From an optimization exercise on the open Yosys and OpenROAD flow, aimed at small area, a short achievable clock period and few clock cycles; shortcuts taken in it are not production practice. Where RTL was checked, it was by simulation tests only, not by an equivalence proof against the original. Some runs may be left out. An edit can pass the tests and still lose a function that they never use. No functional check of the RTL was part of run 1.

==> flow/design.v, too long to show whole: its modules and the start of the top module <==
// module dot9: 3341 lines
// module PE: 67 lines
// module ring_buffer: 23 lines
// module control_unit: 109 lines
// module matrix_multiplier: 134 lines
module matrix_multiplier #(
    parameter N           = 8,
    parameter P           = 9,
    parameter M           = 10,
    parameter N_BIT_WIDTH = 3,
    parameter M_BIT_WIDTH = 4,
    parameter DATA_WIDTH  = 16,
    parameter ACCUM_WIDTH = 2*DATA_WIDTH + 1,
    parameter FIFO_SIZE   = 20
) (
    input wire clk,
    input wire rst_n,
    input wire fetch_stall,
    input wire data_stall,
    input wire pop_fifo,
    input wire start,
    input wire [P*DATA_WIDTH-1:0] mem_line,
    output wire [N_BIT_WIDTH-1:0]     n,
    output wire [M_BIT_WIDTH-1:0]     m,
    output wire fetch_row,
    output wire fetch_col,
    output wire [ACCUM_WIDTH-1:0] fifo_head,
    output wire fifo_empty,
    output wire fifo_full,
    output wire done,
    output wire err
);
  // ...
==> flow/run.sh <==
#!/bin/bash
# synth_recipe.tcl (not shown) runs the flow's synth.tcl, then flattens the netlist and writes it again
# the make line also repeats each setting of config.mk as NAME=value (left out here)
make -C /OpenROAD-flow-scripts/flow DESIGN_CONFIG=/design/flow/config.mk WORK_HOME=/design/flow/orfs CLKGATE_MAP_FILE= SYNTH_SCRIPT=/design/flow/synth_recipe.tcl finish
==> flow/config.mk <==
export PLATFORM = sky130hd
export DESIGN_NAME = matrix_multiplier
export DESIGN_NICKNAME = matrix_multiplier
export VERILOG_FILES = /design/flow/design.v
export SDC_FILE = /design/flow/constraint.sdc
export NUM_CORES = 4
export LEC_CHECK = 0
export ABC_AREA = 1
export CAP_MARGIN = 20
export CORE_MARGIN = 2
export CORE_UTILIZATION = 40
export SETUP_SLACK_MARGIN = 4.5
export SLEW_MARGIN = 20
==> flow/constraint.sdc <==
create_clock -name core_clock -period 9.0 [get_ports {clk}]
set_input_delay 1.8000 -clock core_clock [delete_from_list [all_inputs] [get_ports {clk}]]
set_output_delay 1.8000 -clock core_clock [all_outputs]
set_load 0.01 [all_outputs]
**Run 1: sequential cells colored by instance or generate block**

Bar = 200 um.
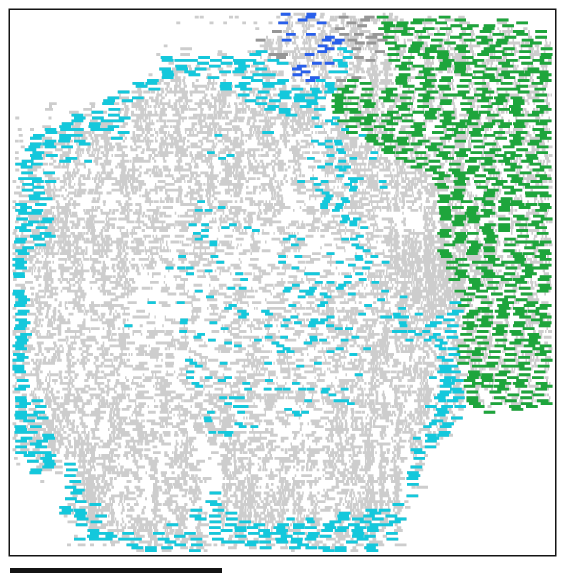
controller: in blue, sequential cells 25, where top center. queue: in green, sequential cells 693. pe: in cyan, sequential cells 730, where widely spread.
Another 25 sequential cells are not colored.
die area: 0.264 mm^2
post-layout util: 0.495
post-route insts no fill: 13800

**Run 1: nets reached from selected ports**

Bar = 200 um.
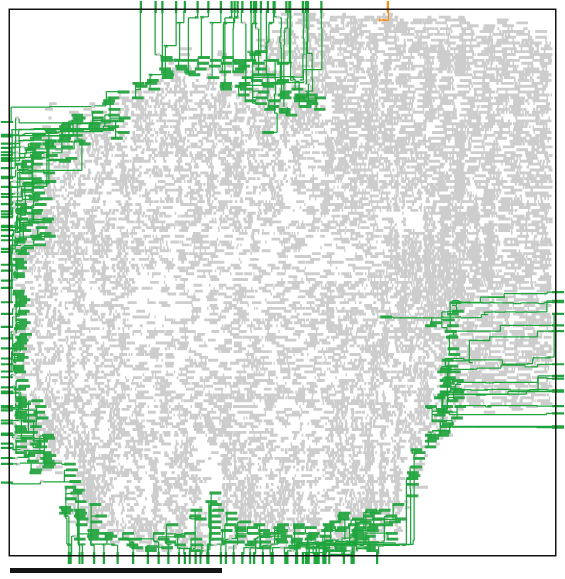
mem_line: in green, bits 144, direction input, edge 55 left, 48 bottom, 26 top, 15 right, end cells 432, buffers 144, wire 11300 um. pop_fifo: in orange, bits 1, direction input, edge top, end cells 1, buffers 1, wire 22.5 um.
port bufs: 195
Ports: 196

**Run 1: wiring by layer**

Bar = 200 um.
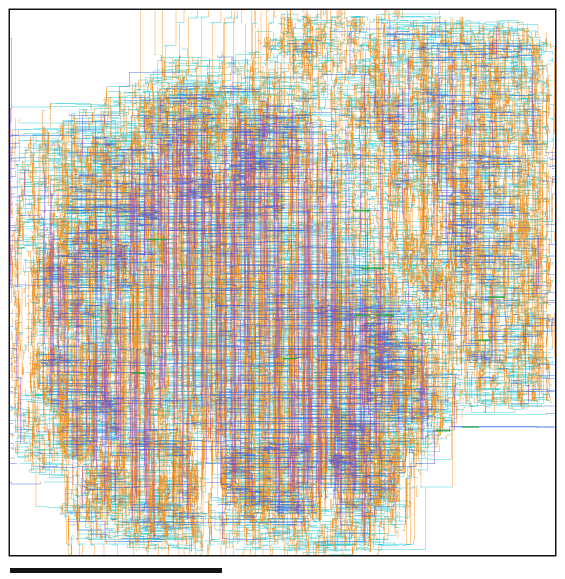
met3: in blue, wire length 39.8 mm. met5: in green, wire length 154 um. met1: in cyan, wire length 169 mm. met2: in orange, wire length 202 mm. met4: in purple, wire length 38.7 mm.
post-DR wirelength/cell: 32.7 um
WL final: 450000 um

**Run 1: the whole layout, all layers**

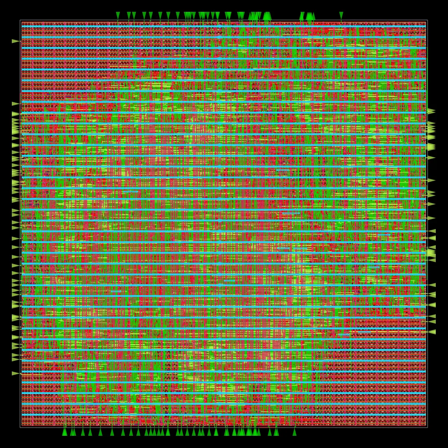
Vert. Die Dim: 514 um
die width: 514 um
post-route cell area: 0.128 mm^2
FP Rows: 187

==> summary.txt, run 1 <==
Floorplanning
  – Initial core utilization: 0.402
  – Area of the core: about 0.26 mm^2

STA
  – Slew Limit Fails: 0
  – Slew @ Worst Pin: around 1.2 ns
  – Slew HR: 0.189
  – RSZ-0062 raised after global routing: true
  – Fin crit period: 5.12 ns
  – TNS Setup: 0 ns
  – Max frequency: 195 MHz

Clock network
  – TritonCTS buffer count: 163
  – CTS root buffer: clkbuf_16
  – Worst-path clk slew: ~0.060 ns
  – Sinks on Clock Net: 1473
  – CTS tree: built
  – CTS H-tree lvls: 4

Final layout
  – Highest-count cells in the layout ignoring fill and taps: 1217 x inv_1, 1125 x edfxtp_1, 1114 x xor2_1, 1049 x o22ai_1, 717 x fa_1
  – Reg area: 0.0411 mm^2
  – Commonest non-fill, non-tap cell in the layout: inv_1
  – Fin nets: between 10000 and 15000
  – # fillers: between 20000 and 25000
  – Area occupied by multi-input gates: 0.0608 mm^2

Global route
  – First-pass GRT wire length: slightly above 600000 um
  – Largest net degree at the start of global routing: approximately 190

Route
  – Post-DRT Antenna Nets: 0
  – DR pass1 iterations: 6
  – Drt drc: 0

Critical path
  – Setup crit start kind: flop
  – Bufs and invs on worst path: 5
  – CP max-delay cell: fa_2
  – R2R setup slack: around 3.9 ns
  – CP endpoint kind: flop
  – Critical path class: reg2reg
  – CP max FO: 6

Logic synthesis
  – Mapped Nets: around 11000
  – Top_reg_cell synth: edfxtp_1
  – Yosys cell types: 57
  – Mux share of post-synthesis cell area: 0.0133
  – Synthesized area: about 0.10 mm^2
  – Register area share after synthesis: 0.395

Placed design
  – Post-DP HPWL: around 320000 um
  – Gpl congestion: 1.09

Outcome
  – Outcome: timing/DRC/antenna clean

Min path
  – Hold/Removal Path Class: reg2reg

Run
  – MaxCap Viol Count: 0
[run 1: Yosys cell counts (7+ instances only)]
cell type | count | area share
a21oi_1 | 69 | 0.0033
and2_1 | 7 | 0.00042
buf_1 | 22 | 0.00079
buf_2 | 252 | 0.012
buf_4 | 16 | 0.0012
buf_6 | 14 | 0.0015
clkbuf_1 | 274 | 0.0099
clkinv_1 | 75 | 0.0027
dfrtp_1 | 64 | 0.015
dfxtp_1 | 282 | 0.054
edfxtp_1 | 1125 | 0.32
fa_1 | 1187 | 0.23
ha_1 | 88 | 0.011
inv_1 | 1424 | 0.051
inv_2 | 40 | 0.0014
mux2i_1 | 56 | 0.0054
mux2i_2 | 60 | 0.0079
nand2_1 | 534 | 0.019
nand2_2 | 7 | 0.00042
nand3_1 | 86 | 0.0041
nand4_1 | 33 | 0.0020
nor2_1 | 659 | 0.024
nor3_1 | 10 | 0.00048
o211ai_1 | 23 | 0.0017
o21ai_0 | 567 | 0.027
o21ai_1 | 31 | 0.0015
o21ai_2 | 8 | 0.00067
o21bai_1 | 10 | 0.00072
o221ai_1 | 62 | 0.0052
o22ai_1 | 1180 | 0.071
or2_2 | 8 | 0.00048
xnor2_1 | 45 | 0.0038
xor2_1 | 1196 | 0.10
[run 1: timing repair]
item,4_1_cts,5_1_grt
setup buffers,501,144
gates resized for setup,1083,668
pin swaps,236,347
gates cloned,39,28
endpoints found under the setup margin,692,594
[run 1: metal layers]
metal / GRT usage / part of all wire / vias up
li1: - / - / 33100
met1: 0.421 / 0.38 / 40700
met2: 0.516 / 0.45 / 4652
met3: 0.0646 / 0.089 / 1135
met4: 0.217 / 0.086 / 22
met5: 0 / 0.00034 / -
[run 1: cell type report]
type | instances | share of cell area
Antenna cell | 11 | 0.000215
Clock inverter | 102 | 0.00980
Sequential cell | 1473 | 0.321
Tap cell | 3402 | 0.0332
Timing Repair inverter | 2 | 0.0000976
Multi-Input combinational cell | 6010 | 0.474
Inverter | 1540 | 0.0471
Timing Repair Buffer | 1030 | 0.0808
Clock buffer | 199 | 0.0334
[run 1: worst register-to-register path, stage by stage (launching register included)]
cell     delay (ns)
dfrtp_4        0.45
buf_12         0.14
buf_12         0.16
buf_16         0.22
mux2i_4        0.39
buf_12         0.18
o22ai_2        0.08
xor2_1         0.17
fa_2           0.66
fa_1           0.48
fa_2           0.59
fa_2           0.47
fa_2           0.59
inv_2          0.04
fa_2           0.52
**Run 1: placement by cell class**

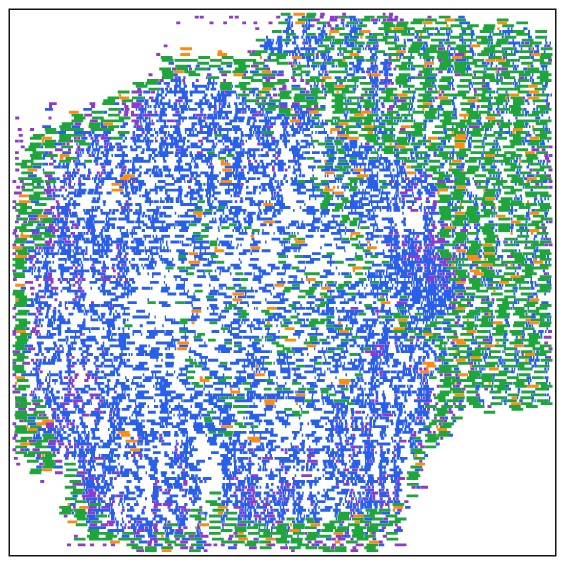

==> inputs of run 2 (changes only) <==
--- a/flow/design.v
+++ b/flow/design.v
@@ -3417,20 +3417,14 @@
     input  wire                  we,
     input  wire  [4:0]           wslot,
     input  wire  [DATA_WIDTH-1:0] wdata,
-    input  wire  [4:0]           hslot,      
-    input  wire  [4:0]           rslot,      
-    input  wire                  pop,        
-    output logic [DATA_WIDTH-1:0] head       
+    input  wire  [4:0]           rslot,
+    output wire  [DATA_WIDTH-1:0] head
 );
     logic [DATA_WIDTH-1:0] fifo [0:FIFO_SIZE-1];
     always_ff @(posedge clk) begin
         if (we) fifo[wslot] <= wdata;
     end
-    wire [4:0] nslot = pop ? rslot : hslot;
-    always_ff @(posedge clk) begin
-        if (we && wslot == nslot) head <= wdata;
-        else if (pop)             head <= fifo[rslot];
-    end
+    assign head = fifo[rslot];
 endmodule
 `default_nettype wire
 `default_nettype none
@@ -3580,8 +3574,6 @@
     logic [4:0] cnt;       
     logic [4:0] space;     
     logic [4:0] hp;        
-    logic [4:0] hp1;       
-    logic       empty_r, full_r;
     logic       bsel;      
     logic       done_r, err_r;
     control_unit controller (
@@ -3634,40 +3626,29 @@
         .we    (res_v),
         .wslot (wslot),
         .wdata (res[ACCUM_WIDTH-1:0]),
-        .hslot (hp),
-        .rslot (hp1),
-        .pop   (pop),
+        .rslot (hp),
         .head  (fifo_head)
     );
-    assign fifo_empty = empty_r;
-    assign fifo_full  = full_r;
+    assign fifo_empty = (cnt == 5'd0);
+    assign fifo_full  = (cnt == 5'd20);
     assign done       = done_r;
     assign err        = err_r;
     wire pop  = pop_fifo & ~fifo_empty;
     wire row9 = (res_j == 4'd9);
     wire [4:0] vis = ~res_v ? 5'd0 : ~res_r ? 5'd1 : row9 ? 5'd10 : 5'd0;
-    wire [4:0] cnt_n = cnt + vis - {4'd0, pop};
     wire ovf = (res[34:32] != 3'b000) & (res[34:32] != 3'b111);
     always_ff @(posedge clk, negedge rst_n) begin
         if (~rst_n) begin
             cnt    <= 5'd0;
-            empty_r <= 1'b1;
-            full_r <= 1'b0;
             space  <= 5'd0;
             hp     <= 5'd0;
-            hp1    <= 5'd1;
             bsel   <= 1'b0;
             done_r <= 1'b0;
             err_r  <= 1'b0;
         end else begin
-            cnt   <= cnt_n;
-            empty_r <= (cnt_n == 5'd0);
-            full_r  <= (cnt_n == 5'd20);
+            cnt   <= cnt + vis - {4'd0, pop};
             space <= space + reserve - {4'd0, pop};
-            if (pop) begin
-                hp  <= hp1;
-                hp1 <= (hp1 == 5'd19) ? 5'd0 : hp1 + 5'd1;
-            end
+            if (pop) hp <= (hp == 5'd19) ? 5'd0 : hp + 5'd1;
             if (res_v & ~res_pair & row9) bsel <= ~bsel;
             if (start) begin
                 done_r <= 1'b0;
--- a/flow/config.mk
+++ b/flow/config.mk
@@ -9,5 +9,4 @@
 export CAP_MARGIN = 20
 export CORE_MARGIN = 2
 export CORE_UTILIZATION = 40
-export SETUP_SLACK_MARGIN = 4.5
 export SLEW_MARGIN = 20
**Run 2: placement by cell class**

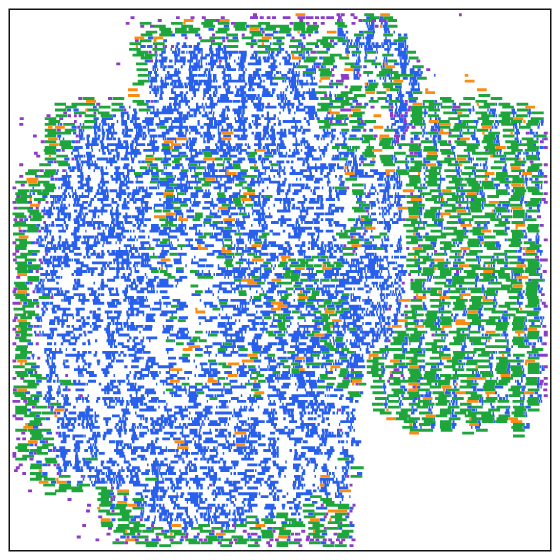
clock drivers and dummy loads: in orange, cells 300, share of their area 5.1%. flip-flops: in green, cells 1433, share of their area 37%. other buffers and delay cells: in purple, cells 395, share of their area 3.2%. all other logic: in blue, cells 7294, share of their area 55%.
post-layout util: 0.445
post-route cell area: 0.113 mm^2
Seq area share: 0.353
area of the core: 0.254 mm^2

**Run 2: sequential cells colored by instance or generate block**

Bar = 200 um.
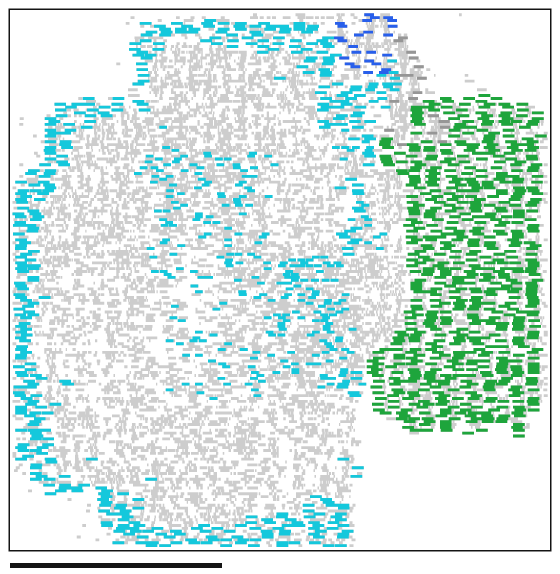
pe: in cyan, sequential cells 730. queue: in green, sequential cells 660. controller: in blue, sequential cells 25.
post-route insts no fill: 12800
die area: 0.259 mm^2

**Run 2: the whole layout, all layers**

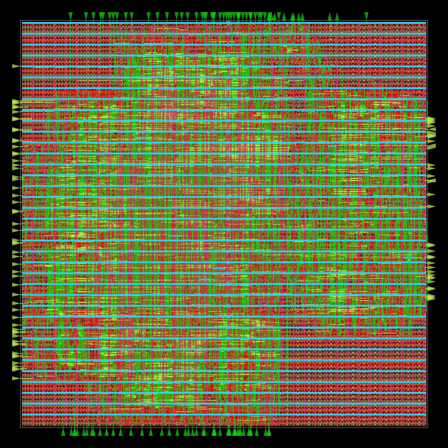
FP Rows: 185
die width: 509 um
Vert. Die Dim: 509 um
WL final: 395000 um

==> run 2 against run 1 <==
Against the previous run: synthesized area shrank 1.9%; flip-flop and latch count shrank 40; die area shrank 1.9%; critical path type is now reg2out; first-iteration DRC count shrank 8.7%; count of clock-buffer cells in the layout shrank 10; highest routed layer unchanged.
==> summary.txt, run 2 <==
Outcome
  – Outcome: timing/DRC/antenna clean

Logic synthesis
  – Register area share after synthesis: 0.391 (-0.00378)
  – Synth Area in Compound Gates: 0.116
  – Synth cell count leaders: 1387 x inv_1, 1194 x xor2_1, 1187 x fa_1
  – Mapped Nets: 10700 (-2.6%)
  – Post-synth top area share: 0.321 (-0.00340)
  – Synth top area cells: edfxtp_1 32%, fa_1 23%, xor2_1 10%, o22ai_1 7.1%, dfxtp_1 5.5%
  – Synth Area in XOR/XNOR: 0.108
  – Mux share of post-synthesis cell area: 0.0152 (+0.00188)
  – Cell taking the most area after synthesis: edfxtp_1
  – Top_reg_cell synth: edfxtp_1

STA
  – Slew Limit Fails: 0 (unchanged)
  – Slew @ Worst Pin: 1.18 ns (-0.0271 ns)
  – RSZ-0062 raised after global routing: false
  – TNS Setup: 0 ns (unchanged)
  – Max frequency: 148 MHz (-24%)
  – Slew HR: 0.195 (+0.00519)
  – Fin crit period: 6.74 ns (+1.62 ns)

Route
  – Drt drc: 0 (unchanged)
  – Post-DR wirelength/cell: 30.9 um (-5.5%)
  – Via density: about 5.7
  – DR pass1 iterations: 8 (+2)
  – Top sig layer: met5
  – M1 WL: 155000 um (-8.3%)
  – Post-DRT Antenna Nets: 0 (unchanged)
  – Met2 routed WL: 180000 um (-11%)

Clock network
  – Sinks on Clock Net: 1433 (-2.7%)
  – CTS tree: built
  – CTS resizes: 0 (-100%)
  – Setup bufs post-CTS: 0 (-100%)
  – CTS root buffer: clkbuf_16
  – TritonCTS buffer count: 161 (-1.2%)
  – Post-CTS Hold Fix Bufs: 0
  – CTS H-tree lvls: 4 (unchanged)
  – Worst-path clk slew: 0.06 ns (about the same)

Min path
  – Hold/Removal Path Class: reg2reg

Placed design
  – Post-DP HPWL: 297000 um (-7.4%)
  – Gpl congestion: 1.08 (-0.54%)
  – Port bufs: 195 (unchanged)

Critical path
  – Setup crit start kind: flop
  – Critical path class: reg2out
  – CP endpoint kind: output port
  – CP max FO: 82 (+76)
  – R2R setup slack: 2.49 ns (-1.39 ns)
  – WP data arrival: between 4 and 5 ns

Floorplanning
  – Initial core utilization: 0.402 (about the same)
  – Ports: 196 (unchanged)

Final layout
  – Highest-count cells in the layout ignoring fill and taps: 1386 x inv_1, 1187 x xor2_1, 1187 x fa_1, 1159 x o22ai_1, 1092 x edfxtp_1
  – Fin nets: 10700 (-8.0%)
  – Commonest non-fill, non-tap cell in the layout: inv_1
  – # fillers: 23500 (+2.2%)

Global route
  – First-pass GRT wire length: 551000 um (-10%)
  – Largest net degree at the start of global routing: 200 (+5.8%)
Testbench counts for the RTL of run 2, summed over its fixed seeds: cycles 2,592.
## run 2: stage by stage
step / utilization / instances / area (um^2)
after floorplan: - / 9295 / 102000
after global placement: 0.423 / 12500 / 107000
after global routing: 0.445 / 12800 / 113000
after CTS: 0.445 / 12800 / 113000
after detailed placement: 0.423 / 12500 / 107000
final: 0.445 / 12800 / 113000
## run 2: critical path, stage by stage, from the launching register on
cell	delay [ns]
dfrtp_4	0.81
inv_4	0.80
buf_4	0.72
o21ai_0	0.19
o221ai_1	0.22
o211ai_1	0.12
a2bb2oi_1	0.45
clkdlybuf4s50_1	0.64
## run 2: cell type report
| cell class | count | area, um^2 | share of cell area |
|---|---|---|---|
| clock buffer | 189 | 4160 | 0.0368 |
| antenna | 6 | 15.0 | 0.000133 |
| timing repair buffer | 395 | 3530 | 0.0312 |
| tap | 3366 | 4210 | 0.0372 |
| clock inverter | 111 | 1350 | 0.0119 |
| sequential | 1433 | 39900 | 0.353 |
| inverter | 1498 | 5630 | 0.0498 |
| multi-input combinational | 5796 | 54300 | 0.480 |
## run 2: logic make-up (layout without fill, tap and decap cells)
| logic type | count (synthesis) | count (layout) |
|---|---|---|
| simple gates | 1190 | 1190 |
| flops | 1433 | 1433 |
| compound gates | 1951 | 1951 |
| fa+ha+maj | 1275 | 1275 |
| xor+xnor | 1251 | 1251 |
| other cells | 0 | 6 |
| mux | 129 | 129 |
| buf+inv | 2066 | 2193 |
## run 2: layer usage
metal  GRT usage  vias to the layer above
li1            -                    31000
met1       0.398                    37700
met2       0.473                     3982
met3      0.0460                      764
met4       0.172                       12
met5           0                        -
**Run 2: wiring by layer**

Bar = 200 um.
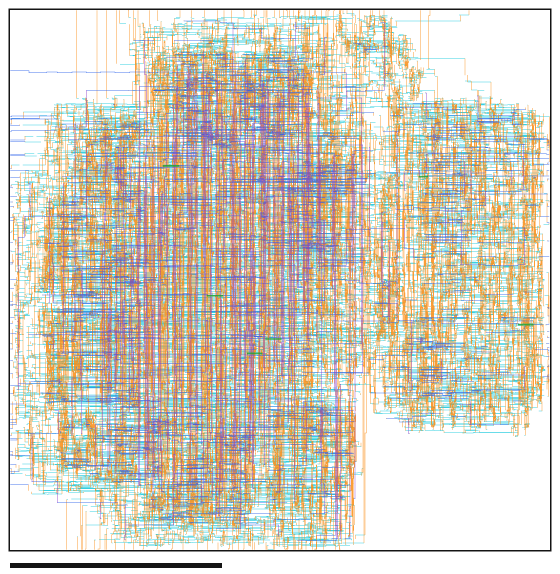

## Run 3: large edit since run 2, in outline
flow/design.v: 3663 -> 2333 lines; modules unchanged: 1
  dot9: edited, 3341 -> 1992 lines
  PE: edited, 67 -> 67 lines
  ring_buffer: edited, 17 -> 23 lines
  matrix_multiplier: edited, 121 -> 134 lines
==> module matrix_multiplier as of run 3 <==
module matrix_multiplier #(
    parameter N           = 8,
    parameter P           = 9,
    parameter M           = 10,
    parameter N_BIT_WIDTH = 3,
    parameter M_BIT_WIDTH = 4,
    parameter DATA_WIDTH  = 16,
    parameter ACCUM_WIDTH = 2*DATA_WIDTH + 1,
    parameter FIFO_SIZE   = 20
) (
    input wire clk,
    input wire rst_n,
    input wire fetch_stall,
    input wire data_stall,
    input wire pop_fifo,
    input wire start,
    input wire [P*DATA_WIDTH-1:0] mem_line,
    output wire [N_BIT_WIDTH-1:0]     n,
    output wire [M_BIT_WIDTH-1:0]     m,
    output wire fetch_row,
    output wire fetch_col,
    output wire [ACCUM_WIDTH-1:0] fifo_head,
    output wire fifo_empty,
    output wire fifo_full,
    output wire done,
    output wire err
);
    wire       ans_row0, ans_row1, ans_col;
    wire [3:0] ans_j;
    wire       grp_pair, grp_last;
    wire [4:0] reserve;
    wire       col_busy;
    logic [4:0] cnt;       
    logic [4:0] space;     
    logic [4:0] hp;        
    logic [4:0] hp1;       
    logic       empty_r, full_r;
    logic       bsel;      
    logic       done_r, err_r;
    control_unit controller (
        .clk         (clk),
        .rst_n       (rst_n),
        .start       (start),
        .fetch_stall (fetch_stall),
        .data_stall  (data_stall),
        .space       (space),
        .col_busy    (col_busy),
        .fetch_row   (fetch_row),
        .fetch_col   (fetch_col),
        .n           (n),
        .m           (m),
        .ans_row0    (ans_row0),
        .ans_row1    (ans_row1),
        .ans_col     (ans_col),
        .grp_pair    (grp_pair),
        .grp_last    (grp_last),
        .reserve     (reserve),
        .ans_j       (ans_j)
    );
    wire        res_v, res_r, res_pair, res_last;
    wire [3:0]  res_j;
    wire [34:0] res;
    PE pe (
        .clk      (clk),
        .rst_n    (rst_n),
        .mem_line (mem_line),
        .ans_row0 (ans_row0),
        .ans_row1 (ans_row1),
        .ans_col  (ans_col),
        .ans_j    (ans_j),
        .grp_pair (grp_pair),
        .grp_last (grp_last),
        .col_busy (col_busy),
        .res_v    (res_v),
        .res_r    (res_r),
        .res_j    (res_j),
        .res_pair (res_pair),
        .res_last (res_last),
        .res      (res)
    );
    wire [4:0] wslot = {1'b0, res_j} + (((bsel ^ res_r) == 1'b1) ? 5'd10 : 5'd0);
    ring_buffer #(
        .DATA_WIDTH (ACCUM_WIDTH),
        .FIFO_SIZE  (FIFO_SIZE)
    ) queue (
        .clk   (clk),
        .we    (res_v),
        .wslot (wslot),
        .wdata (res[ACCUM_WIDTH-1:0]),
        .hslot (hp),
        .rslot (hp1),
        .pop   (pop),
        .head  (fifo_head)
    );
    assign fifo_empty = empty_r;
    assign fifo_full  = full_r;
    assign done       = done_r;
    assign err        = err_r;
    wire pop  = pop_fifo & ~fifo_empty;
    wire row9 = (res_j == 4'd9);
    wire [4:0] vis = ~res_v ? 5'd0 : ~res_r ? 5'd1 : row9 ? 5'd10 : 5'd0;
    wire [4:0] cnt_n = cnt + vis - {4'd0, pop};
    wire ovf = (res[34:32] != 3'b000) & (res[34:32] != 3'b111);
    always_ff @(posedge clk, negedge rst_n) begin
        if (~rst_n) begin
            cnt    <= 5'd0;
            empty_r <= 1'b1;
            full_r <= 1'b0;
            space  <= 5'd0;
            hp     <= 5'd0;
            hp1    <= 5'd1;
            bsel   <= 1'b0;
            done_r <= 1'b0;
            err_r  <= 1'b0;
        end else begin
            cnt   <= cnt_n;
            empty_r <= (cnt_n == 5'd0);
            full_r  <= (cnt_n == 5'd20);
            space <= space + reserve - {4'd0, pop};
            if (pop) begin
                hp  <= hp1;
                hp1 <= (hp1 == 5'd19) ? 5'd0 : hp1 + 5'd1;
            end
            if (res_v & ~res_pair & row9) bsel <= ~bsel;
            if (start) begin
                done_r <= 1'b0;
                err_r  <= 1'b0;
            end else begin
                if (res_v & res_last & row9 & (res_r == res_pair)) done_r <= 1'b1;
                if (res_v & ovf) err_r <= 1'b1;
            end
        end
    end
endmodule
==> module ring_buffer as of run 3 <==
module ring_buffer #(
    parameter int DATA_WIDTH = 33,
    parameter int FIFO_SIZE  = 20
) (
    input  wire                  clk,
    input  wire                  we,
    input  wire  [4:0]           wslot,
    input  wire  [DATA_WIDTH-1:0] wdata,
    input  wire  [4:0]           hslot,      
    input  wire  [4:0]           rslot,      
    input  wire                  pop,        
    output logic [DATA_WIDTH-1:0] head       
);
    logic [DATA_WIDTH-1:0] fifo [0:FIFO_SIZE-1];
    always_ff @(posedge clk) begin
        if (we) fifo[wslot] <= wdata;
    end
    wire [4:0] nslot = pop ? rslot : hslot;
    always_ff @(posedge clk) begin
        if (we && wslot == nslot) head <= wdata;
        else if (pop)             head <= fifo[rslot];
    end
endmodule
==> module PE as of run 3 <==
module PE (
    input  wire         clk,
    input  wire         rst_n,
    input  wire [143:0] mem_line,
    input  wire         ans_row0,
    input  wire         ans_row1,
    input  wire         ans_col,
    input  wire [3:0]   ans_j,
    input  wire         grp_pair,
    input  wire         grp_last,
    output wire         col_busy,
    output logic        res_v,
    output logic        res_r,       
    output logic [3:0]  res_j,
    output logic        res_pair,
    output logic        res_last,
    output wire  [34:0] res
);
    logic [143:0] row0, row1, col;
    always_ff @(posedge clk) begin
        if (ans_row0) row0 <= mem_line;
        if (ans_row1) row1 <= mem_line;
        if (ans_col)  col  <= mem_line;
    end
    logic       s1_v, s1_r, s1_pair, s1_last;
    logic [3:0] s1_j;
    always_ff @(posedge clk, negedge rst_n) begin
        if (~rst_n) begin
            s1_v <= 1'b0;
            s1_r <= 1'b0;
            s1_j <= 4'd0;
            s1_pair <= 1'b0;
            s1_last <= 1'b0;
            res_v <= 1'b0;
            res_r <= 1'b0;
            res_j <= 4'd0;
            res_pair <= 1'b0;
            res_last <= 1'b0;
        end else begin
            if (ans_col) begin
                s1_v <= 1'b1;
                s1_r <= 1'b0;
                s1_j <= ans_j;
                s1_pair <= grp_pair;
                s1_last <= grp_last;
            end else if (s1_v & ~s1_r & s1_pair) begin
                s1_r <= 1'b1;
            end else begin
                s1_v <= 1'b0;
            end
            res_v <= s1_v;
            res_r <= s1_r;
            res_j <= s1_j;
            res_pair <= s1_pair;
            res_last <= s1_last;
        end
    end
    assign col_busy = s1_v & ~s1_r & s1_pair;
    logic [143:0] a;
    always_ff @(posedge clk) a <= ans_col ? row0 : row1;
    dot9 dot (
        .clk (clk),
        .a   (a),
        .b   (col),
        .y   (res)
    );
endmodule
--- a/flow/config.mk
+++ b/flow/config.mk
@@ -10,3 +10,4 @@
 export CORE_MARGIN = 2
 export CORE_UTILIZATION = 40
+export SETUP_SLACK_MARGIN = 4.5
 export SLEW_MARGIN = 20
**Run 3: wiring by layer**

Bar = 200 um.
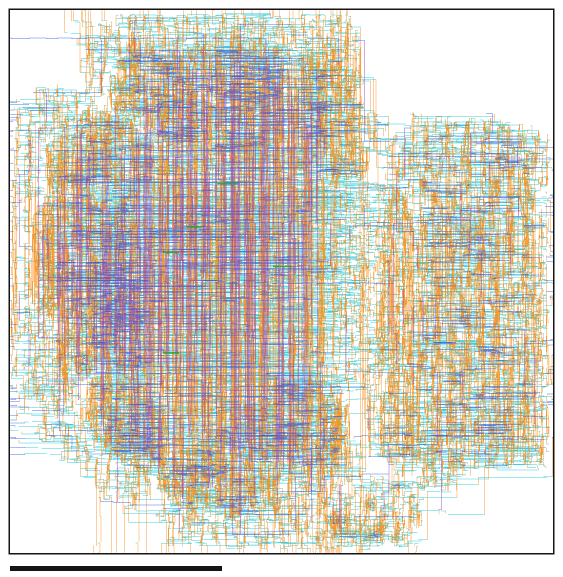
met2: in orange, wire length 190 mm. met1: in cyan, wire length 164 mm. met4: in purple, wire length 32.4 mm. met3: in blue, wire length 41.6 mm. met5: in green, wire length 74.5 um.
aggregate global-route resource usage: 0.317
WL final: 428000 um
post-DR wirelength/cell: 32.0 um
Via Count: 77500

**Run 3: the whole layout, all layers**

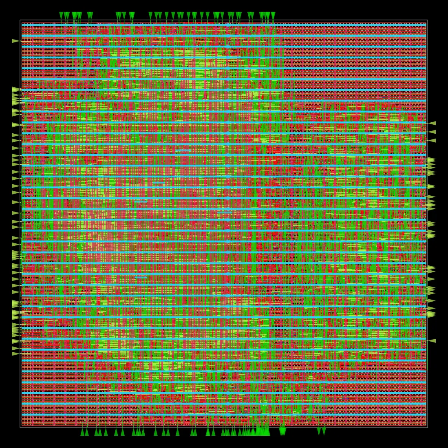
die area: 0.262 mm^2
post-route cell area: 0.122 mm^2
Vert. Die Dim: 512 um

**Run 3: nets reached from selected ports**

Bar = 200 um.
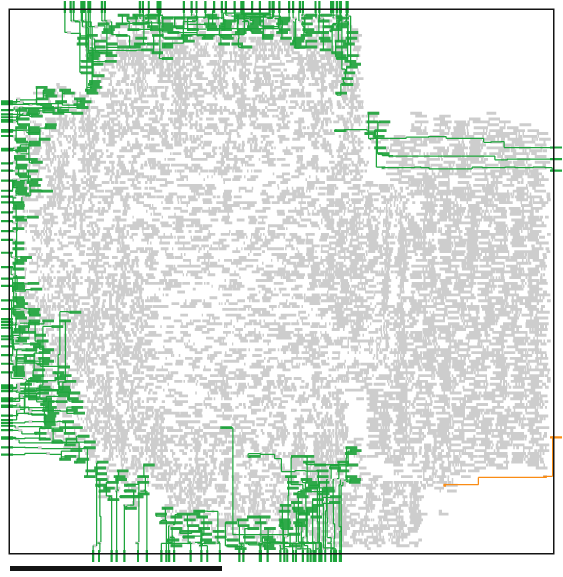
mem_line: in green, bits 144, direction input, edge 57 left, 45 top, 39 bottom, 3 right, end cells 432, buffers 144, wire 9500 um. pop_fifo: in orange, bits 1, direction input, edge right, end cells 1, buffers 1, wire 151 um.

==> run 3 against run 2 <==
Against the previous run: still clean; count of clock-buffer cells in the layout is 28 higher; first-iteration DRC count rose by 12%; final cell count is 4.6% higher; register-to-register slack improved by 2.0 ns; critical path type is now reg2reg; largest cell class unchanged.
==> summary.txt, run 3 <==
Clock network
  – Post-CTS Hold Fix Bufs: 0 (unchanged)
  – CTS root buffer: clkbuf_16
  – TritonCTS buffer count: 169 (+5.0%)
  – CTS tree: built
  – Sinks on Clock Net: 1535 (+7.1%)
  – Clock Path Buffers: 3
  – Worst-path clk slew: 0.06 ns (about the same)
  – Clk latency of the worst-skew pair: between 0.8 and 0.9 ns
  – CTS H-tree lvls: 4 (unchanged)

Placed design
  – Area after DPL: 0.108 mm^2 (+0.86%)
  – Post-DP HPWL: 315000 um (+6.1%)
  – Port bufs: 195 (unchanged)
  – Gpl congestion: 1.13 (+4.8%)
  – Cell Count Post-Placement: 12600 (+0.71%)

Logic synthesis
  – Main combinational cell family by area after synthesis: adder cells
  – Post-synth top area share: 0.327 (+0.00561)
  – Mapped Nets: 10900 (+1.7%)
  – Average cell area after synthesis: between 10 and 15 um^2
  – Yosys warns: 5
  – Yosys cell types: 58
  – Post-Syn Instances: 9449
  – Ys async rst share: 0.0430
  – Most numerous cell in the Yosys netlist: fa_1
  – Synth Register Bits: approximately 1500
  – Cell taking the most area after synthesis: edfxtp_1
  – Adder-Cell Fraction of Synth Area: 0.248
  – Mux share of post-synthesis cell area: 0.000291 (-0.0149)
  – Post-synth EDFFs: 1125
  – Register area share after synthesis: 0.410 (+0.0185)
  – Synth Area in XOR/XNOR: 0.100 (-0.00723)
  – Simple-gate share of the synthesized area: 0.0696
  – Synth Area in Compound Gates: 0.112 (-0.00432)
  – Synthesized area: ~0.10 mm^2
  – Synth top area cells: edfxtp_1 33%, fa_1 24%, xor2_1 9.9%, o22ai_1 6.7%, dfxtp_1 6.7%
  – Top_reg_cell synth: edfxtp_1
  – Synth cell count leaders: 1232 x fa_1, 1169 x xor2_1, 1148 x nand2_1

STA
  – Slew HR: 0.272 (+0.0777)
  – Slew @ Worst Pin: 1.09 ns (-0.0931 ns)
  – Max frequency: 220 MHz (+48%)
  – Worst Skew: 0.0490 ns
  – Final period util: 0.505
  – Final Setup Violations: 0
  – RSZ-0062 raised after global routing: true
  – Slew Limit Fails: 0 (unchanged)
  – Fin crit period: 4.55 ns (-2.19 ns)
  – Hold Slack: approximately 0.37 ns
  – TNS Setup: 0 ns (unchanged)
  – Final Hold Fails: 0

Floorplanning
  – FP Rows: 186 (+0.54%)
  – Initial core utilization: 0.402 (about the same)
  – Area of the core: 0.257 mm^2 (+1.2%)
  – Die width: 512 um (+0.62%)
  – Ports: 196 (unchanged)

Route
  – Via density: 5.79 (+0.91%)
  – DR pass1 iterations: 6 (-2)
  – Starting DRT DRC Count: between 10000 and 15000
  – Post-DRT Antenna Nets: 0 (unchanged)
  – Drt drc: 0 (unchanged)

Critical path
  – Largest delay share family, worst path: adder cells
  – CP Data Required Time: roughly 9.6 ns
  – CP endpoint kind: flop
  – R2R setup slack: 4.45 ns (+1.96 ns)
  – R2r worst-path depth: 19
  – CP max-delay cell: fa_2
  – Most Frequent Cell on Critical Path: fa_2
  – WP depth: 19 (+12)
  – CP max FO: 5 (-94%)
  – Critical path class: reg2reg
  – Setup crit start kind: flop
  – Worst path max stage delay: 0.58 ns (-0.23 ns)
  – WP data arrival: 5.19 ns (+0.25 ns)
  – Worst path cell trace: fa_2 -> inv_2 -> fa_2 -> fa_2 -> fa_2 -> inv_2 -> fa_1 -> ha_4 -> nand2_4 -> inv_2 -> nand2_1 -> nand2_1 -> a21oi_2 -> nand3_4 -> a21oi_4 -> o21ai_4 -> xor2_4 -> buf_4 -> buf_16
  – Bufs and invs on worst path: 5 (+2)

Global route
  – First-pass GRT wire length: 585000 um (+6.1%)
  – Vias in the first global route: 74100
  – Initial antenna violation count: 20
  – Largest net degree at the start of global routing: 227 (+14%)
  – Grt ovf: 0

Final layout
  – Highest-count cells in the layout ignoring fill and taps: 1131 x xor2_1, 1125 x edfxtp_1, 1105 x o22ai_1, 1087 x fa_1, 1022 x nand2_1
  – Commonest non-fill, non-tap cell in the layout: xor2_1
  – Layout Area Growth over Synthesis: 18.0%
  – Layout cells sized above 1: 0.153
  – Fin nets: 11300 (+5.5%)
  – Max FFs per register: between 600 and 700
  – Post-route insts no fill: 13400 (+4.6%)
  – # fillers: 23200 (-1.4%)

Min path
  – Hold/Removal Path Class: reg2reg
  – Worst hold path depth: 0

Outcome
  – Outcome: timing/DRC/antenna clean

Run
  – MaxCap Viol Count: 0
Testbench counts for the RTL of run 3, summed over its fixed seeds: cycles 2,592.
-- run 3: cell types whose count changed after synthesis, sizes merged, moves of 44 or more --
| cell | delta |
|---|---|
| a21oi | +44 |
| fa | +45 |
| clkbuf | +72 |
| nor2 | -70 |
| nand2 | +687 |
| clkinv | -69 |
| inv | -366 |
| o21ai | +115 |
| dfxtp | +62 |
| mux2i | -126 |
| o22ai | -50 |
| a211oi | +64 |
| buf | -92 |
-- run 3: metal layers --
metal  part of all wire  up-vias  global-route usage
met4              0.076       10               0.189
met5            0.00017        -                   0
met1               0.38    39300               0.415
met2               0.44     4766               0.485
met3              0.097      951              0.0688
li1                   -    32500                   -
-- run 3: what timing repair did --
action | CTS | global route
setup buffers | 174 | 268
resized for setup | 573 | 415
endpoints found under the setup margin | 556 | 466
cloned | 23 | 15
pin swaps | 85 | 139
endpoints found under the hold margin | 0 | 0
-- run 3: layout make-up --
| type | count | area [um^2] | share of cell area |
|---|---|---|---|
| tap | 3384 | 4230 | 0.0347 |
| inverter | 1063 | 4430 | 0.0363 |
| timing repair inverter | 10 | 67.6 | 0.000554 |
| multi-input combinational | 6326 | 58200 | 0.477 |
| sequential | 1535 | 42300 | 0.347 |
| clock inverter | 102 | 1260 | 0.0104 |
| clock buffer | 217 | 4580 | 0.0375 |
| timing repair buffer | 737 | 6780 | 0.0556 |
| antenna | 12 | 30.0 | 0.000246 |
-- run 3: cell families after synthesis --
family / count (synthesis)
adders and majority gates: 1308
AOI/OAI and AO/OA: 1976
DFF: 1535
buffers and inverters: 1611
xor gates and xnor gates: 1184
and+or+nand+nor: 1832
muxes: 3
-- run 3: stage by stage --
stage | utilization | setup slack [ns]
after floorplan | - | 4.46
after global placement | 0.422 | 3.46
after detailed placement | 0.422 | 3.43
after CTS | 0.460 | 4.37
after global routing | 0.474 | 4.34
final | 0.474 | 4.45
**Run 3: placement by cell class**

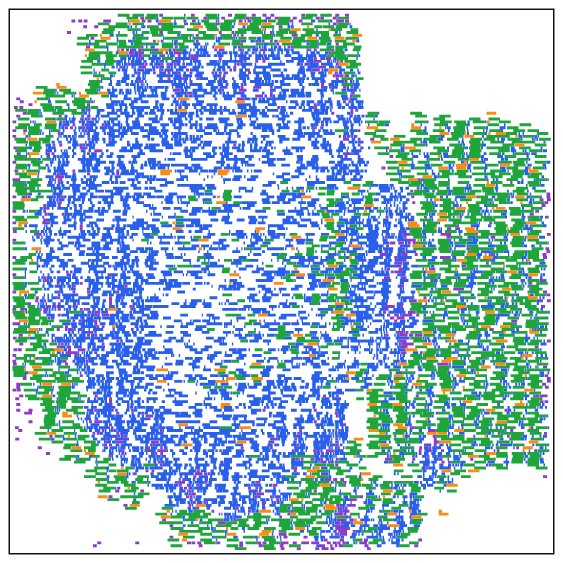

==> inputs of run 4 (changes only) <==
--- a/flow/config.mk
+++ b/flow/config.mk
@@ -9,5 +9,5 @@
 export CAP_MARGIN = 20
 export CORE_MARGIN = 2
 export CORE_UTILIZATION = 40
-export SETUP_SLACK_MARGIN = 4.5
+export SETUP_SLACK_MARGIN = 4.0
 export SLEW_MARGIN = 20
**Run 4: placement by cell class**

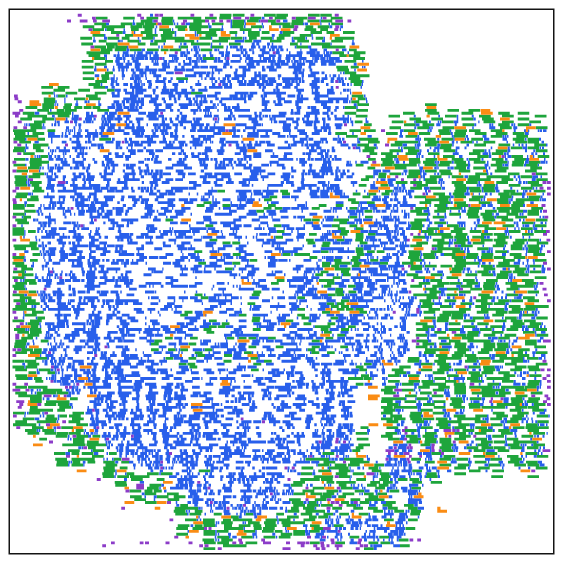
all other logic: in blue, cells 7368, share of their area 54%. flip-flops: in green, cells 1535, share of their area 38%. clock drivers and dummy loads: in orange, cells 316, share of their area 5.2%. other buffers and delay cells: in purple, cells 339, share of their area 2.9%.
post-layout util: 0.448
FP Rows: 186
Seq area share: 0.367

**Run 4: sequential cells colored by instance or generate block**

Bar = 200 um.
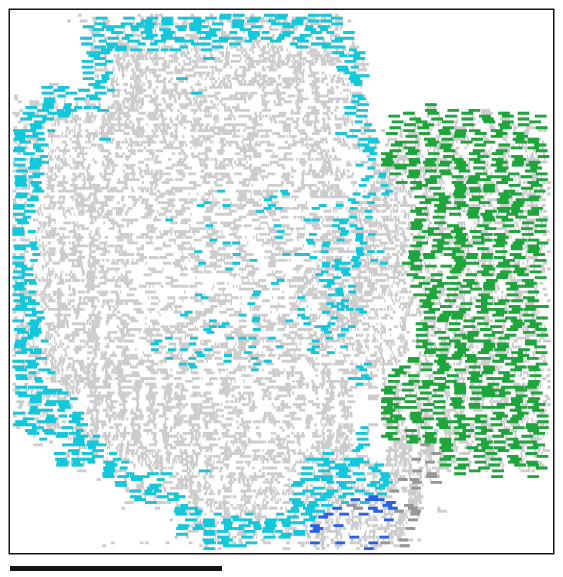
queue: in green, sequential cells 693. controller: in blue, sequential cells 25. pe: in cyan, sequential cells 792.
Another 25 sequential cells are not colored.
post-route insts no fill: 12900

**Run 4: nets reached from selected ports**

Bar = 200 um.
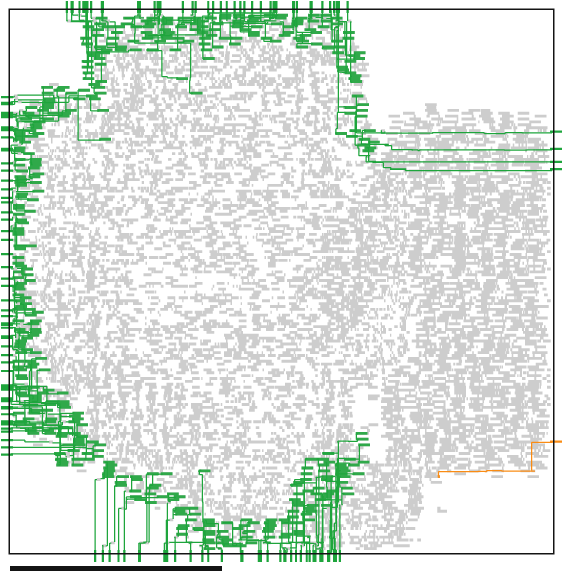
pop_fifo: in orange, bits 1, direction input, edge right, end cells 1, buffers 1, wire 145 um. mem_line: in green, bits 144, direction input, edge 57 left, 44 top, 39 bottom, 4 right, end cells 432, buffers 144, wire 9750 um.

==> run 4 against run 3 <==
Against the previous run: still clean on timing, DRC and antenna; non-clock buffer count down 398; global-route usage shrank 0.64 points; sequential share of layout area rose by 2.0 points; wire length decreased by 2.9%; first-iteration DRC count is 10% lower; flip-flop and latch count is the same; highest routed layer unchanged.
==> summary.txt, run 4 <==
Outcome
  – Outcome: timing/DRC/antenna clean

Critical path
  – Bufs and invs on worst path: 2 (-3)
  – Largest delay share family, worst path: adder cells
  – CP Data Required Time: 9.73 ns (+0.09 ns)
  – Worst path max stage delay: 0.69 ns (+0.11 ns)
  – WP data arrival: 5.72 ns (+0.53 ns)
  – R2r worst-path depth: 10 (-9)
  – CP endpoint kind: flop
  – Setup crit start kind: flop
  – WP depth: 10 (-9)
  – Most Frequent Cell on Critical Path: fa_1
  – CP max FO: 18 (+13)

Logic synthesis
  – Yosys cell types: 58 (unchanged)
  – Average cell area after synthesis: 10.9 um^2 (unchanged)
  – Synth top area cells: edfxtp_1 33%, fa_1 24%, xor2_1 9.9%, o22ai_1 6.7%, dfxtp_1 6.7%
  – Top_reg_cell synth: edfxtp_1
  – Most numerous cell in the Yosys netlist: fa_1
  – Cell taking the most area after synthesis: edfxtp_1
  – Synthesized area: 0.103 mm^2 (unchanged)
  – Synth cell count leaders: 1232 x fa_1, 1169 x xor2_1, 1148 x nand2_1
  – Post-synth EDFFs: 1125 (unchanged)
  – Post-synth top area share: 0.327 (unchanged)
  – Mapped Nets: 10900 (unchanged)
  – Synth Register Bits: 1535 (unchanged)
  – Yosys warns: 5 (unchanged)

Final layout
  – Max FFs per register: 660 (unchanged)
  – Layout Area Growth over Synthesis: 11.5%
  – Highest-count cells in the layout ignoring fill and taps: 1228 x fa_1, 1159 x xor2_1, 1125 x edfxtp_1, 1120 x nand2_1, 1111 x o22ai_1
  – Layout cells sized above 1: 0.0696 (-0.0839)

STA
  – Slew Limit Fails: 0 (unchanged)
  – Worst Skew: 0.0690 ns (+0.0200 ns)
  – Slew @ Worst Pin: 1.28 ns (+0.191 ns)
  – Final period util: 0.554 (+0.0489)
  – Max frequency: 200 MHz (-8.8%)
  – RSZ-0062 raised after global routing: false
  – Slew HR: 0.136 (-0.136)
  – Final Setup Violations: 0 (unchanged)
  – Final Hold Fails: 0 (unchanged)

Floorplanning
  – Initial core utilization: 0.402 (unchanged)
  – Die area: 0.262 mm^2 (unchanged)
  – Area of the core: 0.257 mm^2 (unchanged)
  – Ports: 196 (unchanged)
  – Die width: 512 um (unchanged)

Route
  – Drt drc: 0 (unchanged)
  – Top sig layer: met5
  – WL final: 416000 um (-2.9%)
  – DR pass1 iterations: 6 (unchanged)
  – Met3 wire length: 38800 um (-6.7%)

Placed design
  – Port bufs: 195 (unchanged)
  – Post-DP HPWL: 314000 um (-0.32%)

Clock network
  – CTS root buffer: clkbuf_16
  – CTS tree: built
  – Worst-path clk slew: 0.06 ns (about the same)
  – CTS H-tree lvls: 4 (unchanged)
  – Clock Path Buffers: 3 (unchanged)
  – Sinks on Clock Net: 1535 (unchanged)

Min path
  – Hold/Removal Path Class: reg2reg
  – Worst hold path depth: 0 (unchanged)

Global route
  – Grt ovf: 0 (unchanged)
  – Largest net degree at the start of global routing: 183 (-19%)
  – Aggregate global-route resource usage: 0.311 (-0.00643)
[run 4: cells by family (layout without fill, tap and decap cells)]
logic type | after synthesis | count (layout) | share of synthesized area
AO/OA/AOI/OAI | 1976 | 1976 | 0.112
AND/OR/NAND/NOR | 1832 | 1832 | 0.0696
buffers and inverters | 1611 | 1719 | 0.0599
flip-flops | 1535 | 1535 | 0.410
adder cells (fa/ha/maj) | 1308 | 1308 | 0.248
XOR/XNOR | 1184 | 1185 | 0.100
multiplexers | 3 | 3 | 0.000291
other | 0 | 4 | 0
[run 4: layer usage]
layer	global-route usage	up-vias
li1	-	31500
met1	0.406	38200
met2	0.475	4282
met3	0.0660	935
met4	0.189	14
met5	0	-
[run 4: final cells by class]
type	count	area, um^2	area share
Antenna cell	4	10.0	0.0000869
Clock buffer	219	4610	0.0400
Clock inverter	97	1140	0.00991
Inverter	1063	4080	0.0354
Multi-Input combinational cell	6304	55600	0.483
Sequential cell	1535	42300	0.367
Tap cell	3384	4230	0.0368
Timing Repair Buffer	339	3180	0.0276
Timing Repair inverter	1	7.51	0.0000652
[run 4: per-stage QoR]
stage	setup WS (ns)	util	cell area, um^2	cells
2_1_floorplan	2.79	-	103000	9449
6_report	4.01	0.448	115000	12900
5_1_grt	3.98	0.448	115000	12900
3_3_place_gp	3.20	0.422	108000	12600
3_5_place_dp	3.13	0.422	108000	12600
4_1_cts	3.99	0.445	114000	12900
[run 4: what timing repair did]
item,CTS,global route
setup buffers,3,31
cloned,1,4
hold endpoints to repair,0,0
pin swaps,1,12
resized for setup,56,135
hold buffers,0,0
endpoints found under the setup margin,266,360
**Run 4: the whole layout, all layers**

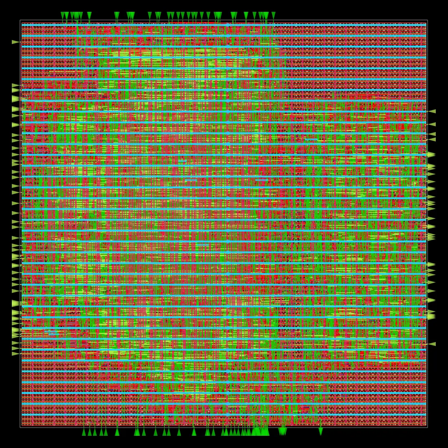

==> inputs of run 5 (changes only) <==
==> flow/flow/run.sh (new file) <==
#!/bin/bash
# The standard layout (standard synthesis unchanged), with two changes to
# placement and repair: the port buffers are buf_4 cells instead of the
# default delay-buffer cells, and the resizer may swap a cell for any cell of
# the same function (not only one of the same footprint).
set -euo pipefail
bash standard.sh \
    "BUFFER_PORTS_ARGS=-buffer_cell sky130_fd_sc_hd__buf_4" \
    MATCH_CELL_FOOTPRINT=0 \
    finish > standard_flow.log 2>&1
==> flow/standard.sh (new file) <==
#!/bin/bash
# synth_recipe.tcl (not shown) runs the flow's synth.tcl, then flattens the netlist and writes it again
# the make line also repeats each setting of config.mk as NAME=value (left out here)
make -C /OpenROAD-flow-scripts/flow DESIGN_CONFIG=/design/flow/config.mk WORK_HOME=/design/flow/orfs CLKGATE_MAP_FILE= SYNTH_SCRIPT=/design/flow/synth_recipe.tcl "${@:-finish}"
--- a/flow/config.mk
+++ b/flow/config.mk
@@ -8,6 +8,6 @@
 export ABC_AREA = 1
 export CAP_MARGIN = 20
 export CORE_MARGIN = 2
-export CORE_UTILIZATION = 40
-export SETUP_SLACK_MARGIN = 4.0
+export CORE_UTILIZATION = 55
+export SETUP_SLACK_MARGIN = 4.5
 export SLEW_MARGIN = 20
removed: flow/run.sh
**Run 5: the whole layout, all layers**

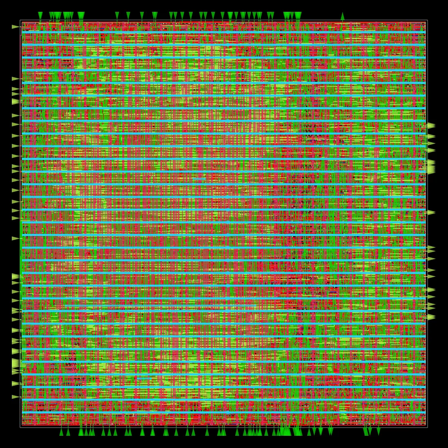
post-route cell area: 0.119 mm^2
WL final: 410000 um

**Run 5: nets reached from selected ports**

Bar = 100 um.
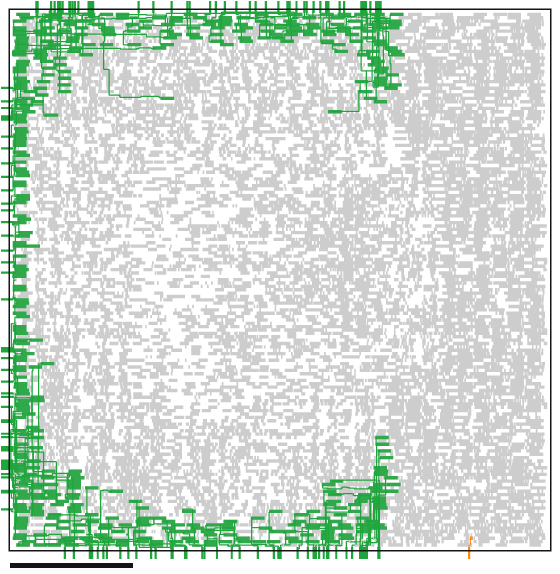
pop_fifo: in orange, bits 1, direction input, edge bottom, end cells 1, buffers 1, wire 8.70 um. mem_line: in green, bits 144, direction input, edge 53 top, 46 left, 45 bottom, end cells 432, buffers 144, wire 8420 um.

==> run 5 against run 4 <==
Against the previous run: largest cell class unchanged; still clean on timing, DRC and antenna; critical endpoint is now queue.fifo[9][26]$_DFFE_PP_; synthesized cell count unchanged; non-clock buffer count increased by 289; register-to-register slack improved by 0.43 ns; synthesized area unchanged.
==> summary.txt, run 5 <==
Placed design
  – Post-DP HPWL: 303000 um (-3.6%)
  – Port bufs: 195 (unchanged)
  – Area after DPL: 0.107 mm^2 (-1.5%)

Critical path
  – WP depth: 17 (+7)
  – Most Frequent Cell on Critical Path: fa_2
  – CP max FO: 5 (-13)
  – CP Data Required Time: 9.58 ns (-0.15 ns)
  – Setup crit start kind: flop
  – Worst path max stage delay: 0.55 ns (-0.14 ns)
  – R2r worst-path depth: 17 (+7)

STA
  – Slew Limit Fails: 0 (unchanged)
  – Max frequency: 219 MHz (+9.5%)
  – Final period util: 0.506 (-0.0481)
  – Slew @ Worst Pin: 1.22 ns (-0.0654 ns)
  – Final Setup Violations: 0 (unchanged)
  – Slew HR: 0.189 (+0.0526)
  – Final Hold Fails: 0 (unchanged)

Logic synthesis
  – Synth cell count leaders: 1232 x fa_1, 1169 x xor2_1, 1148 x nand2_1
  – Post-synth top area share: 0.327 (unchanged)
  – Most numerous cell in the Yosys netlist: fa_1
  – Post-synth EDFFs: 1125 (unchanged)
  – Average cell area after synthesis: 10.9 um^2 (unchanged)
  – Synth top area cells: edfxtp_1 33%, fa_1 24%, xor2_1 9.9%, o22ai_1 6.7%, dfxtp_1 6.7%
  – Cell taking the most area after synthesis: edfxtp_1
  – Mapped Nets: 10900 (unchanged)
  – Yosys warns: 5 (unchanged)
  – Synthesized area: 0.103 mm^2 (unchanged)
  – Yosys cell types: 58 (unchanged)

Global route
  – Aggregate global-route resource usage: 0.423 (+0.112)
  – Largest net degree at the start of global routing: 150 (-18%)
  – Grt ovf: 0 (unchanged)

Final layout
  – Layout Area Growth over Synthesis: 15.0%
  – Layout cells sized above 1: 0.160 (+0.0904)
  – Highest-count cells in the layout ignoring fill and taps: 1135 x xor2_1, 1125 x edfxtp_1, 1107 x o22ai_1, 1084 x fa_1, 1025 x nand2_1
  – Max FFs per register: 660 (unchanged)

Route
  – Drt drc: 0 (unchanged)
  – DR pass1 iterations: 7 (+1)

Clock network
  – CTS tree: built
  – Clock Path Buffers: 3 (unchanged)
  – CTS H-tree lvls: 4 (unchanged)
  – Worst-path clk slew: 0.06 ns (about the same)
  – CTS root buffer: clkbuf_16

Min path
  – Worst hold path depth: 0 (unchanged)

Floorplanning
  – Die width: 437 um (-15%)
  – Ports: 196 (unchanged)
  – Area of the core: 0.187 mm^2 (-27%)
  – FP Rows: 159 (-15%)

Outcome
  – Outcome: timing/DRC/antenna clean
**Run 5: sequential cells colored by instance or generate block**

Bar = 100 um.
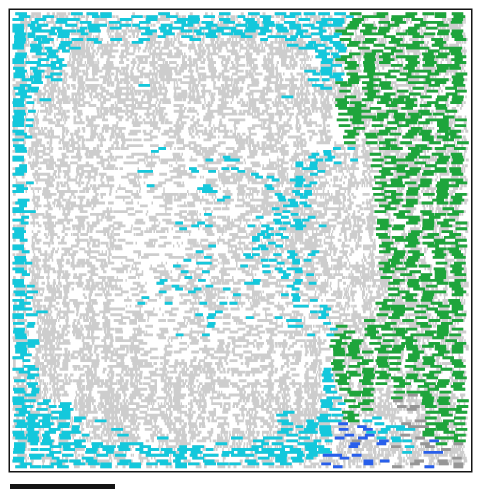
queue: in green, sequential cells 693, where a vertical strip on the right. controller: in blue, sequential cells 25, where lower right. pe: in cyan, sequential cells 792, where widely spread.
die area: 0.191 mm^2
post-route insts no fill: 12400
post-layout util: 0.635

## run 5: changes by cell type in the layout (fill, tap and decap cells not counted), moves of 49 or more
cell / change
nor2_1: -49
nand2_4: +70
fa_2: +144
buf_4: +440
fa_1: -144
clkdlybuf4s50_1: -192
nand2_1: -95
## run 5: metrics by stage
| step | std cells | util | hold WS [ns] | setup slack, ns |
|---|---|---|---|---|
| after floorplan | 9449 | - | 0.354 | 4.46 |
| after global placement | 11700 | 0.570 | 0.360 | 3.54 |
| after detailed placement | 11700 | 0.571 | 0.364 | 3.50 |
| after CTS | 12200 | 0.621 | 0.377 | 4.40 |
| after global routing | 12400 | 0.635 | 0.391 | 4.30 |
| final | 12400 | 0.635 | 0.376 | 4.44 |
## run 5: layer usage
metal,GRT usage,vias to the layer above,part of all wire
met4,0.266,6,0.084
met2,0.632,5107,0.44
met3,0.113,1059,0.11
met1,0.550,38700,0.36
met5,0,-,0.00056
li1,-,32200,-
## run 5: area by class of cell
cell class                 count  area (um^2)
sequential                  1535        42300
timing repair inverter        12         87.6
tap                         2495         3120
multi-input combinational   6326        58100
timing repair buffer         628         5320
clock inverter                88         1210
clock buffer                 205         4220
antenna                        3         7.51
inverter                    1063         4390
fill                       14900        68400
## run 5: logic make-up after synthesis
logic type / after synthesis / synth area share
AO/OA/AOI/OAI: 1976 / 0.112
AND/OR/NAND/NOR: 1832 / 0.0696
buffers and inverters: 1611 / 0.0599
flip-flops: 1535 / 0.410
adder cells (fa/ha/maj): 1308 / 0.248
XOR/XNOR: 1184 / 0.100
multiplexers: 3 / 0.000291
## run 5: worst register-to-register path, delay by kind of cell, from the launching register on
| family | cells | cell delay [ns] |
|---|---|---|
| adders and majority gates | 6 | 2.52 |
| DFF | 1 | 0.32 |
| AOI/OAI and AO/OA | 4 | 0.60 |
| and+or+nand+nor | 5 | 0.73 |
| buffers and inverters | 2 | 0.10 |
## run 5: repair_timing
| action | CTS | global route |
|---|---|---|
| setup buffers | 187 | 149 |
| cloned | 23 | 15 |
| resized for setup | 581 | 405 |
| pin swaps | 89 | 103 |
| endpoints found under the setup margin | 576 | 484 |
| hold buffers | 0 | 0 |
**Run 5: placement by cell class**

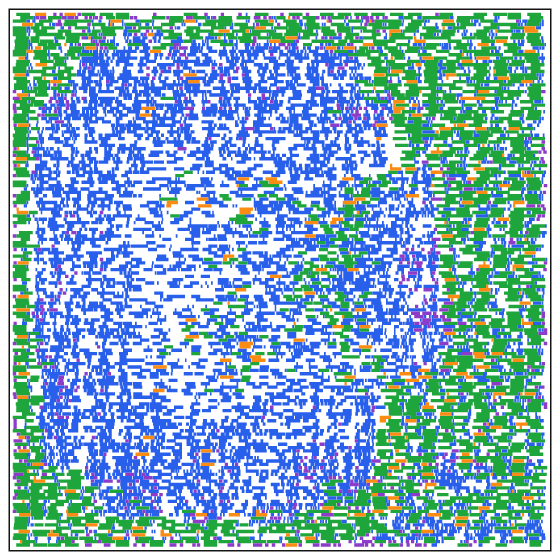

==> inputs of run 6 (changes only) <==
--- a/flow/config.mk
+++ b/flow/config.mk
@@ -8,6 +8,6 @@
 export ABC_AREA = 1
 export CAP_MARGIN = 20
 export CORE_MARGIN = 2
-export CORE_UTILIZATION = 55
+export CORE_UTILIZATION = 40
 export SETUP_SLACK_MARGIN = 4.5
 export SLEW_MARGIN = 20
**Run 6: placement by cell class**

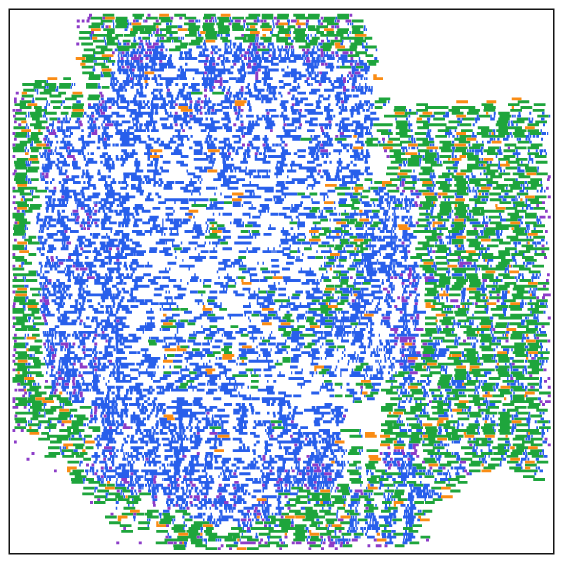
all other logic: in blue, cells 7397, share of their area 54%. clock drivers and dummy loads: in orange, cells 315, share of their area 5.0%. other buffers and delay cells: in purple, cells 679, share of their area 4.8%. flip-flops: in green, cells 1535, share of their area 36%.
area of the core: 0.257 mm^2
post-route cell area: 0.121 mm^2
post-layout util: 0.469
Seq area share: 0.351

**Run 6: sequential cells colored by instance or generate block**

Bar = 200 um.
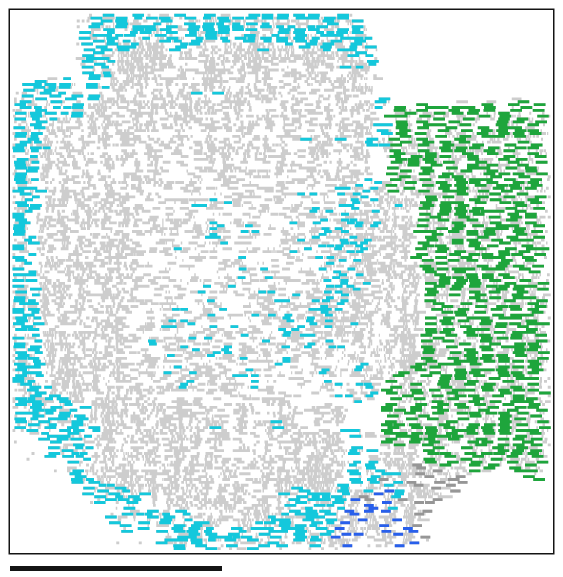
queue: in green, sequential cells 693. pe: in cyan, sequential cells 792, where widely spread. controller: in blue, sequential cells 25.
Another 25 sequential cells are not colored.
post-route insts no fill: 13300
die area: 0.262 mm^2

**Run 6: wiring by layer**

Bar = 200 um.
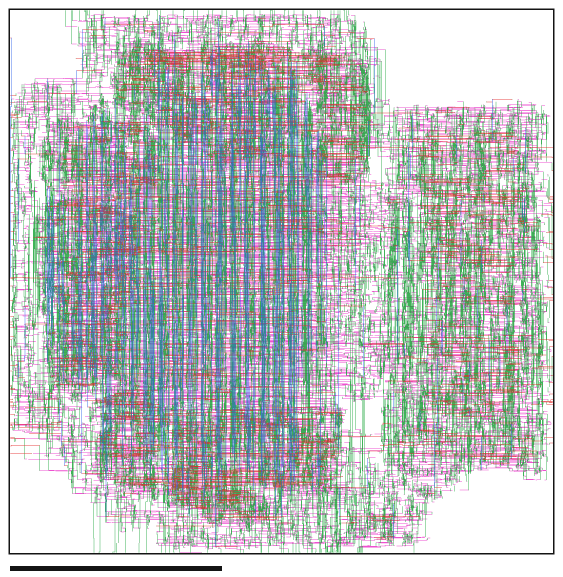
met3: in red, wire length 37.0 mm. met4: in blue, wire length 35.5 mm. met1: in magenta, wire length 170 mm. met2: in green, wire length 191 mm.
Via Count: 76800
aggregate global-route resource usage: 0.323

==> run 6 against run 5 <==
Against the previous run: core utilization decreased by 17 points; first-iteration DRC count decreased by 8.4%; global-route usage decreased by 9.9 points.
==> summary.txt, run 6 <==
STA
  – Hold Slack: 0.373 ns (-0.00284 ns)
  – Final Setup Violations: 0 (unchanged)
  – Max frequency: 220 MHz (+0.43%)
  – Slew HR: 0.282 (+0.0937)
  – Final Hold Fails: 0 (unchanged)
  – Slew @ Worst Pin: 1.08 ns (-0.140 ns)
  – Slew Limit Fails: 0 (unchanged)

Logic synthesis
  – Cell taking the most area after synthesis: edfxtp_1
  – Synth cell count leaders: 1232 x fa_1, 1169 x xor2_1, 1148 x nand2_1
  – Synth top area cells: edfxtp_1 33%, fa_1 24%, xor2_1 9.9%, o22ai_1 6.7%, dfxtp_1 6.7%
  – Yosys warns: 5 (unchanged)
  – Mapped Nets: 10900 (unchanged)
  – Post-synth top area share: 0.327 (unchanged)
  – Average cell area after synthesis: 10.9 um^2 (unchanged)
  – Yosys cell types: 58 (unchanged)
  – Post-synth EDFFs: 1125 (unchanged)

Clock network
  – Worst-path clk slew: 0.06 ns (about the same)
  – CTS root buffer: clkbuf_16
  – Post-CTS Hold Fix Bufs: 0 (unchanged)
  – CTS tree: built
  – CTS H-tree lvls: 4 (unchanged)
  – Clock Path Buffers: 3 (unchanged)

Critical path
  – R2R setup slack: between 4 and 5 ns
  – R2r worst-path depth: 20 (+3)
  – Setup crit start kind: flop
  – Worst path max stage delay: 0.55 ns (about the same)
  – CP max FO: 8 (+3)

Min path
  – Hold/Removal Path Class: reg2reg
  – Worst hold path depth: 0 (unchanged)

Final layout
  – Highest-count cells in the layout ignoring fill and taps: 1125 x edfxtp_1, 1122 x xor2_1, 1108 x o22ai_1, 1081 x fa_1, 1021 x nand2_1
  – Fin nets: ~11000
  – Layout Area Growth over Synthesis: 16.7%
  – Layout cells sized above 1: 0.166 (+0.00584)

Outcome
  – Outcome: timing/DRC/antenna clean

Global route
  – Largest net degree at the start of global routing: 198 (+32%)

Floorplanning
  – FP Rows: 186 (+17%)
  – Ports: 196 (unchanged)

Route
  – DR pass1 iterations: 6 (-1)
  – WL final: 434000 um (+5.9%)
  – Drt drc: 0 (unchanged)

Placed design
  – Post-DP HPWL: 321000 um (+6.1%)
## run 6: cell counts after synthesis
Identical to the previous run, type by type.
## run 6: metrics by stage
stage	instances	util	area [um^2]	setup slack (ns)
final	13300	0.469	121000	4.46
after global routing	13300	0.469	121000	4.33
after CTS	13100	0.457	117000	4.37
after detailed placement	12600	0.420	108000	3.45
after global placement	12600	0.420	108000	3.52
after floorplan	9449	-	103000	4.46
## run 6: critical path: cells and delay by family (launching register included)
kind                     cells  cell delay [ns]
XOR/XNOR                     1             0.10
flip-flops                   1             0.32
adder cells (fa/ha/maj)      6             2.53
AND/OR/NAND/NOR              5             0.39
buffers and inverters        5             0.46
AO/OA/AOI/OAI                3             0.48
## run 6: logic make-up after synthesis
kind of cell,count (synthesis),share of synthesized area
flip-flops,1535,0.410
XOR/XNOR,1184,0.100
multiplexers,3,0.000291
AO/OA/AOI/OAI,1976,0.112
AND/OR/NAND/NOR,1832,0.0696
adder cells (fa/ha/maj),1308,0.248
buffers and inverters,1611,0.0599
## run 6: what timing repair did
action                                  CTS  global route
endpoints found under the setup margin  550           449
gates resized for setup                 615           395
buffers inserted                        174           194
pin swaps                                86           126
cloned                                   21            16
## run 6: area by class of cell
type,count,area (um^2)
inverter,1063,4420
clock inverter,102,1190
antenna,6,15.0
sequential,1535,42300
multi-input combinational,6323,58100
fill,23500,136000
tap,3384,4230
clock buffer,213,4590
timing repair buffer,679,5590
timing repair inverter,11,82.6
## run 6: metal layers
layer  global-route usage  part of all wire
met1                0.430              0.39
met2                0.491              0.44
met3               0.0540             0.085
met4                0.210             0.082
met5                    0                 0
**Run 6: the whole layout, all layers**

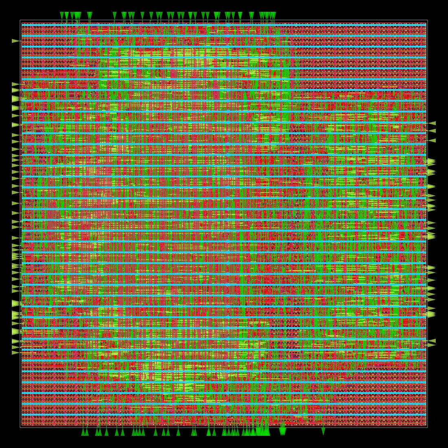

==> inputs of run 7 (changes only) <==
--- a/flow/design.v
+++ b/flow/design.v
@@ -2092,6 +2092,7 @@
     input  wire       fetch_stall,
     input  wire       data_stall,
     input  wire [4:0] space,         
+    input  wire [4:0] space_n,       
     input  wire       col_busy,      
     output wire       fetch_row,
     output wire       fetch_col,
@@ -2128,11 +2129,73 @@
     wire drop      = stuck & (wait_cnt == 4'd15);
     wire want_row  = busy & (ph != 2'd2);
     wire want_col  = busy & (ph == 2'd2) & col_ok;
-    assign fetch_row = want_row & mem_ok & ~fetch_stall;
-    assign fetch_col = want_col & mem_ok & ~fetch_stall;
+    logic row_idle, row_wait, col_idle, col_wait;
+    assign fetch_row = ~fetch_stall & (row_idle | (row_wait & ~data_stall));
+    assign fetch_col = ~fetch_stall & (col_idle | (col_wait & ~data_stall));
     wire pair_now  = first_col ? go_pair : grp_pair;
     assign reserve = drop ? 5'd0 - {1'b0, m} :
                      ~fetch_col ? 5'd0 : first_col ? (go_pair ? 5'd11 : 5'd1) : prer ? 5'd0 : 5'd1;
+    logic       busy_n, pend_n, grp_pair_n, grp_last_n, two_n, prer_n;
+    logic [1:0] pk_n, ph_n;
+    logic [2:0] n_n;
+    logic [3:0] m_n, wait_cnt_n, ans_j_n;
+    always_comb begin
+        busy_n = busy; pend_n = pend; pk_n = pk; ph_n = ph; n_n = n; m_n = m;
+        grp_pair_n = grp_pair; grp_last_n = grp_last; wait_cnt_n = wait_cnt;
+        two_n = two; prer_n = prer; ans_j_n = ans_j;
+        if (answer) pend_n = 1'b0;
+        if (start) begin
+            busy_n     = 1'b1;
+            ph_n       = 2'd0;
+            n_n        = 3'd0;
+            m_n        = 4'd0;
+            wait_cnt_n = 4'd0;
+        end else if (fetch_row) begin
+            pend_n = 1'b1;
+            pk_n   = {1'b0, ph[0]};
+            if (ph == 2'd0) two_n = (n != 3'd7);
+            if (ph == 2'd0 && n != 3'd7) begin
+                ph_n = 2'd1;
+                n_n  = n + 3'd1;
+            end else begin
+                ph_n = 2'd2;
+            end
+        end else if (fetch_col) begin
+            pend_n     = 1'b1;
+            pk_n       = 2'd2;
+            ans_j_n    = m;
+            wait_cnt_n = 4'd0;
+            if (first_col) begin
+                prer_n     = 1'b0;
+                grp_pair_n = go_pair;
+                grp_last_n = (n == 3'd7) & (go_pair | ~two_rows);
+            end
+            if (m == 4'd9) begin
+                m_n  = 4'd0;
+                ph_n = 2'd0;
+                if (n == 3'd7 & (pair_now | ~two_rows)) busy_n = 1'b0;
+                else if (pair_now) n_n = n + 3'd1;
+            end else begin
+                m_n = m + 4'd1;
+            end
+        end else if (drop) begin
+            grp_pair_n = 1'b0;
+            grp_last_n = 1'b0;
+            prer_n     = 1'b1;
+            wait_cnt_n = 4'd0;
+        end else if (busy & (ph == 2'd2) & ((first_col & ~col_ok) | stuck)) begin
+            if (wait_cnt != 4'd15) wait_cnt_n = wait_cnt + 4'd1;
+        end
+    end
+    wire col_busy_n  = ans_col & grp_pair;        
+    wire room1_n     = (space_n <= 5'd19);
+    wire room11_n    = (space_n <= 5'd9);
+    wire go_pair_nx  = two_n & room11_n;
+    wire go_single_nx = room1_n & (~two_n | (wait_cnt_n == 4'd15));
+    wire col_ok_n    = (m_n == 4'd0) ? (go_pair_nx | go_single_nx) : (room1_n | prer_n);
+    wire want_row_n  = busy_n & (ph_n != 2'd2);
+    wire want_col_n  = busy_n & (ph_n == 2'd2) & col_ok_n;
+    wire blocked_n   = pk_n[1] & col_busy_n;
     always_ff @(posedge clk, negedge rst_n) begin
         if (~rst_n) begin
             busy     <= 1'b0;
@@ -2147,50 +2210,27 @@
             two      <= 1'b0;
             prer     <= 1'b0;
             ans_j    <= 4'd0;
+            row_idle <= 1'b0;
+            row_wait <= 1'b0;
+            col_idle <= 1'b0;
+            col_wait <= 1'b0;
         end else begin
-            if (answer) pend <= 1'b0;
-            if (start) begin
-                busy     <= 1'b1;
-                ph       <= 2'd0;
-                n        <= 3'd0;
-                m        <= 4'd0;
-                wait_cnt <= 4'd0;
-            end else if (fetch_row) begin
-                pend <= 1'b1;
-                pk   <= {1'b0, ph[0]};
-                if (ph == 2'd0) two <= (n != 3'd7);
-                if (ph == 2'd0 && n != 3'd7) begin
-                    ph <= 2'd1;
-                    n  <= n + 3'd1;
-                end else begin
-                    ph <= 2'd2;
-                end
-            end else if (fetch_col) begin
-                pend <= 1'b1;
-                pk   <= 2'd2;
-                ans_j <= m;
-                wait_cnt <= 4'd0;
-                if (first_col) begin
-                    prer     <= 1'b0;
-                    grp_pair <= go_pair;
-                    grp_last <= (n == 3'd7) & (go_pair | ~two_rows);
-                end
-                if (m == 4'd9) begin
-                    m  <= 4'd0;
-                    ph <= 2'd0;
-                    if (n == 3'd7 & (pair_now | ~two_rows)) busy <= 1'b0;
-                    else if (pair_now) n <= n + 3'd1;
-                end else begin
-                    m <= m + 4'd1;
-                end
-            end else if (drop) begin
-                grp_pair <= 1'b0;
-                grp_last <= 1'b0;
-                prer     <= 1'b1;
-                wait_cnt <= 4'd0;
-            end else if (busy & (ph == 2'd2) & ((first_col & ~col_ok) | stuck)) begin
-                if (wait_cnt != 4'd15) wait_cnt <= wait_cnt + 4'd1;
-            end
+            busy     <= busy_n;
+            pend     <= pend_n;
+            pk       <= pk_n;
+            ph       <= ph_n;
+            n        <= n_n;
+            m        <= m_n;
+            grp_pair <= grp_pair_n;
+            grp_last <= grp_last_n;
+            wait_cnt <= wait_cnt_n;
+            two      <= two_n;
+            prer     <= prer_n;
+            ans_j    <= ans_j_n;
+            row_idle <= want_row_n & ~pend_n;
+            row_wait <= want_row_n & pend_n & ~blocked_n;
+            col_idle <= want_col_n & ~pend_n;
+            col_wait <= want_col_n & pend_n & ~blocked_n;
         end
     end
 endmodule
@@ -2228,6 +2268,7 @@
     wire       grp_pair, grp_last;
     wire [4:0] reserve;
     wire       col_busy;
+    wire [4:0] space_n;
     logic [4:0] cnt;       
     logic [4:0] space;     
     logic [4:0] hp;        
@@ -2242,6 +2283,7 @@
         .fetch_stall (fetch_stall),
         .data_stall  (data_stall),
         .space       (space),
+        .space_n     (space_n),
         .col_busy    (col_busy),
         .fetch_row   (fetch_row),
         .fetch_col   (fetch_col),
@@ -2298,6 +2340,7 @@
     wire row9 = (res_j == 4'd9);
     wire [4:0] vis = ~res_v ? 5'd0 : ~res_r ? 5'd1 : row9 ? 5'd10 : 5'd0;
     wire [4:0] cnt_n = cnt + vis - {4'd0, pop};
+    assign space_n = space + reserve - {4'd0, pop};
     wire ovf = (res[34:32] != 3'b000) & (res[34:32] != 3'b111);
     always_ff @(posedge clk, negedge rst_n) begin
         if (~rst_n) begin
@@ -2314,7 +2357,7 @@
             cnt   <= cnt_n;
             empty_r <= (cnt_n == 5'd0);
             full_r  <= (cnt_n == 5'd20);
-            space <= space + reserve - {4'd0, pop};
+            space <= space_n;
             if (pop) begin
                 hp  <= hp1;
                 hp1 <= (hp1 == 5'd19) ? 5'd0 : hp1 + 5'd1;
--- a/flow/config.mk
+++ b/flow/config.mk
@@ -8,6 +8,6 @@
 export ABC_AREA = 1
 export CAP_MARGIN = 20
 export CORE_MARGIN = 2
-export CORE_UTILIZATION = 40
+export CORE_UTILIZATION = 55
 export SETUP_SLACK_MARGIN = 4.5
 export SLEW_MARGIN = 20
**Run 7: the whole layout, all layers**

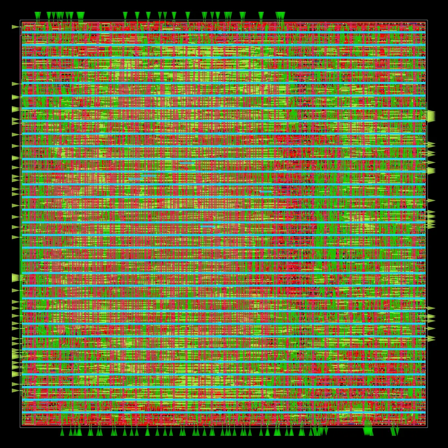
post-layout util: 0.636
WL final: 413000 um
FP Rows: 159
Vert. Die Dim: 438 um

**Run 7: wiring by layer**

Bar = 100 um.
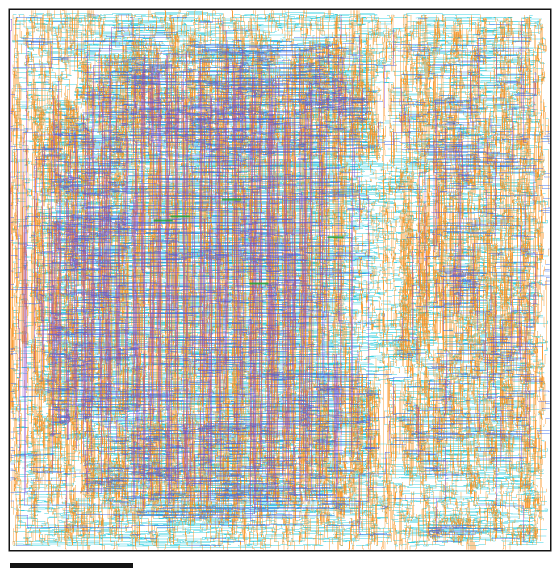
met3: in blue, wire length 46.1 mm. met4: in purple, wire length 36.1 mm. met2: in orange, wire length 179 mm. met5: in green, wire length 66.2 um. met1: in cyan, wire length 151 mm.
aggregate global-route resource usage: 0.425
Via Count: 78100
post-DR wirelength/cell: 33.5 um

**Run 7: nets reached from selected ports**

Bar = 100 um.
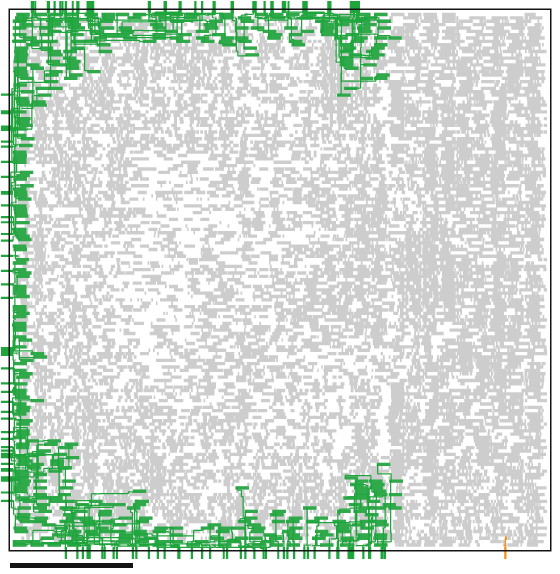
pop_fifo: in orange, bits 1, direction input, edge bottom, end cells 1, buffers 1, wire 10.2 um. mem_line: in green, bits 144, direction input, edge 50 top, 47 bottom, 47 left, end cells 432, buffers 144, wire 8850 um.

==> run 7 against run 6 <==
Against the previous run: wire length shrank 4.9%; highest routed layer is now met5; via count grew 1.7%; critical endpoint is now err_r$_DFFE_PN0P_; setup slack lost 0.16 ns.
==> summary.txt, run 7 <==
Outcome
  – Outcome: timing/DRC/antenna clean

Final layout
  – Fin nets: 11200 (-0.80%)
  – # fillers: 14700 (-38%)
  – Commonest non-fill, non-tap cell in the layout: o22ai_1
  – Layout cells sized above 1: 0.160 (-0.00554)
  – Post-route insts no fill: 12300 (-7.4%)
  – Layout Area Growth over Synthesis: 15.2%
  – Highest-count cells in the layout ignoring fill and taps: 1232 x o22ai_1, 1140 x xor2_1, 1125 x edfxtp_1, 1116 x fa_1, 963 x inv_1
  – Max FFs per register: 660

Logic synthesis
  – Synthesized area: about 0.10 mm^2
  – Average cell area after synthesis: 11.0 um^2 (+0.73%)
  – Most numerous cell in the Yosys netlist: o22ai_1
  – Post-synth top area share: 0.327 (about the same)
  – Post-Syn Instances: approximately 9400
  – Top_reg_cell synth: edfxtp_1
  – Ys async rst share: 0.0455
  – Synth top area cells: edfxtp_1 33%, fa_1 24%, xor2_1 9.9%, o22ai_1 7.5%, dfxtp_1 6.7%
  – Yosys warns: 5 (unchanged)
  – Post-synth EDFFs: 1125 (unchanged)
  – Yosys cell types: 58 (unchanged)
  – Synth Register Bits: 1539
  – Synth cell count leaders: 1233 x o22ai_1, 1232 x fa_1, 1171 x xor2_1
  – Mapped Nets: 10800 (-0.59%)
  – Cell taking the most area after synthesis: edfxtp_1
  – Register area share after synthesis: 0.410

Clock network
  – Clock Path Buffers: 3 (unchanged)
  – CTS tree: built
  – Post-CTS Hold Fix Bufs: 0 (unchanged)
  – CTS resizes: 593 (-3.6%)
  – CTS root buffer: clkbuf_16
  – Setup bufs post-CTS: 179 (+2.9%)
  – Clk latency of the worst-skew pair: roughly 0.86 ns
  – Sinks on Clock Net: roughly 1500
  – CTS H-tree lvls: 4 (unchanged)
  – Worst-path clk slew: 0.07 ns (about the same)
  – TritonCTS buffer count: about 160

Global route
  – Initial antenna violation count: 10
  – Grt ovf: 0
  – Largest net degree at the start of global routing: 136 (-31%)
  – Vias in the first global route: between 70000 and 80000
  – First-pass GRT wire length: ~570000 um

STA
  – Fin crit period: between 4 and 5 ns
  – Max frequency: 213 MHz (-3.3%)
  – Final Setup Violations: 0 (unchanged)
  – TNS Setup: 0 ns
  – Slew HR: 0.330 (+0.0474)
  – Worst Skew: 0.0606 ns
  – Hold Slack: 0.374 ns (+0.000759 ns)
  – Slew Limit Fails: 0 (unchanged)
  – Slew @ Worst Pin: 1.00 ns (-0.0722 ns)
  – Final Hold Fails: 0 (unchanged)
  – RSZ-0062 raised after global routing: true
  – Final period util: 0.521

Floorplanning
  – Ports: 196 (unchanged)
  – Die area: 0.191 mm^2 (-27%)
  – Die width: 438 um
  – Area of the core: 0.187 mm^2 (-27%)
  – Initial core utilization: 0.552

Critical path
  – WP data arrival: approximately 5.5 ns
  – CP max FO: 4 (-4)
  – R2r worst-path depth: 17 (-15%)
  – Setup crit start kind: flop
  – CP Data Required Time: around 9.8 ns
  – CP endpoint kind: flop
  – R2R setup slack: 4.31 ns (-0.16 ns)
  – Critical path class: reg2reg

Route
  – Drt drc: 0 (unchanged)
  – Top sig layer: met5
  – Starting DRT DRC Count: ~11000
  – M1 WL: 151000 um (-11%)
  – DR pass1 iterations: 8 (+2)
  – Met2 routed WL: 179000 um (-6.3%)
  – Met3 wire length: 46100 um (+25%)
  – Via density: approximately 6.3
  – Post-DRT Antenna Nets: 0

Placed design
  – Port bufs: between 150 and 200
  – Gpl congestion: about 1.1
  – Post-DP HPWL: 300000 um (-6.6%)
  – Cell Count Post-Placement: 11600 (-7.7%)

Min path
  – Hold/Removal Path Class: reg2reg
  – Worst hold path depth: 0 (unchanged)

Run
  – MaxCap Viol Count: 0
Testbench counts for the RTL of run 7, summed over its fixed seeds: cycles 2,592.
-- run 7: cell types whose count changed after synthesis, sizes merged, moves of 12 or more --
| cell | change |
|---|---|
| buf | -14 |
| clkbuf | +16 |
| inv | +19 |
| nand2 | -136 |
| nand3 | +19 |
| nor2 | +18 |
| nor3 | -12 |
| o21ai | -114 |
| o22ai | +122 |
-- run 7: per-stage QoR --
stage | worst slack, ns | cell area, um^2
finish | 4.31 | 119000
global route | 4.22 | 119000
CTS | 4.39 | 116000
detailed placement | 3.49 | 107000
global placement | 3.52 | 107000
floorplan | 4.46 | 103000
-- run 7: cell type report --
| cell class | count | area (um^2) | area share |
|---|---|---|---|
| diodes | 4 | 10.0 | 0.0000840 |
| repair inverters | 6 | 40.0 | 0.000336 |
| well taps | 2495 | 3120 | 0.0262 |
| multi-input cells | 6239 | 57900 | 0.486 |
| repair buffers | 663 | 5670 | 0.0476 |
| clock inverters | 79 | 1000 | 0.00839 |
| inverters | 1085 | 4500 | 0.0378 |
| clock buffers | 215 | 4370 | 0.0367 |
| flip-flops and latches | 1539 | 42400 | 0.356 |
-- run 7: cells by family after synthesis --
| kind of cell | Yosys count | share of synthesized area |
|---|---|---|
| buffers and inverters | 1635 | 0.0610 |
| AND/OR/NAND/NOR | 1721 | 0.0657 |
| flip-flops | 1539 | 0.410 |
| AO/OA/AOI/OAI | 1996 | 0.115 |
| XOR/XNOR | 1186 | 0.100 |
| adder cells (fa/ha/maj) | 1308 | 0.248 |
-- run 7: worst max-delay path: stages, from the launching register on --
cell      delay (ns)
dfxtp_2         0.36
fa_1            0.61
inv_1           0.08
fa_1            0.42
fa_2            0.41
fa_2            0.40
fa_1            0.50
inv_2           0.05
ha_4            0.32
nand2_4         0.09
nor2_4          0.12
inv_2           0.07
nor4_4          0.40
nand3_1         0.18
nand3_2         0.16
nand3b_1        0.17
nand3_4         0.12
a21oi_2         0.15
-- run 7: per-layer routing --
| layer | GRT usage | up-vias |
|---|---|---|
| met5 | 0 | - |
| met3 | 0.106 | 1192 |
| li1 | - | 32200 |
| met1 | 0.559 | 39300 |
| met4 | 0.274 | 10 |
| met2 | 0.631 | 5398 |
**Run 7: placement by cell class**

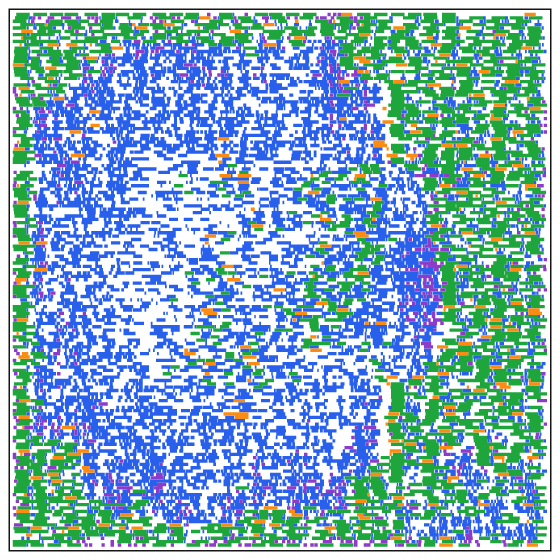

==> inputs of run 8 (changes only) <==
--- a/flow/config.mk
+++ b/flow/config.mk
@@ -9,5 +9,6 @@
 export CAP_MARGIN = 20
 export CORE_MARGIN = 2
 export CORE_UTILIZATION = 55
+export CTS_BUF_LIST = sky130_fd_sc_hd__clkbuf_4 sky130_fd_sc_hd__clkbuf_8
 export SETUP_SLACK_MARGIN = 4.5
 export SLEW_MARGIN = 20
**Run 8: placement by cell class**

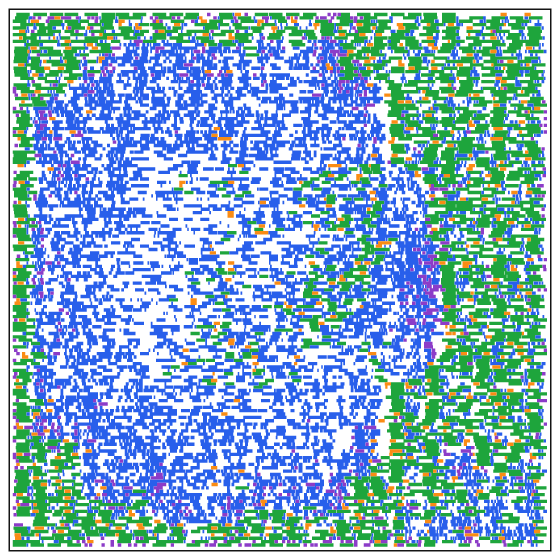
clock drivers and dummy loads: in orange, cells 467, share of their area 4.5%. flip-flops: in green, cells 1539, share of their area 37%. other buffers and delay cells: in purple, cells 632, share of their area 4.7%. all other logic: in blue, cells 7328, share of their area 54%.
post-route cell area: 0.119 mm^2
Seq area share: 0.358
post-layout util: 0.633
area of the core: 0.187 mm^2

**Run 8: wiring by layer**

Bar = 100 um.
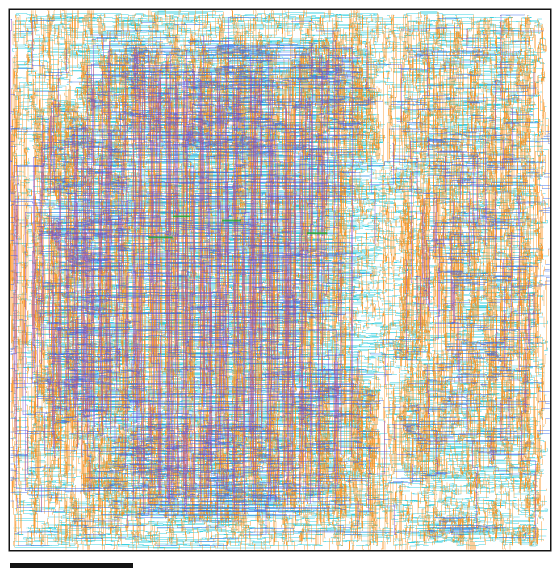
met3: in blue, wire length 46.3 mm. met2: in orange, wire length 179 mm. met5: in green, wire length 58.9 um. met1: in cyan, wire length 151 mm. met4: in purple, wire length 36.9 mm.
post-DR wirelength/cell: 33.1 um
WL final: 413000 um

==> run 8 against run 7 <==
Against the previous run: still clean on timing, DRC and antenna; clock skew increased by 0.044 ns; final cell count up 1.2%; non-clock buffer count fell by 31; via count rose by 0.50%; core utilization is 0.29 points lower; wire length about the same; critical endpoint is now queue.head[31]$_DFFE_PP_.
==> summary.txt, run 8 <==
STA
  – Slew Limit Fails: 0 (unchanged)
  – Slew HR: 0.364 (+0.0339)
  – Slew @ Worst Pin: 0.954 ns (-0.0508 ns)
  – Worst Skew: 0.105 ns (+0.0440 ns)
  – Final period util: 0.513 (-0.00863)
  – TNS Setup: 0 ns (unchanged)
  – Final Setup Violations: 0 (unchanged)
  – Fin crit period: 4.62 ns (-0.0777 ns)
  – Max frequency: 217 MHz (+1.7%)

Critical path
  – R2R setup slack: 4.38 ns (+0.08 ns)
  – Setup crit start kind: flop
  – CP Data Required Time: 9.78 ns (about the same)
  – CP max FO: 5 (+1)
  – WP data arrival: 5.39 ns (-0.08 ns)

Final layout
  – Area occupied by multi-input gates: 0.0578 mm^2 (-0.26%)
  – Highest-count cells in the layout ignoring fill and taps: 1230 x o22ai_1, 1145 x xor2_1, 1131 x fa_1, 1125 x edfxtp_1, 965 x inv_1
  – Post-route insts no fill: 12500 (+1.2%)
  – Max FFs per register: 660 (unchanged)
  – # fillers: 14800 (+0.77%)
  – Layout cells sized above 1: 0.171 (+0.0109)
  – Fin nets: 11200 (+0.75%)
  – Commonest non-fill, non-tap cell in the layout: o22ai_1

Global route
  – First-pass GRT wire length: 569000 um (+0.49%)
  – Aggregate global-route resource usage: 0.426 (+0.00144)
  – Vias in the first global route: 74800 (+1.5%)
  – Initial antenna violation count: 10 (unchanged)
  – Grt ovf: 0 (unchanged)

Clock network
  – CTS tree: built
  – Post-CTS Hold Fix Bufs: 0 (unchanged)
  – Clock Path Buffers: 4 (+1)
  – CTS H-tree lvls: 5 (+1)
  – Worst-path clk slew: 0.06 ns (about the same)
  – Clk latency of the worst-skew pair: 1.08 ns (+0.22 ns)
  – TritonCTS buffer count: 275 (+74%)
  – CTS root buffer: clkbuf_8

Logic synthesis
  – Yosys cell types: 58 (unchanged)
  – Yosys warns: 5 (unchanged)
  – Synth Register Bits: 1539 (unchanged)
  – Cell taking the most area after synthesis: edfxtp_1
  – Post-Syn Instances: 9385 (unchanged)
  – Synthesized area: 0.103 mm^2 (unchanged)
  – Mapped Nets: 10800 (unchanged)
  – Post-synth top area share: 0.327 (unchanged)
  – Synth top area cells: edfxtp_1 33%, fa_1 24%, xor2_1 9.9%, o22ai_1 7.5%, dfxtp_1 6.7%
  – Post-synth EDFFs: 1125 (unchanged)
  – Most numerous cell in the Yosys netlist: o22ai_1
  – Top_reg_cell synth: edfxtp_1
  – Register area share after synthesis: 0.410 (unchanged)
  – Synth cell count leaders: 1233 x o22ai_1, 1232 x fa_1, 1171 x xor2_1

Placed design
  – Port bufs: 195 (unchanged)
  – Area after DPL: 0.107 mm^2 (unchanged)
  – Post-DP HPWL: 300000 um (unchanged)
  – Cell Count Post-Placement: 11600 (unchanged)
  – Gpl congestion: 1.14 (unchanged)

Floorplanning
  – Initial core utilization: 0.552 (unchanged)
  – FP Rows: 159 (unchanged)
  – Die width: 438 um (unchanged)
  – Vert. Die Dim: 438 um (unchanged)

Outcome
  – Outcome: timing/DRC/antenna clean

Min path
  – Hold/Removal Path Class: reg2reg

Route
  – Post-DRT Antenna Nets: 0 (unchanged)
  – Via Count: 78500 (+0.50%)
  – Starting DRT DRC Count: 11100 (-3.6%)
  – DR pass1 iterations: 6 (-2)
  – Drt drc: 0 (unchanged)

Run
  – MaxCap Viol Count: 0 (unchanged)
**Run 8: nets reached from selected ports**

Bar = 100 um.
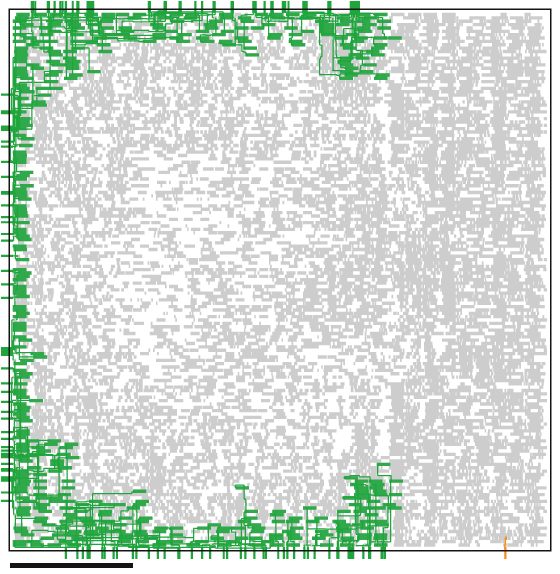
mem_line: in green, bits 144, direction input, edge 50 top, 47 bottom, 47 left, end cells 432, buffers 144, wire 8900 um. pop_fifo: in orange, bits 1, direction input, edge bottom, end cells 1, buffers 1, wire 10.6 um.

run 8: changes by cell type in the layout (fill, tap and decap cells not counted), moves of 10 or more:
cell	previous run	this run
fa_2	116	101
buf_4	578	555
clkinv_1	12	39
clkbuf_4	0	93
clkbuf_8	14	293
clkbuf_1	40	0
buf_6	39	29
fa_1	1116	1131
clkbuf_16	162	0
run 8: cells by family after synthesis:
group | count (synthesis) | synth area share
XOR/XNOR | 1186 | 0.100
adder cells (fa/ha/maj) | 1308 | 0.248
flip-flops | 1539 | 0.410
AO/OA/AOI/OAI | 1996 | 0.115
AND/OR/NAND/NOR | 1721 | 0.0657
buffers and inverters | 1635 | 0.0610
run 8: final cells by class:
cell class	count	share of cell area
Inverter	1085	0.0378
Timing Repair Buffer	632	0.0458
Clock inverter	81	0.00439
Multi-Input combinational cell	6238	0.487
Antenna cell	6	0.000127
Clock buffer	386	0.0399
Timing Repair inverter	5	0.000296
Tap cell	2495	0.0263
Sequential cell	1539	0.358
run 8: timing repair:
| item | CTS | global route |
|---|---|---|
| pin swaps | 98 | 75 |
| setup endpoints to repair | 528 | 396 |
| setup buffers | 180 | 159 |
| resized for setup | 598 | 328 |
| gates cloned | 19 | 13 |
run 8: stage by stage:
stage	hold WS (ns)	setup WS [ns]
6_report	0.379	4.38
5_1_grt	0.387	4.26
4_1_cts	0.382	4.43
3_5_place_dp	0.361	3.49
3_3_place_gp	0.361	3.52
2_1_floorplan	0.354	4.46
run 8: layer usage:
| layer | GRT usage | routed length, um |
|---|---|---|
| met2 | 0.628 | 179000 |
| met4 | 0.288 | 36900 |
| met5 | 0 | 58 |
| met3 | 0.111 | 46300 |
| met1 | 0.556 | 151000 |
run 8: worst max-delay path, cell delays in order (launching register included):
cell      delay [ns]
dfxtp_2         0.36
fa_1            0.61
inv_1           0.08
fa_1            0.42
fa_2            0.41
fa_2            0.40
fa_1            0.53
inv_2           0.05
ha_4            0.27
a21oi_4         0.17
o21ai_2         0.09
a21oi_2         0.15
nor2_1          0.07
a211oi_2        0.33
nand3_2         0.22
nand3_2         0.13
o21ai_2         0.08
**Run 8: the whole layout, all layers**

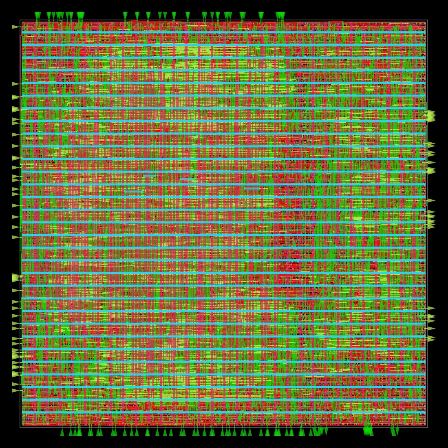

==> inputs of run 9 (changes only) <==
--- a/flow/config.mk
+++ b/flow/config.mk
@@ -8,7 +8,7 @@
 export ABC_AREA = 1
 export CAP_MARGIN = 20
 export CORE_MARGIN = 2
-export CORE_UTILIZATION = 55
+export CORE_UTILIZATION = 40
 export CTS_BUF_LIST = sky130_fd_sc_hd__clkbuf_4 sky130_fd_sc_hd__clkbuf_8
 export SETUP_SLACK_MARGIN = 4.5
 export SLEW_MARGIN = 20
**Run 9: the whole layout, all layers**

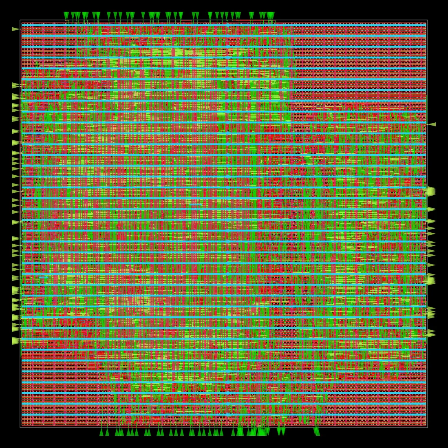
WL final: 438000 um
post-route cell area: 0.121 mm^2
post-route insts no fill: 13500

**Run 9: nets reached from selected ports**

Bar = 200 um.
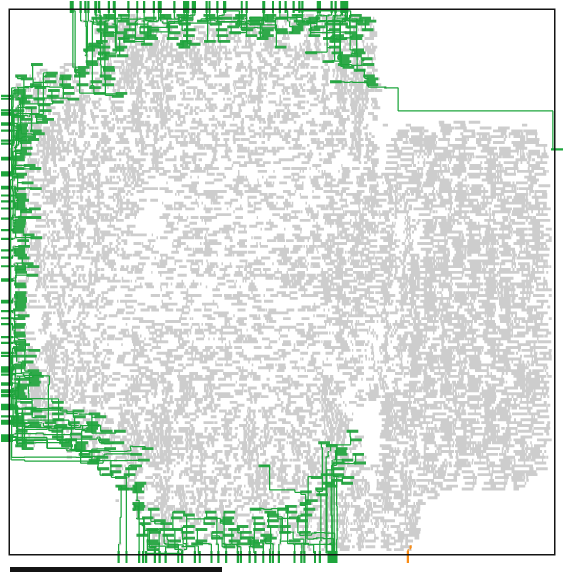
pop_fifo: in orange, bits 1, direction input, edge bottom, end cells 1, buffers 1, wire 7.40 um. mem_line: in green, bits 144, direction input, edge 61 left, 47 top, 35 bottom, 1 right, end cells 432, buffers 144, wire 10200 um.

**Run 9: wiring by layer**

Bar = 200 um.
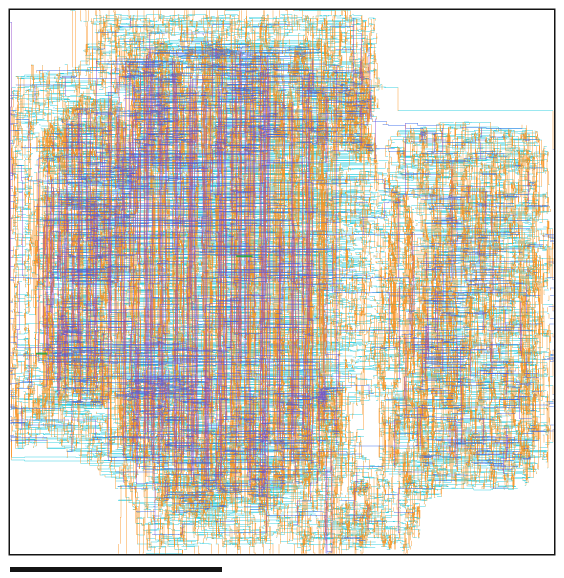
met1: in cyan, wire length 169 mm. met2: in orange, wire length 192 mm. met3: in blue, wire length 42.1 mm. met5: in green, wire length 23.0 um. met4: in purple, wire length 34.8 mm.
aggregate global-route resource usage: 0.325
Via Count: 78100
post-DR wirelength/cell: 32.5 um

==> run 9 against run 8 <==
Against the previous run: register-to-register slack about the same; critical path type unchanged; flip-flop and latch count unchanged; via count decreased by 0.42%; fmax decreased by 0.24%; still clean on timing, DRC and antenna; critical endpoint is now queue.head[25]$_DFFE_PP_.
==> summary.txt, run 9 <==
Floorplanning
  – FP Rows: 186 (+17%)
  – Vert. Die Dim: 512 um (+17%)
  – Ports: a little under 200
  – Area of the core: 0.257 mm^2 (+37%)
  – Die area: 0.262 mm^2
  – Initial core utilization: 0.402 (-0.150)
  – Die width: 512 um (+17%)

Logic synthesis
  – Mapped Nets: 10800 (unchanged)
  – Cell taking the most area after synthesis: edfxtp_1
  – Ys async rst share: 0.0455
  – Yosys cell types: 58 (unchanged)
  – Yosys warns: 5 (unchanged)
  – Register area share after synthesis: 0.410 (unchanged)
  – Synthesized area: 0.103 mm^2 (unchanged)
  – Synth Register Bits: 1539 (unchanged)
  – Top_reg_cell synth: edfxtp_1
  – Average cell area after synthesis: approximately 11 um^2
  – Most numerous cell in the Yosys netlist: o22ai_1
  – Synth top area cells: edfxtp_1 33%, fa_1 24%, xor2_1 9.9%, o22ai_1 7.5%, dfxtp_1 6.7%
  – Synth cell count leaders: 1233 x o22ai_1, 1232 x fa_1, 1171 x xor2_1
  – Post-synth top area share: 0.327 (unchanged)
  – Post-Syn Instances: 9385 (unchanged)
  – Post-synth EDFFs: 1125 (unchanged)

Clock network
  – Sinks on Clock Net: approximately 1500
  – CTS root buffer: clkbuf_8
  – TritonCTS buffer count: 285 (+3.6%)
  – Clock Path Buffers: 4 (unchanged)
  – Worst-path clk slew: 0.06 ns (about the same)
  – CTS H-tree lvls: 5 (unchanged)
  – CTS tree: built
  – Clk latency of the worst-skew pair: 1.10 ns (+0.02 ns)

Global route
  – M3 GR Usage: 0.0751 (-0.0359)
  – Vias in the first global route: 76100 (+1.8%)
  – Met1 Use GR: 0.420 (-0.136)
  – Largest net degree at the start of global routing: 136
  – Initial antenna violation count: 12 (+2)
  – Met2 Use GR: 0.492 (-0.136)
  – GRT busiest layer: met2
  – First-pass GRT wire length: 598000 um (+5.0%)
  – Grt ovf: 0 (unchanged)

Critical path
  – Critical path class: reg2reg
  – R2R setup slack: 4.37 ns (about the same)
  – WP data arrival: 5.56 ns (+0.17 ns)
  – Most Frequent Cell on Critical Path: fa_2
  – CP endpoint kind: flop
  – CP max FO: 4 (-1)
  – CP Data Required Time: 9.93 ns (+0.15 ns)
  – Worst path max stage delay: 0.60 ns (about the same)
  – Setup crit start kind: flop
  – Worst path cell trace: fa_2 -> inv_2 -> fa_2 -> fa_2 -> fa_2 -> fa_1 -> inv_2 -> ha_4 -> a21oi_4 -> o21ai_2 -> nand2_1 -> nand2_2 -> o21bai_4 -> buf_12 -> xor2_4 -> nand2_1 -> o21ai_2
  – CP max-delay cell: fa_2
  – R2r worst-path depth: 17

STA
  – TNS Setup: 0 ns (unchanged)
  – Final Setup Violations: 0 (unchanged)
  – Max frequency: 216 MHz (-0.24%)
  – Hold Slack: 0.375 ns (-0.00440 ns)
  – Slew Limit Fails: 0 (unchanged)
  – Slew @ Worst Pin: 1.08 ns (+0.127 ns)
  – Slew HR: 0.279 (-0.0842)
  – Worst Skew: 0.116 ns (+0.0118 ns)
  – Final Hold Fails: 0
  – RSZ-0062 raised after global routing: true
  – Final period util: 0.514 (+0.00125)
  – Fin crit period: 4.63 ns (+0.0113 ns)

Route
  – DR pass1 iterations: 8 (+2)
  – Drt drc: 0 (unchanged)
  – Via density: about 5.8
  – Post-DRT Antenna Nets: 0 (unchanged)
  – Starting DRT DRC Count: 9876 (-11%)

Final layout
  – Layout cells sized above 1: 0.188 (+0.0173)
  – # fillers: 23600 (+60%)
  – Highest-count cells in the layout ignoring fill and taps: 1225 x o22ai_1, 1141 x xor2_1, 1125 x edfxtp_1, 1082 x fa_1, 960 x inv_1
  – Commonest non-fill, non-tap cell in the layout: o22ai_1
  – Layout Area Growth over Synthesis: 17.1%
  – Fin nets: 11300 (+1.0%)
  – Max FFs per register: 660 (unchanged)

Placed design
  – Post-DP HPWL: 318000 um (+6.0%)
  – Area after DPL: 0.108 mm^2 (+1.1%)
  – Port bufs: 195 (unchanged)
  – Gpl congestion: 1.11 (-3.0%)

Min path
  – Worst hold path depth: 0
  – Hold/Removal Path Class: reg2reg

Run
  – MaxCap Viol Count: 0 (unchanged)

Outcome
  – Outcome: timing/DRC/antenna clean
[run 9: cell types whose count changed in the layout (fill, tap and decap cells not counted), sizes merged, moves of 2 or more]
cell and change:
buf +99, clkinv +29, clkinvlp -11, clkbuf +9, bufinv +8, inv -8
o21ai +2
[run 9: stage by stage]
stage | util | cells | worst slack [ns]
global route | 0.471 | 13500 | 4.29
floorplan | - | 9385 | 4.46
detailed placement | 0.421 | 12500 | 3.23
CTS | 0.459 | 13300 | 4.44
finish | 0.471 | 13500 | 4.37
global placement | 0.421 | 12500 | 3.20
[run 9: worst max-delay path, delay by kind of cell, from the launching register on]
family | cells | cell delay, ns
AOI/OAI and AO/OA | 4 | 0.54
xor gates and xnor gates | 1 | 0.29
adders and majority gates | 6 | 2.78
buffers and inverters | 3 | 0.24
DFF | 1 | 0.34
and+or+nand+nor | 3 | 0.33
[run 9: layout make-up]
class | instances | area (um^2) | area share
antenna | 5 | 12.5 | 0.000103
clock buffer | 393 | 4850 | 0.0401
clock inverter | 100 | 831 | 0.00686
inverter | 1085 | 4510 | 0.0373
multi-input combinational | 6243 | 58000 | 0.479
sequential | 1539 | 42400 | 0.351
tap | 3384 | 4230 | 0.0350
timing repair buffer | 733 | 6110 | 0.0505
timing repair inverter | 4 | 30.0 | 0.000248
[run 9: what timing repair did]
| action | in CTS | in global routing |
|---|---|---|
| gates cloned | 19 | 24 |
| resized for setup | 654 | 387 |
| setup buffers | 216 | 205 |
| hold buffers | 0 | 0 |
| pin swaps | 101 | 131 |
| setup endpoints to repair | 550 | 453 |
[run 9: cell families after synthesis]
kind of cell | Yosys count | share of synthesized area
and+or+nand+nor | 1721 | 0.0657
DFF | 1539 | 0.410
AOI/OAI and AO/OA | 1996 | 0.115
xor gates and xnor gates | 1186 | 0.100
adders and majority gates | 1308 | 0.248
buffers and inverters | 1635 | 0.0610
[run 9: per-layer routing]
| metal | part of all wire | routed length [um] |
|---|---|---|
| met2 | 0.44 | 192000 |
| met1 | 0.39 | 169000 |
| met4 | 0.079 | 34800 |
| met3 | 0.096 | 42100 |
| met5 | 0.000053 | 23 |

-- afterwards: timing with drivers on the ports --
Ports are ideal in the flow. The routed layouts listed here were re-timed in OpenROAD. Step 1, drivers: a clkbuf_16 drives clk and a buf_2 each remaining input, both assumed. Step 2 times the ports against the registers' clock, not the clock port: input delays grow and output delays shrink by t, the midpoint of the rising clock arrivals with the driver on. Three values: no drivers, after step 1, after step 2; two values: the first two.
run	t (ns)	setup WS [ns]	worst setup path after step 2	slew at the worst register clock pin (ns)
run 1	0.960	3.877 / 3.877 / 3.877	register to register	0.08 / 0.08
run 2	0.936	2.259 / 2.161 / 2.491	register to register	0.07 / 0.07
run 3	0.969	4.451 / 4.451 / 3.638	input to register	0.08 / 0.08
run 4	0.936	4.011 / 4.011 / 3.679	input to register	0.07 / 0.07
run 5	0.950	4.444 / 4.444 / 4.108	input to register	0.08 / 0.08
run 6	0.944	4.463 / 4.463 / 4.463	register to register	0.08 / 0.08
run 7	0.934	4.307 / 4.307 / 4.065	input to register	0.08 / 0.08
run 8	1.115	4.385 / 4.385 / 3.985	input to register	0.09 / 0.09
run 9	1.141	4.373 / 4.373 / 4.190	input to register	0.07 / 0.07
After both steps every run listed still meets setup and hold. For run 3, which loses most, drivers alone change the setup slack by 0.000 ns; drivers and shift together by -0.813 ns.
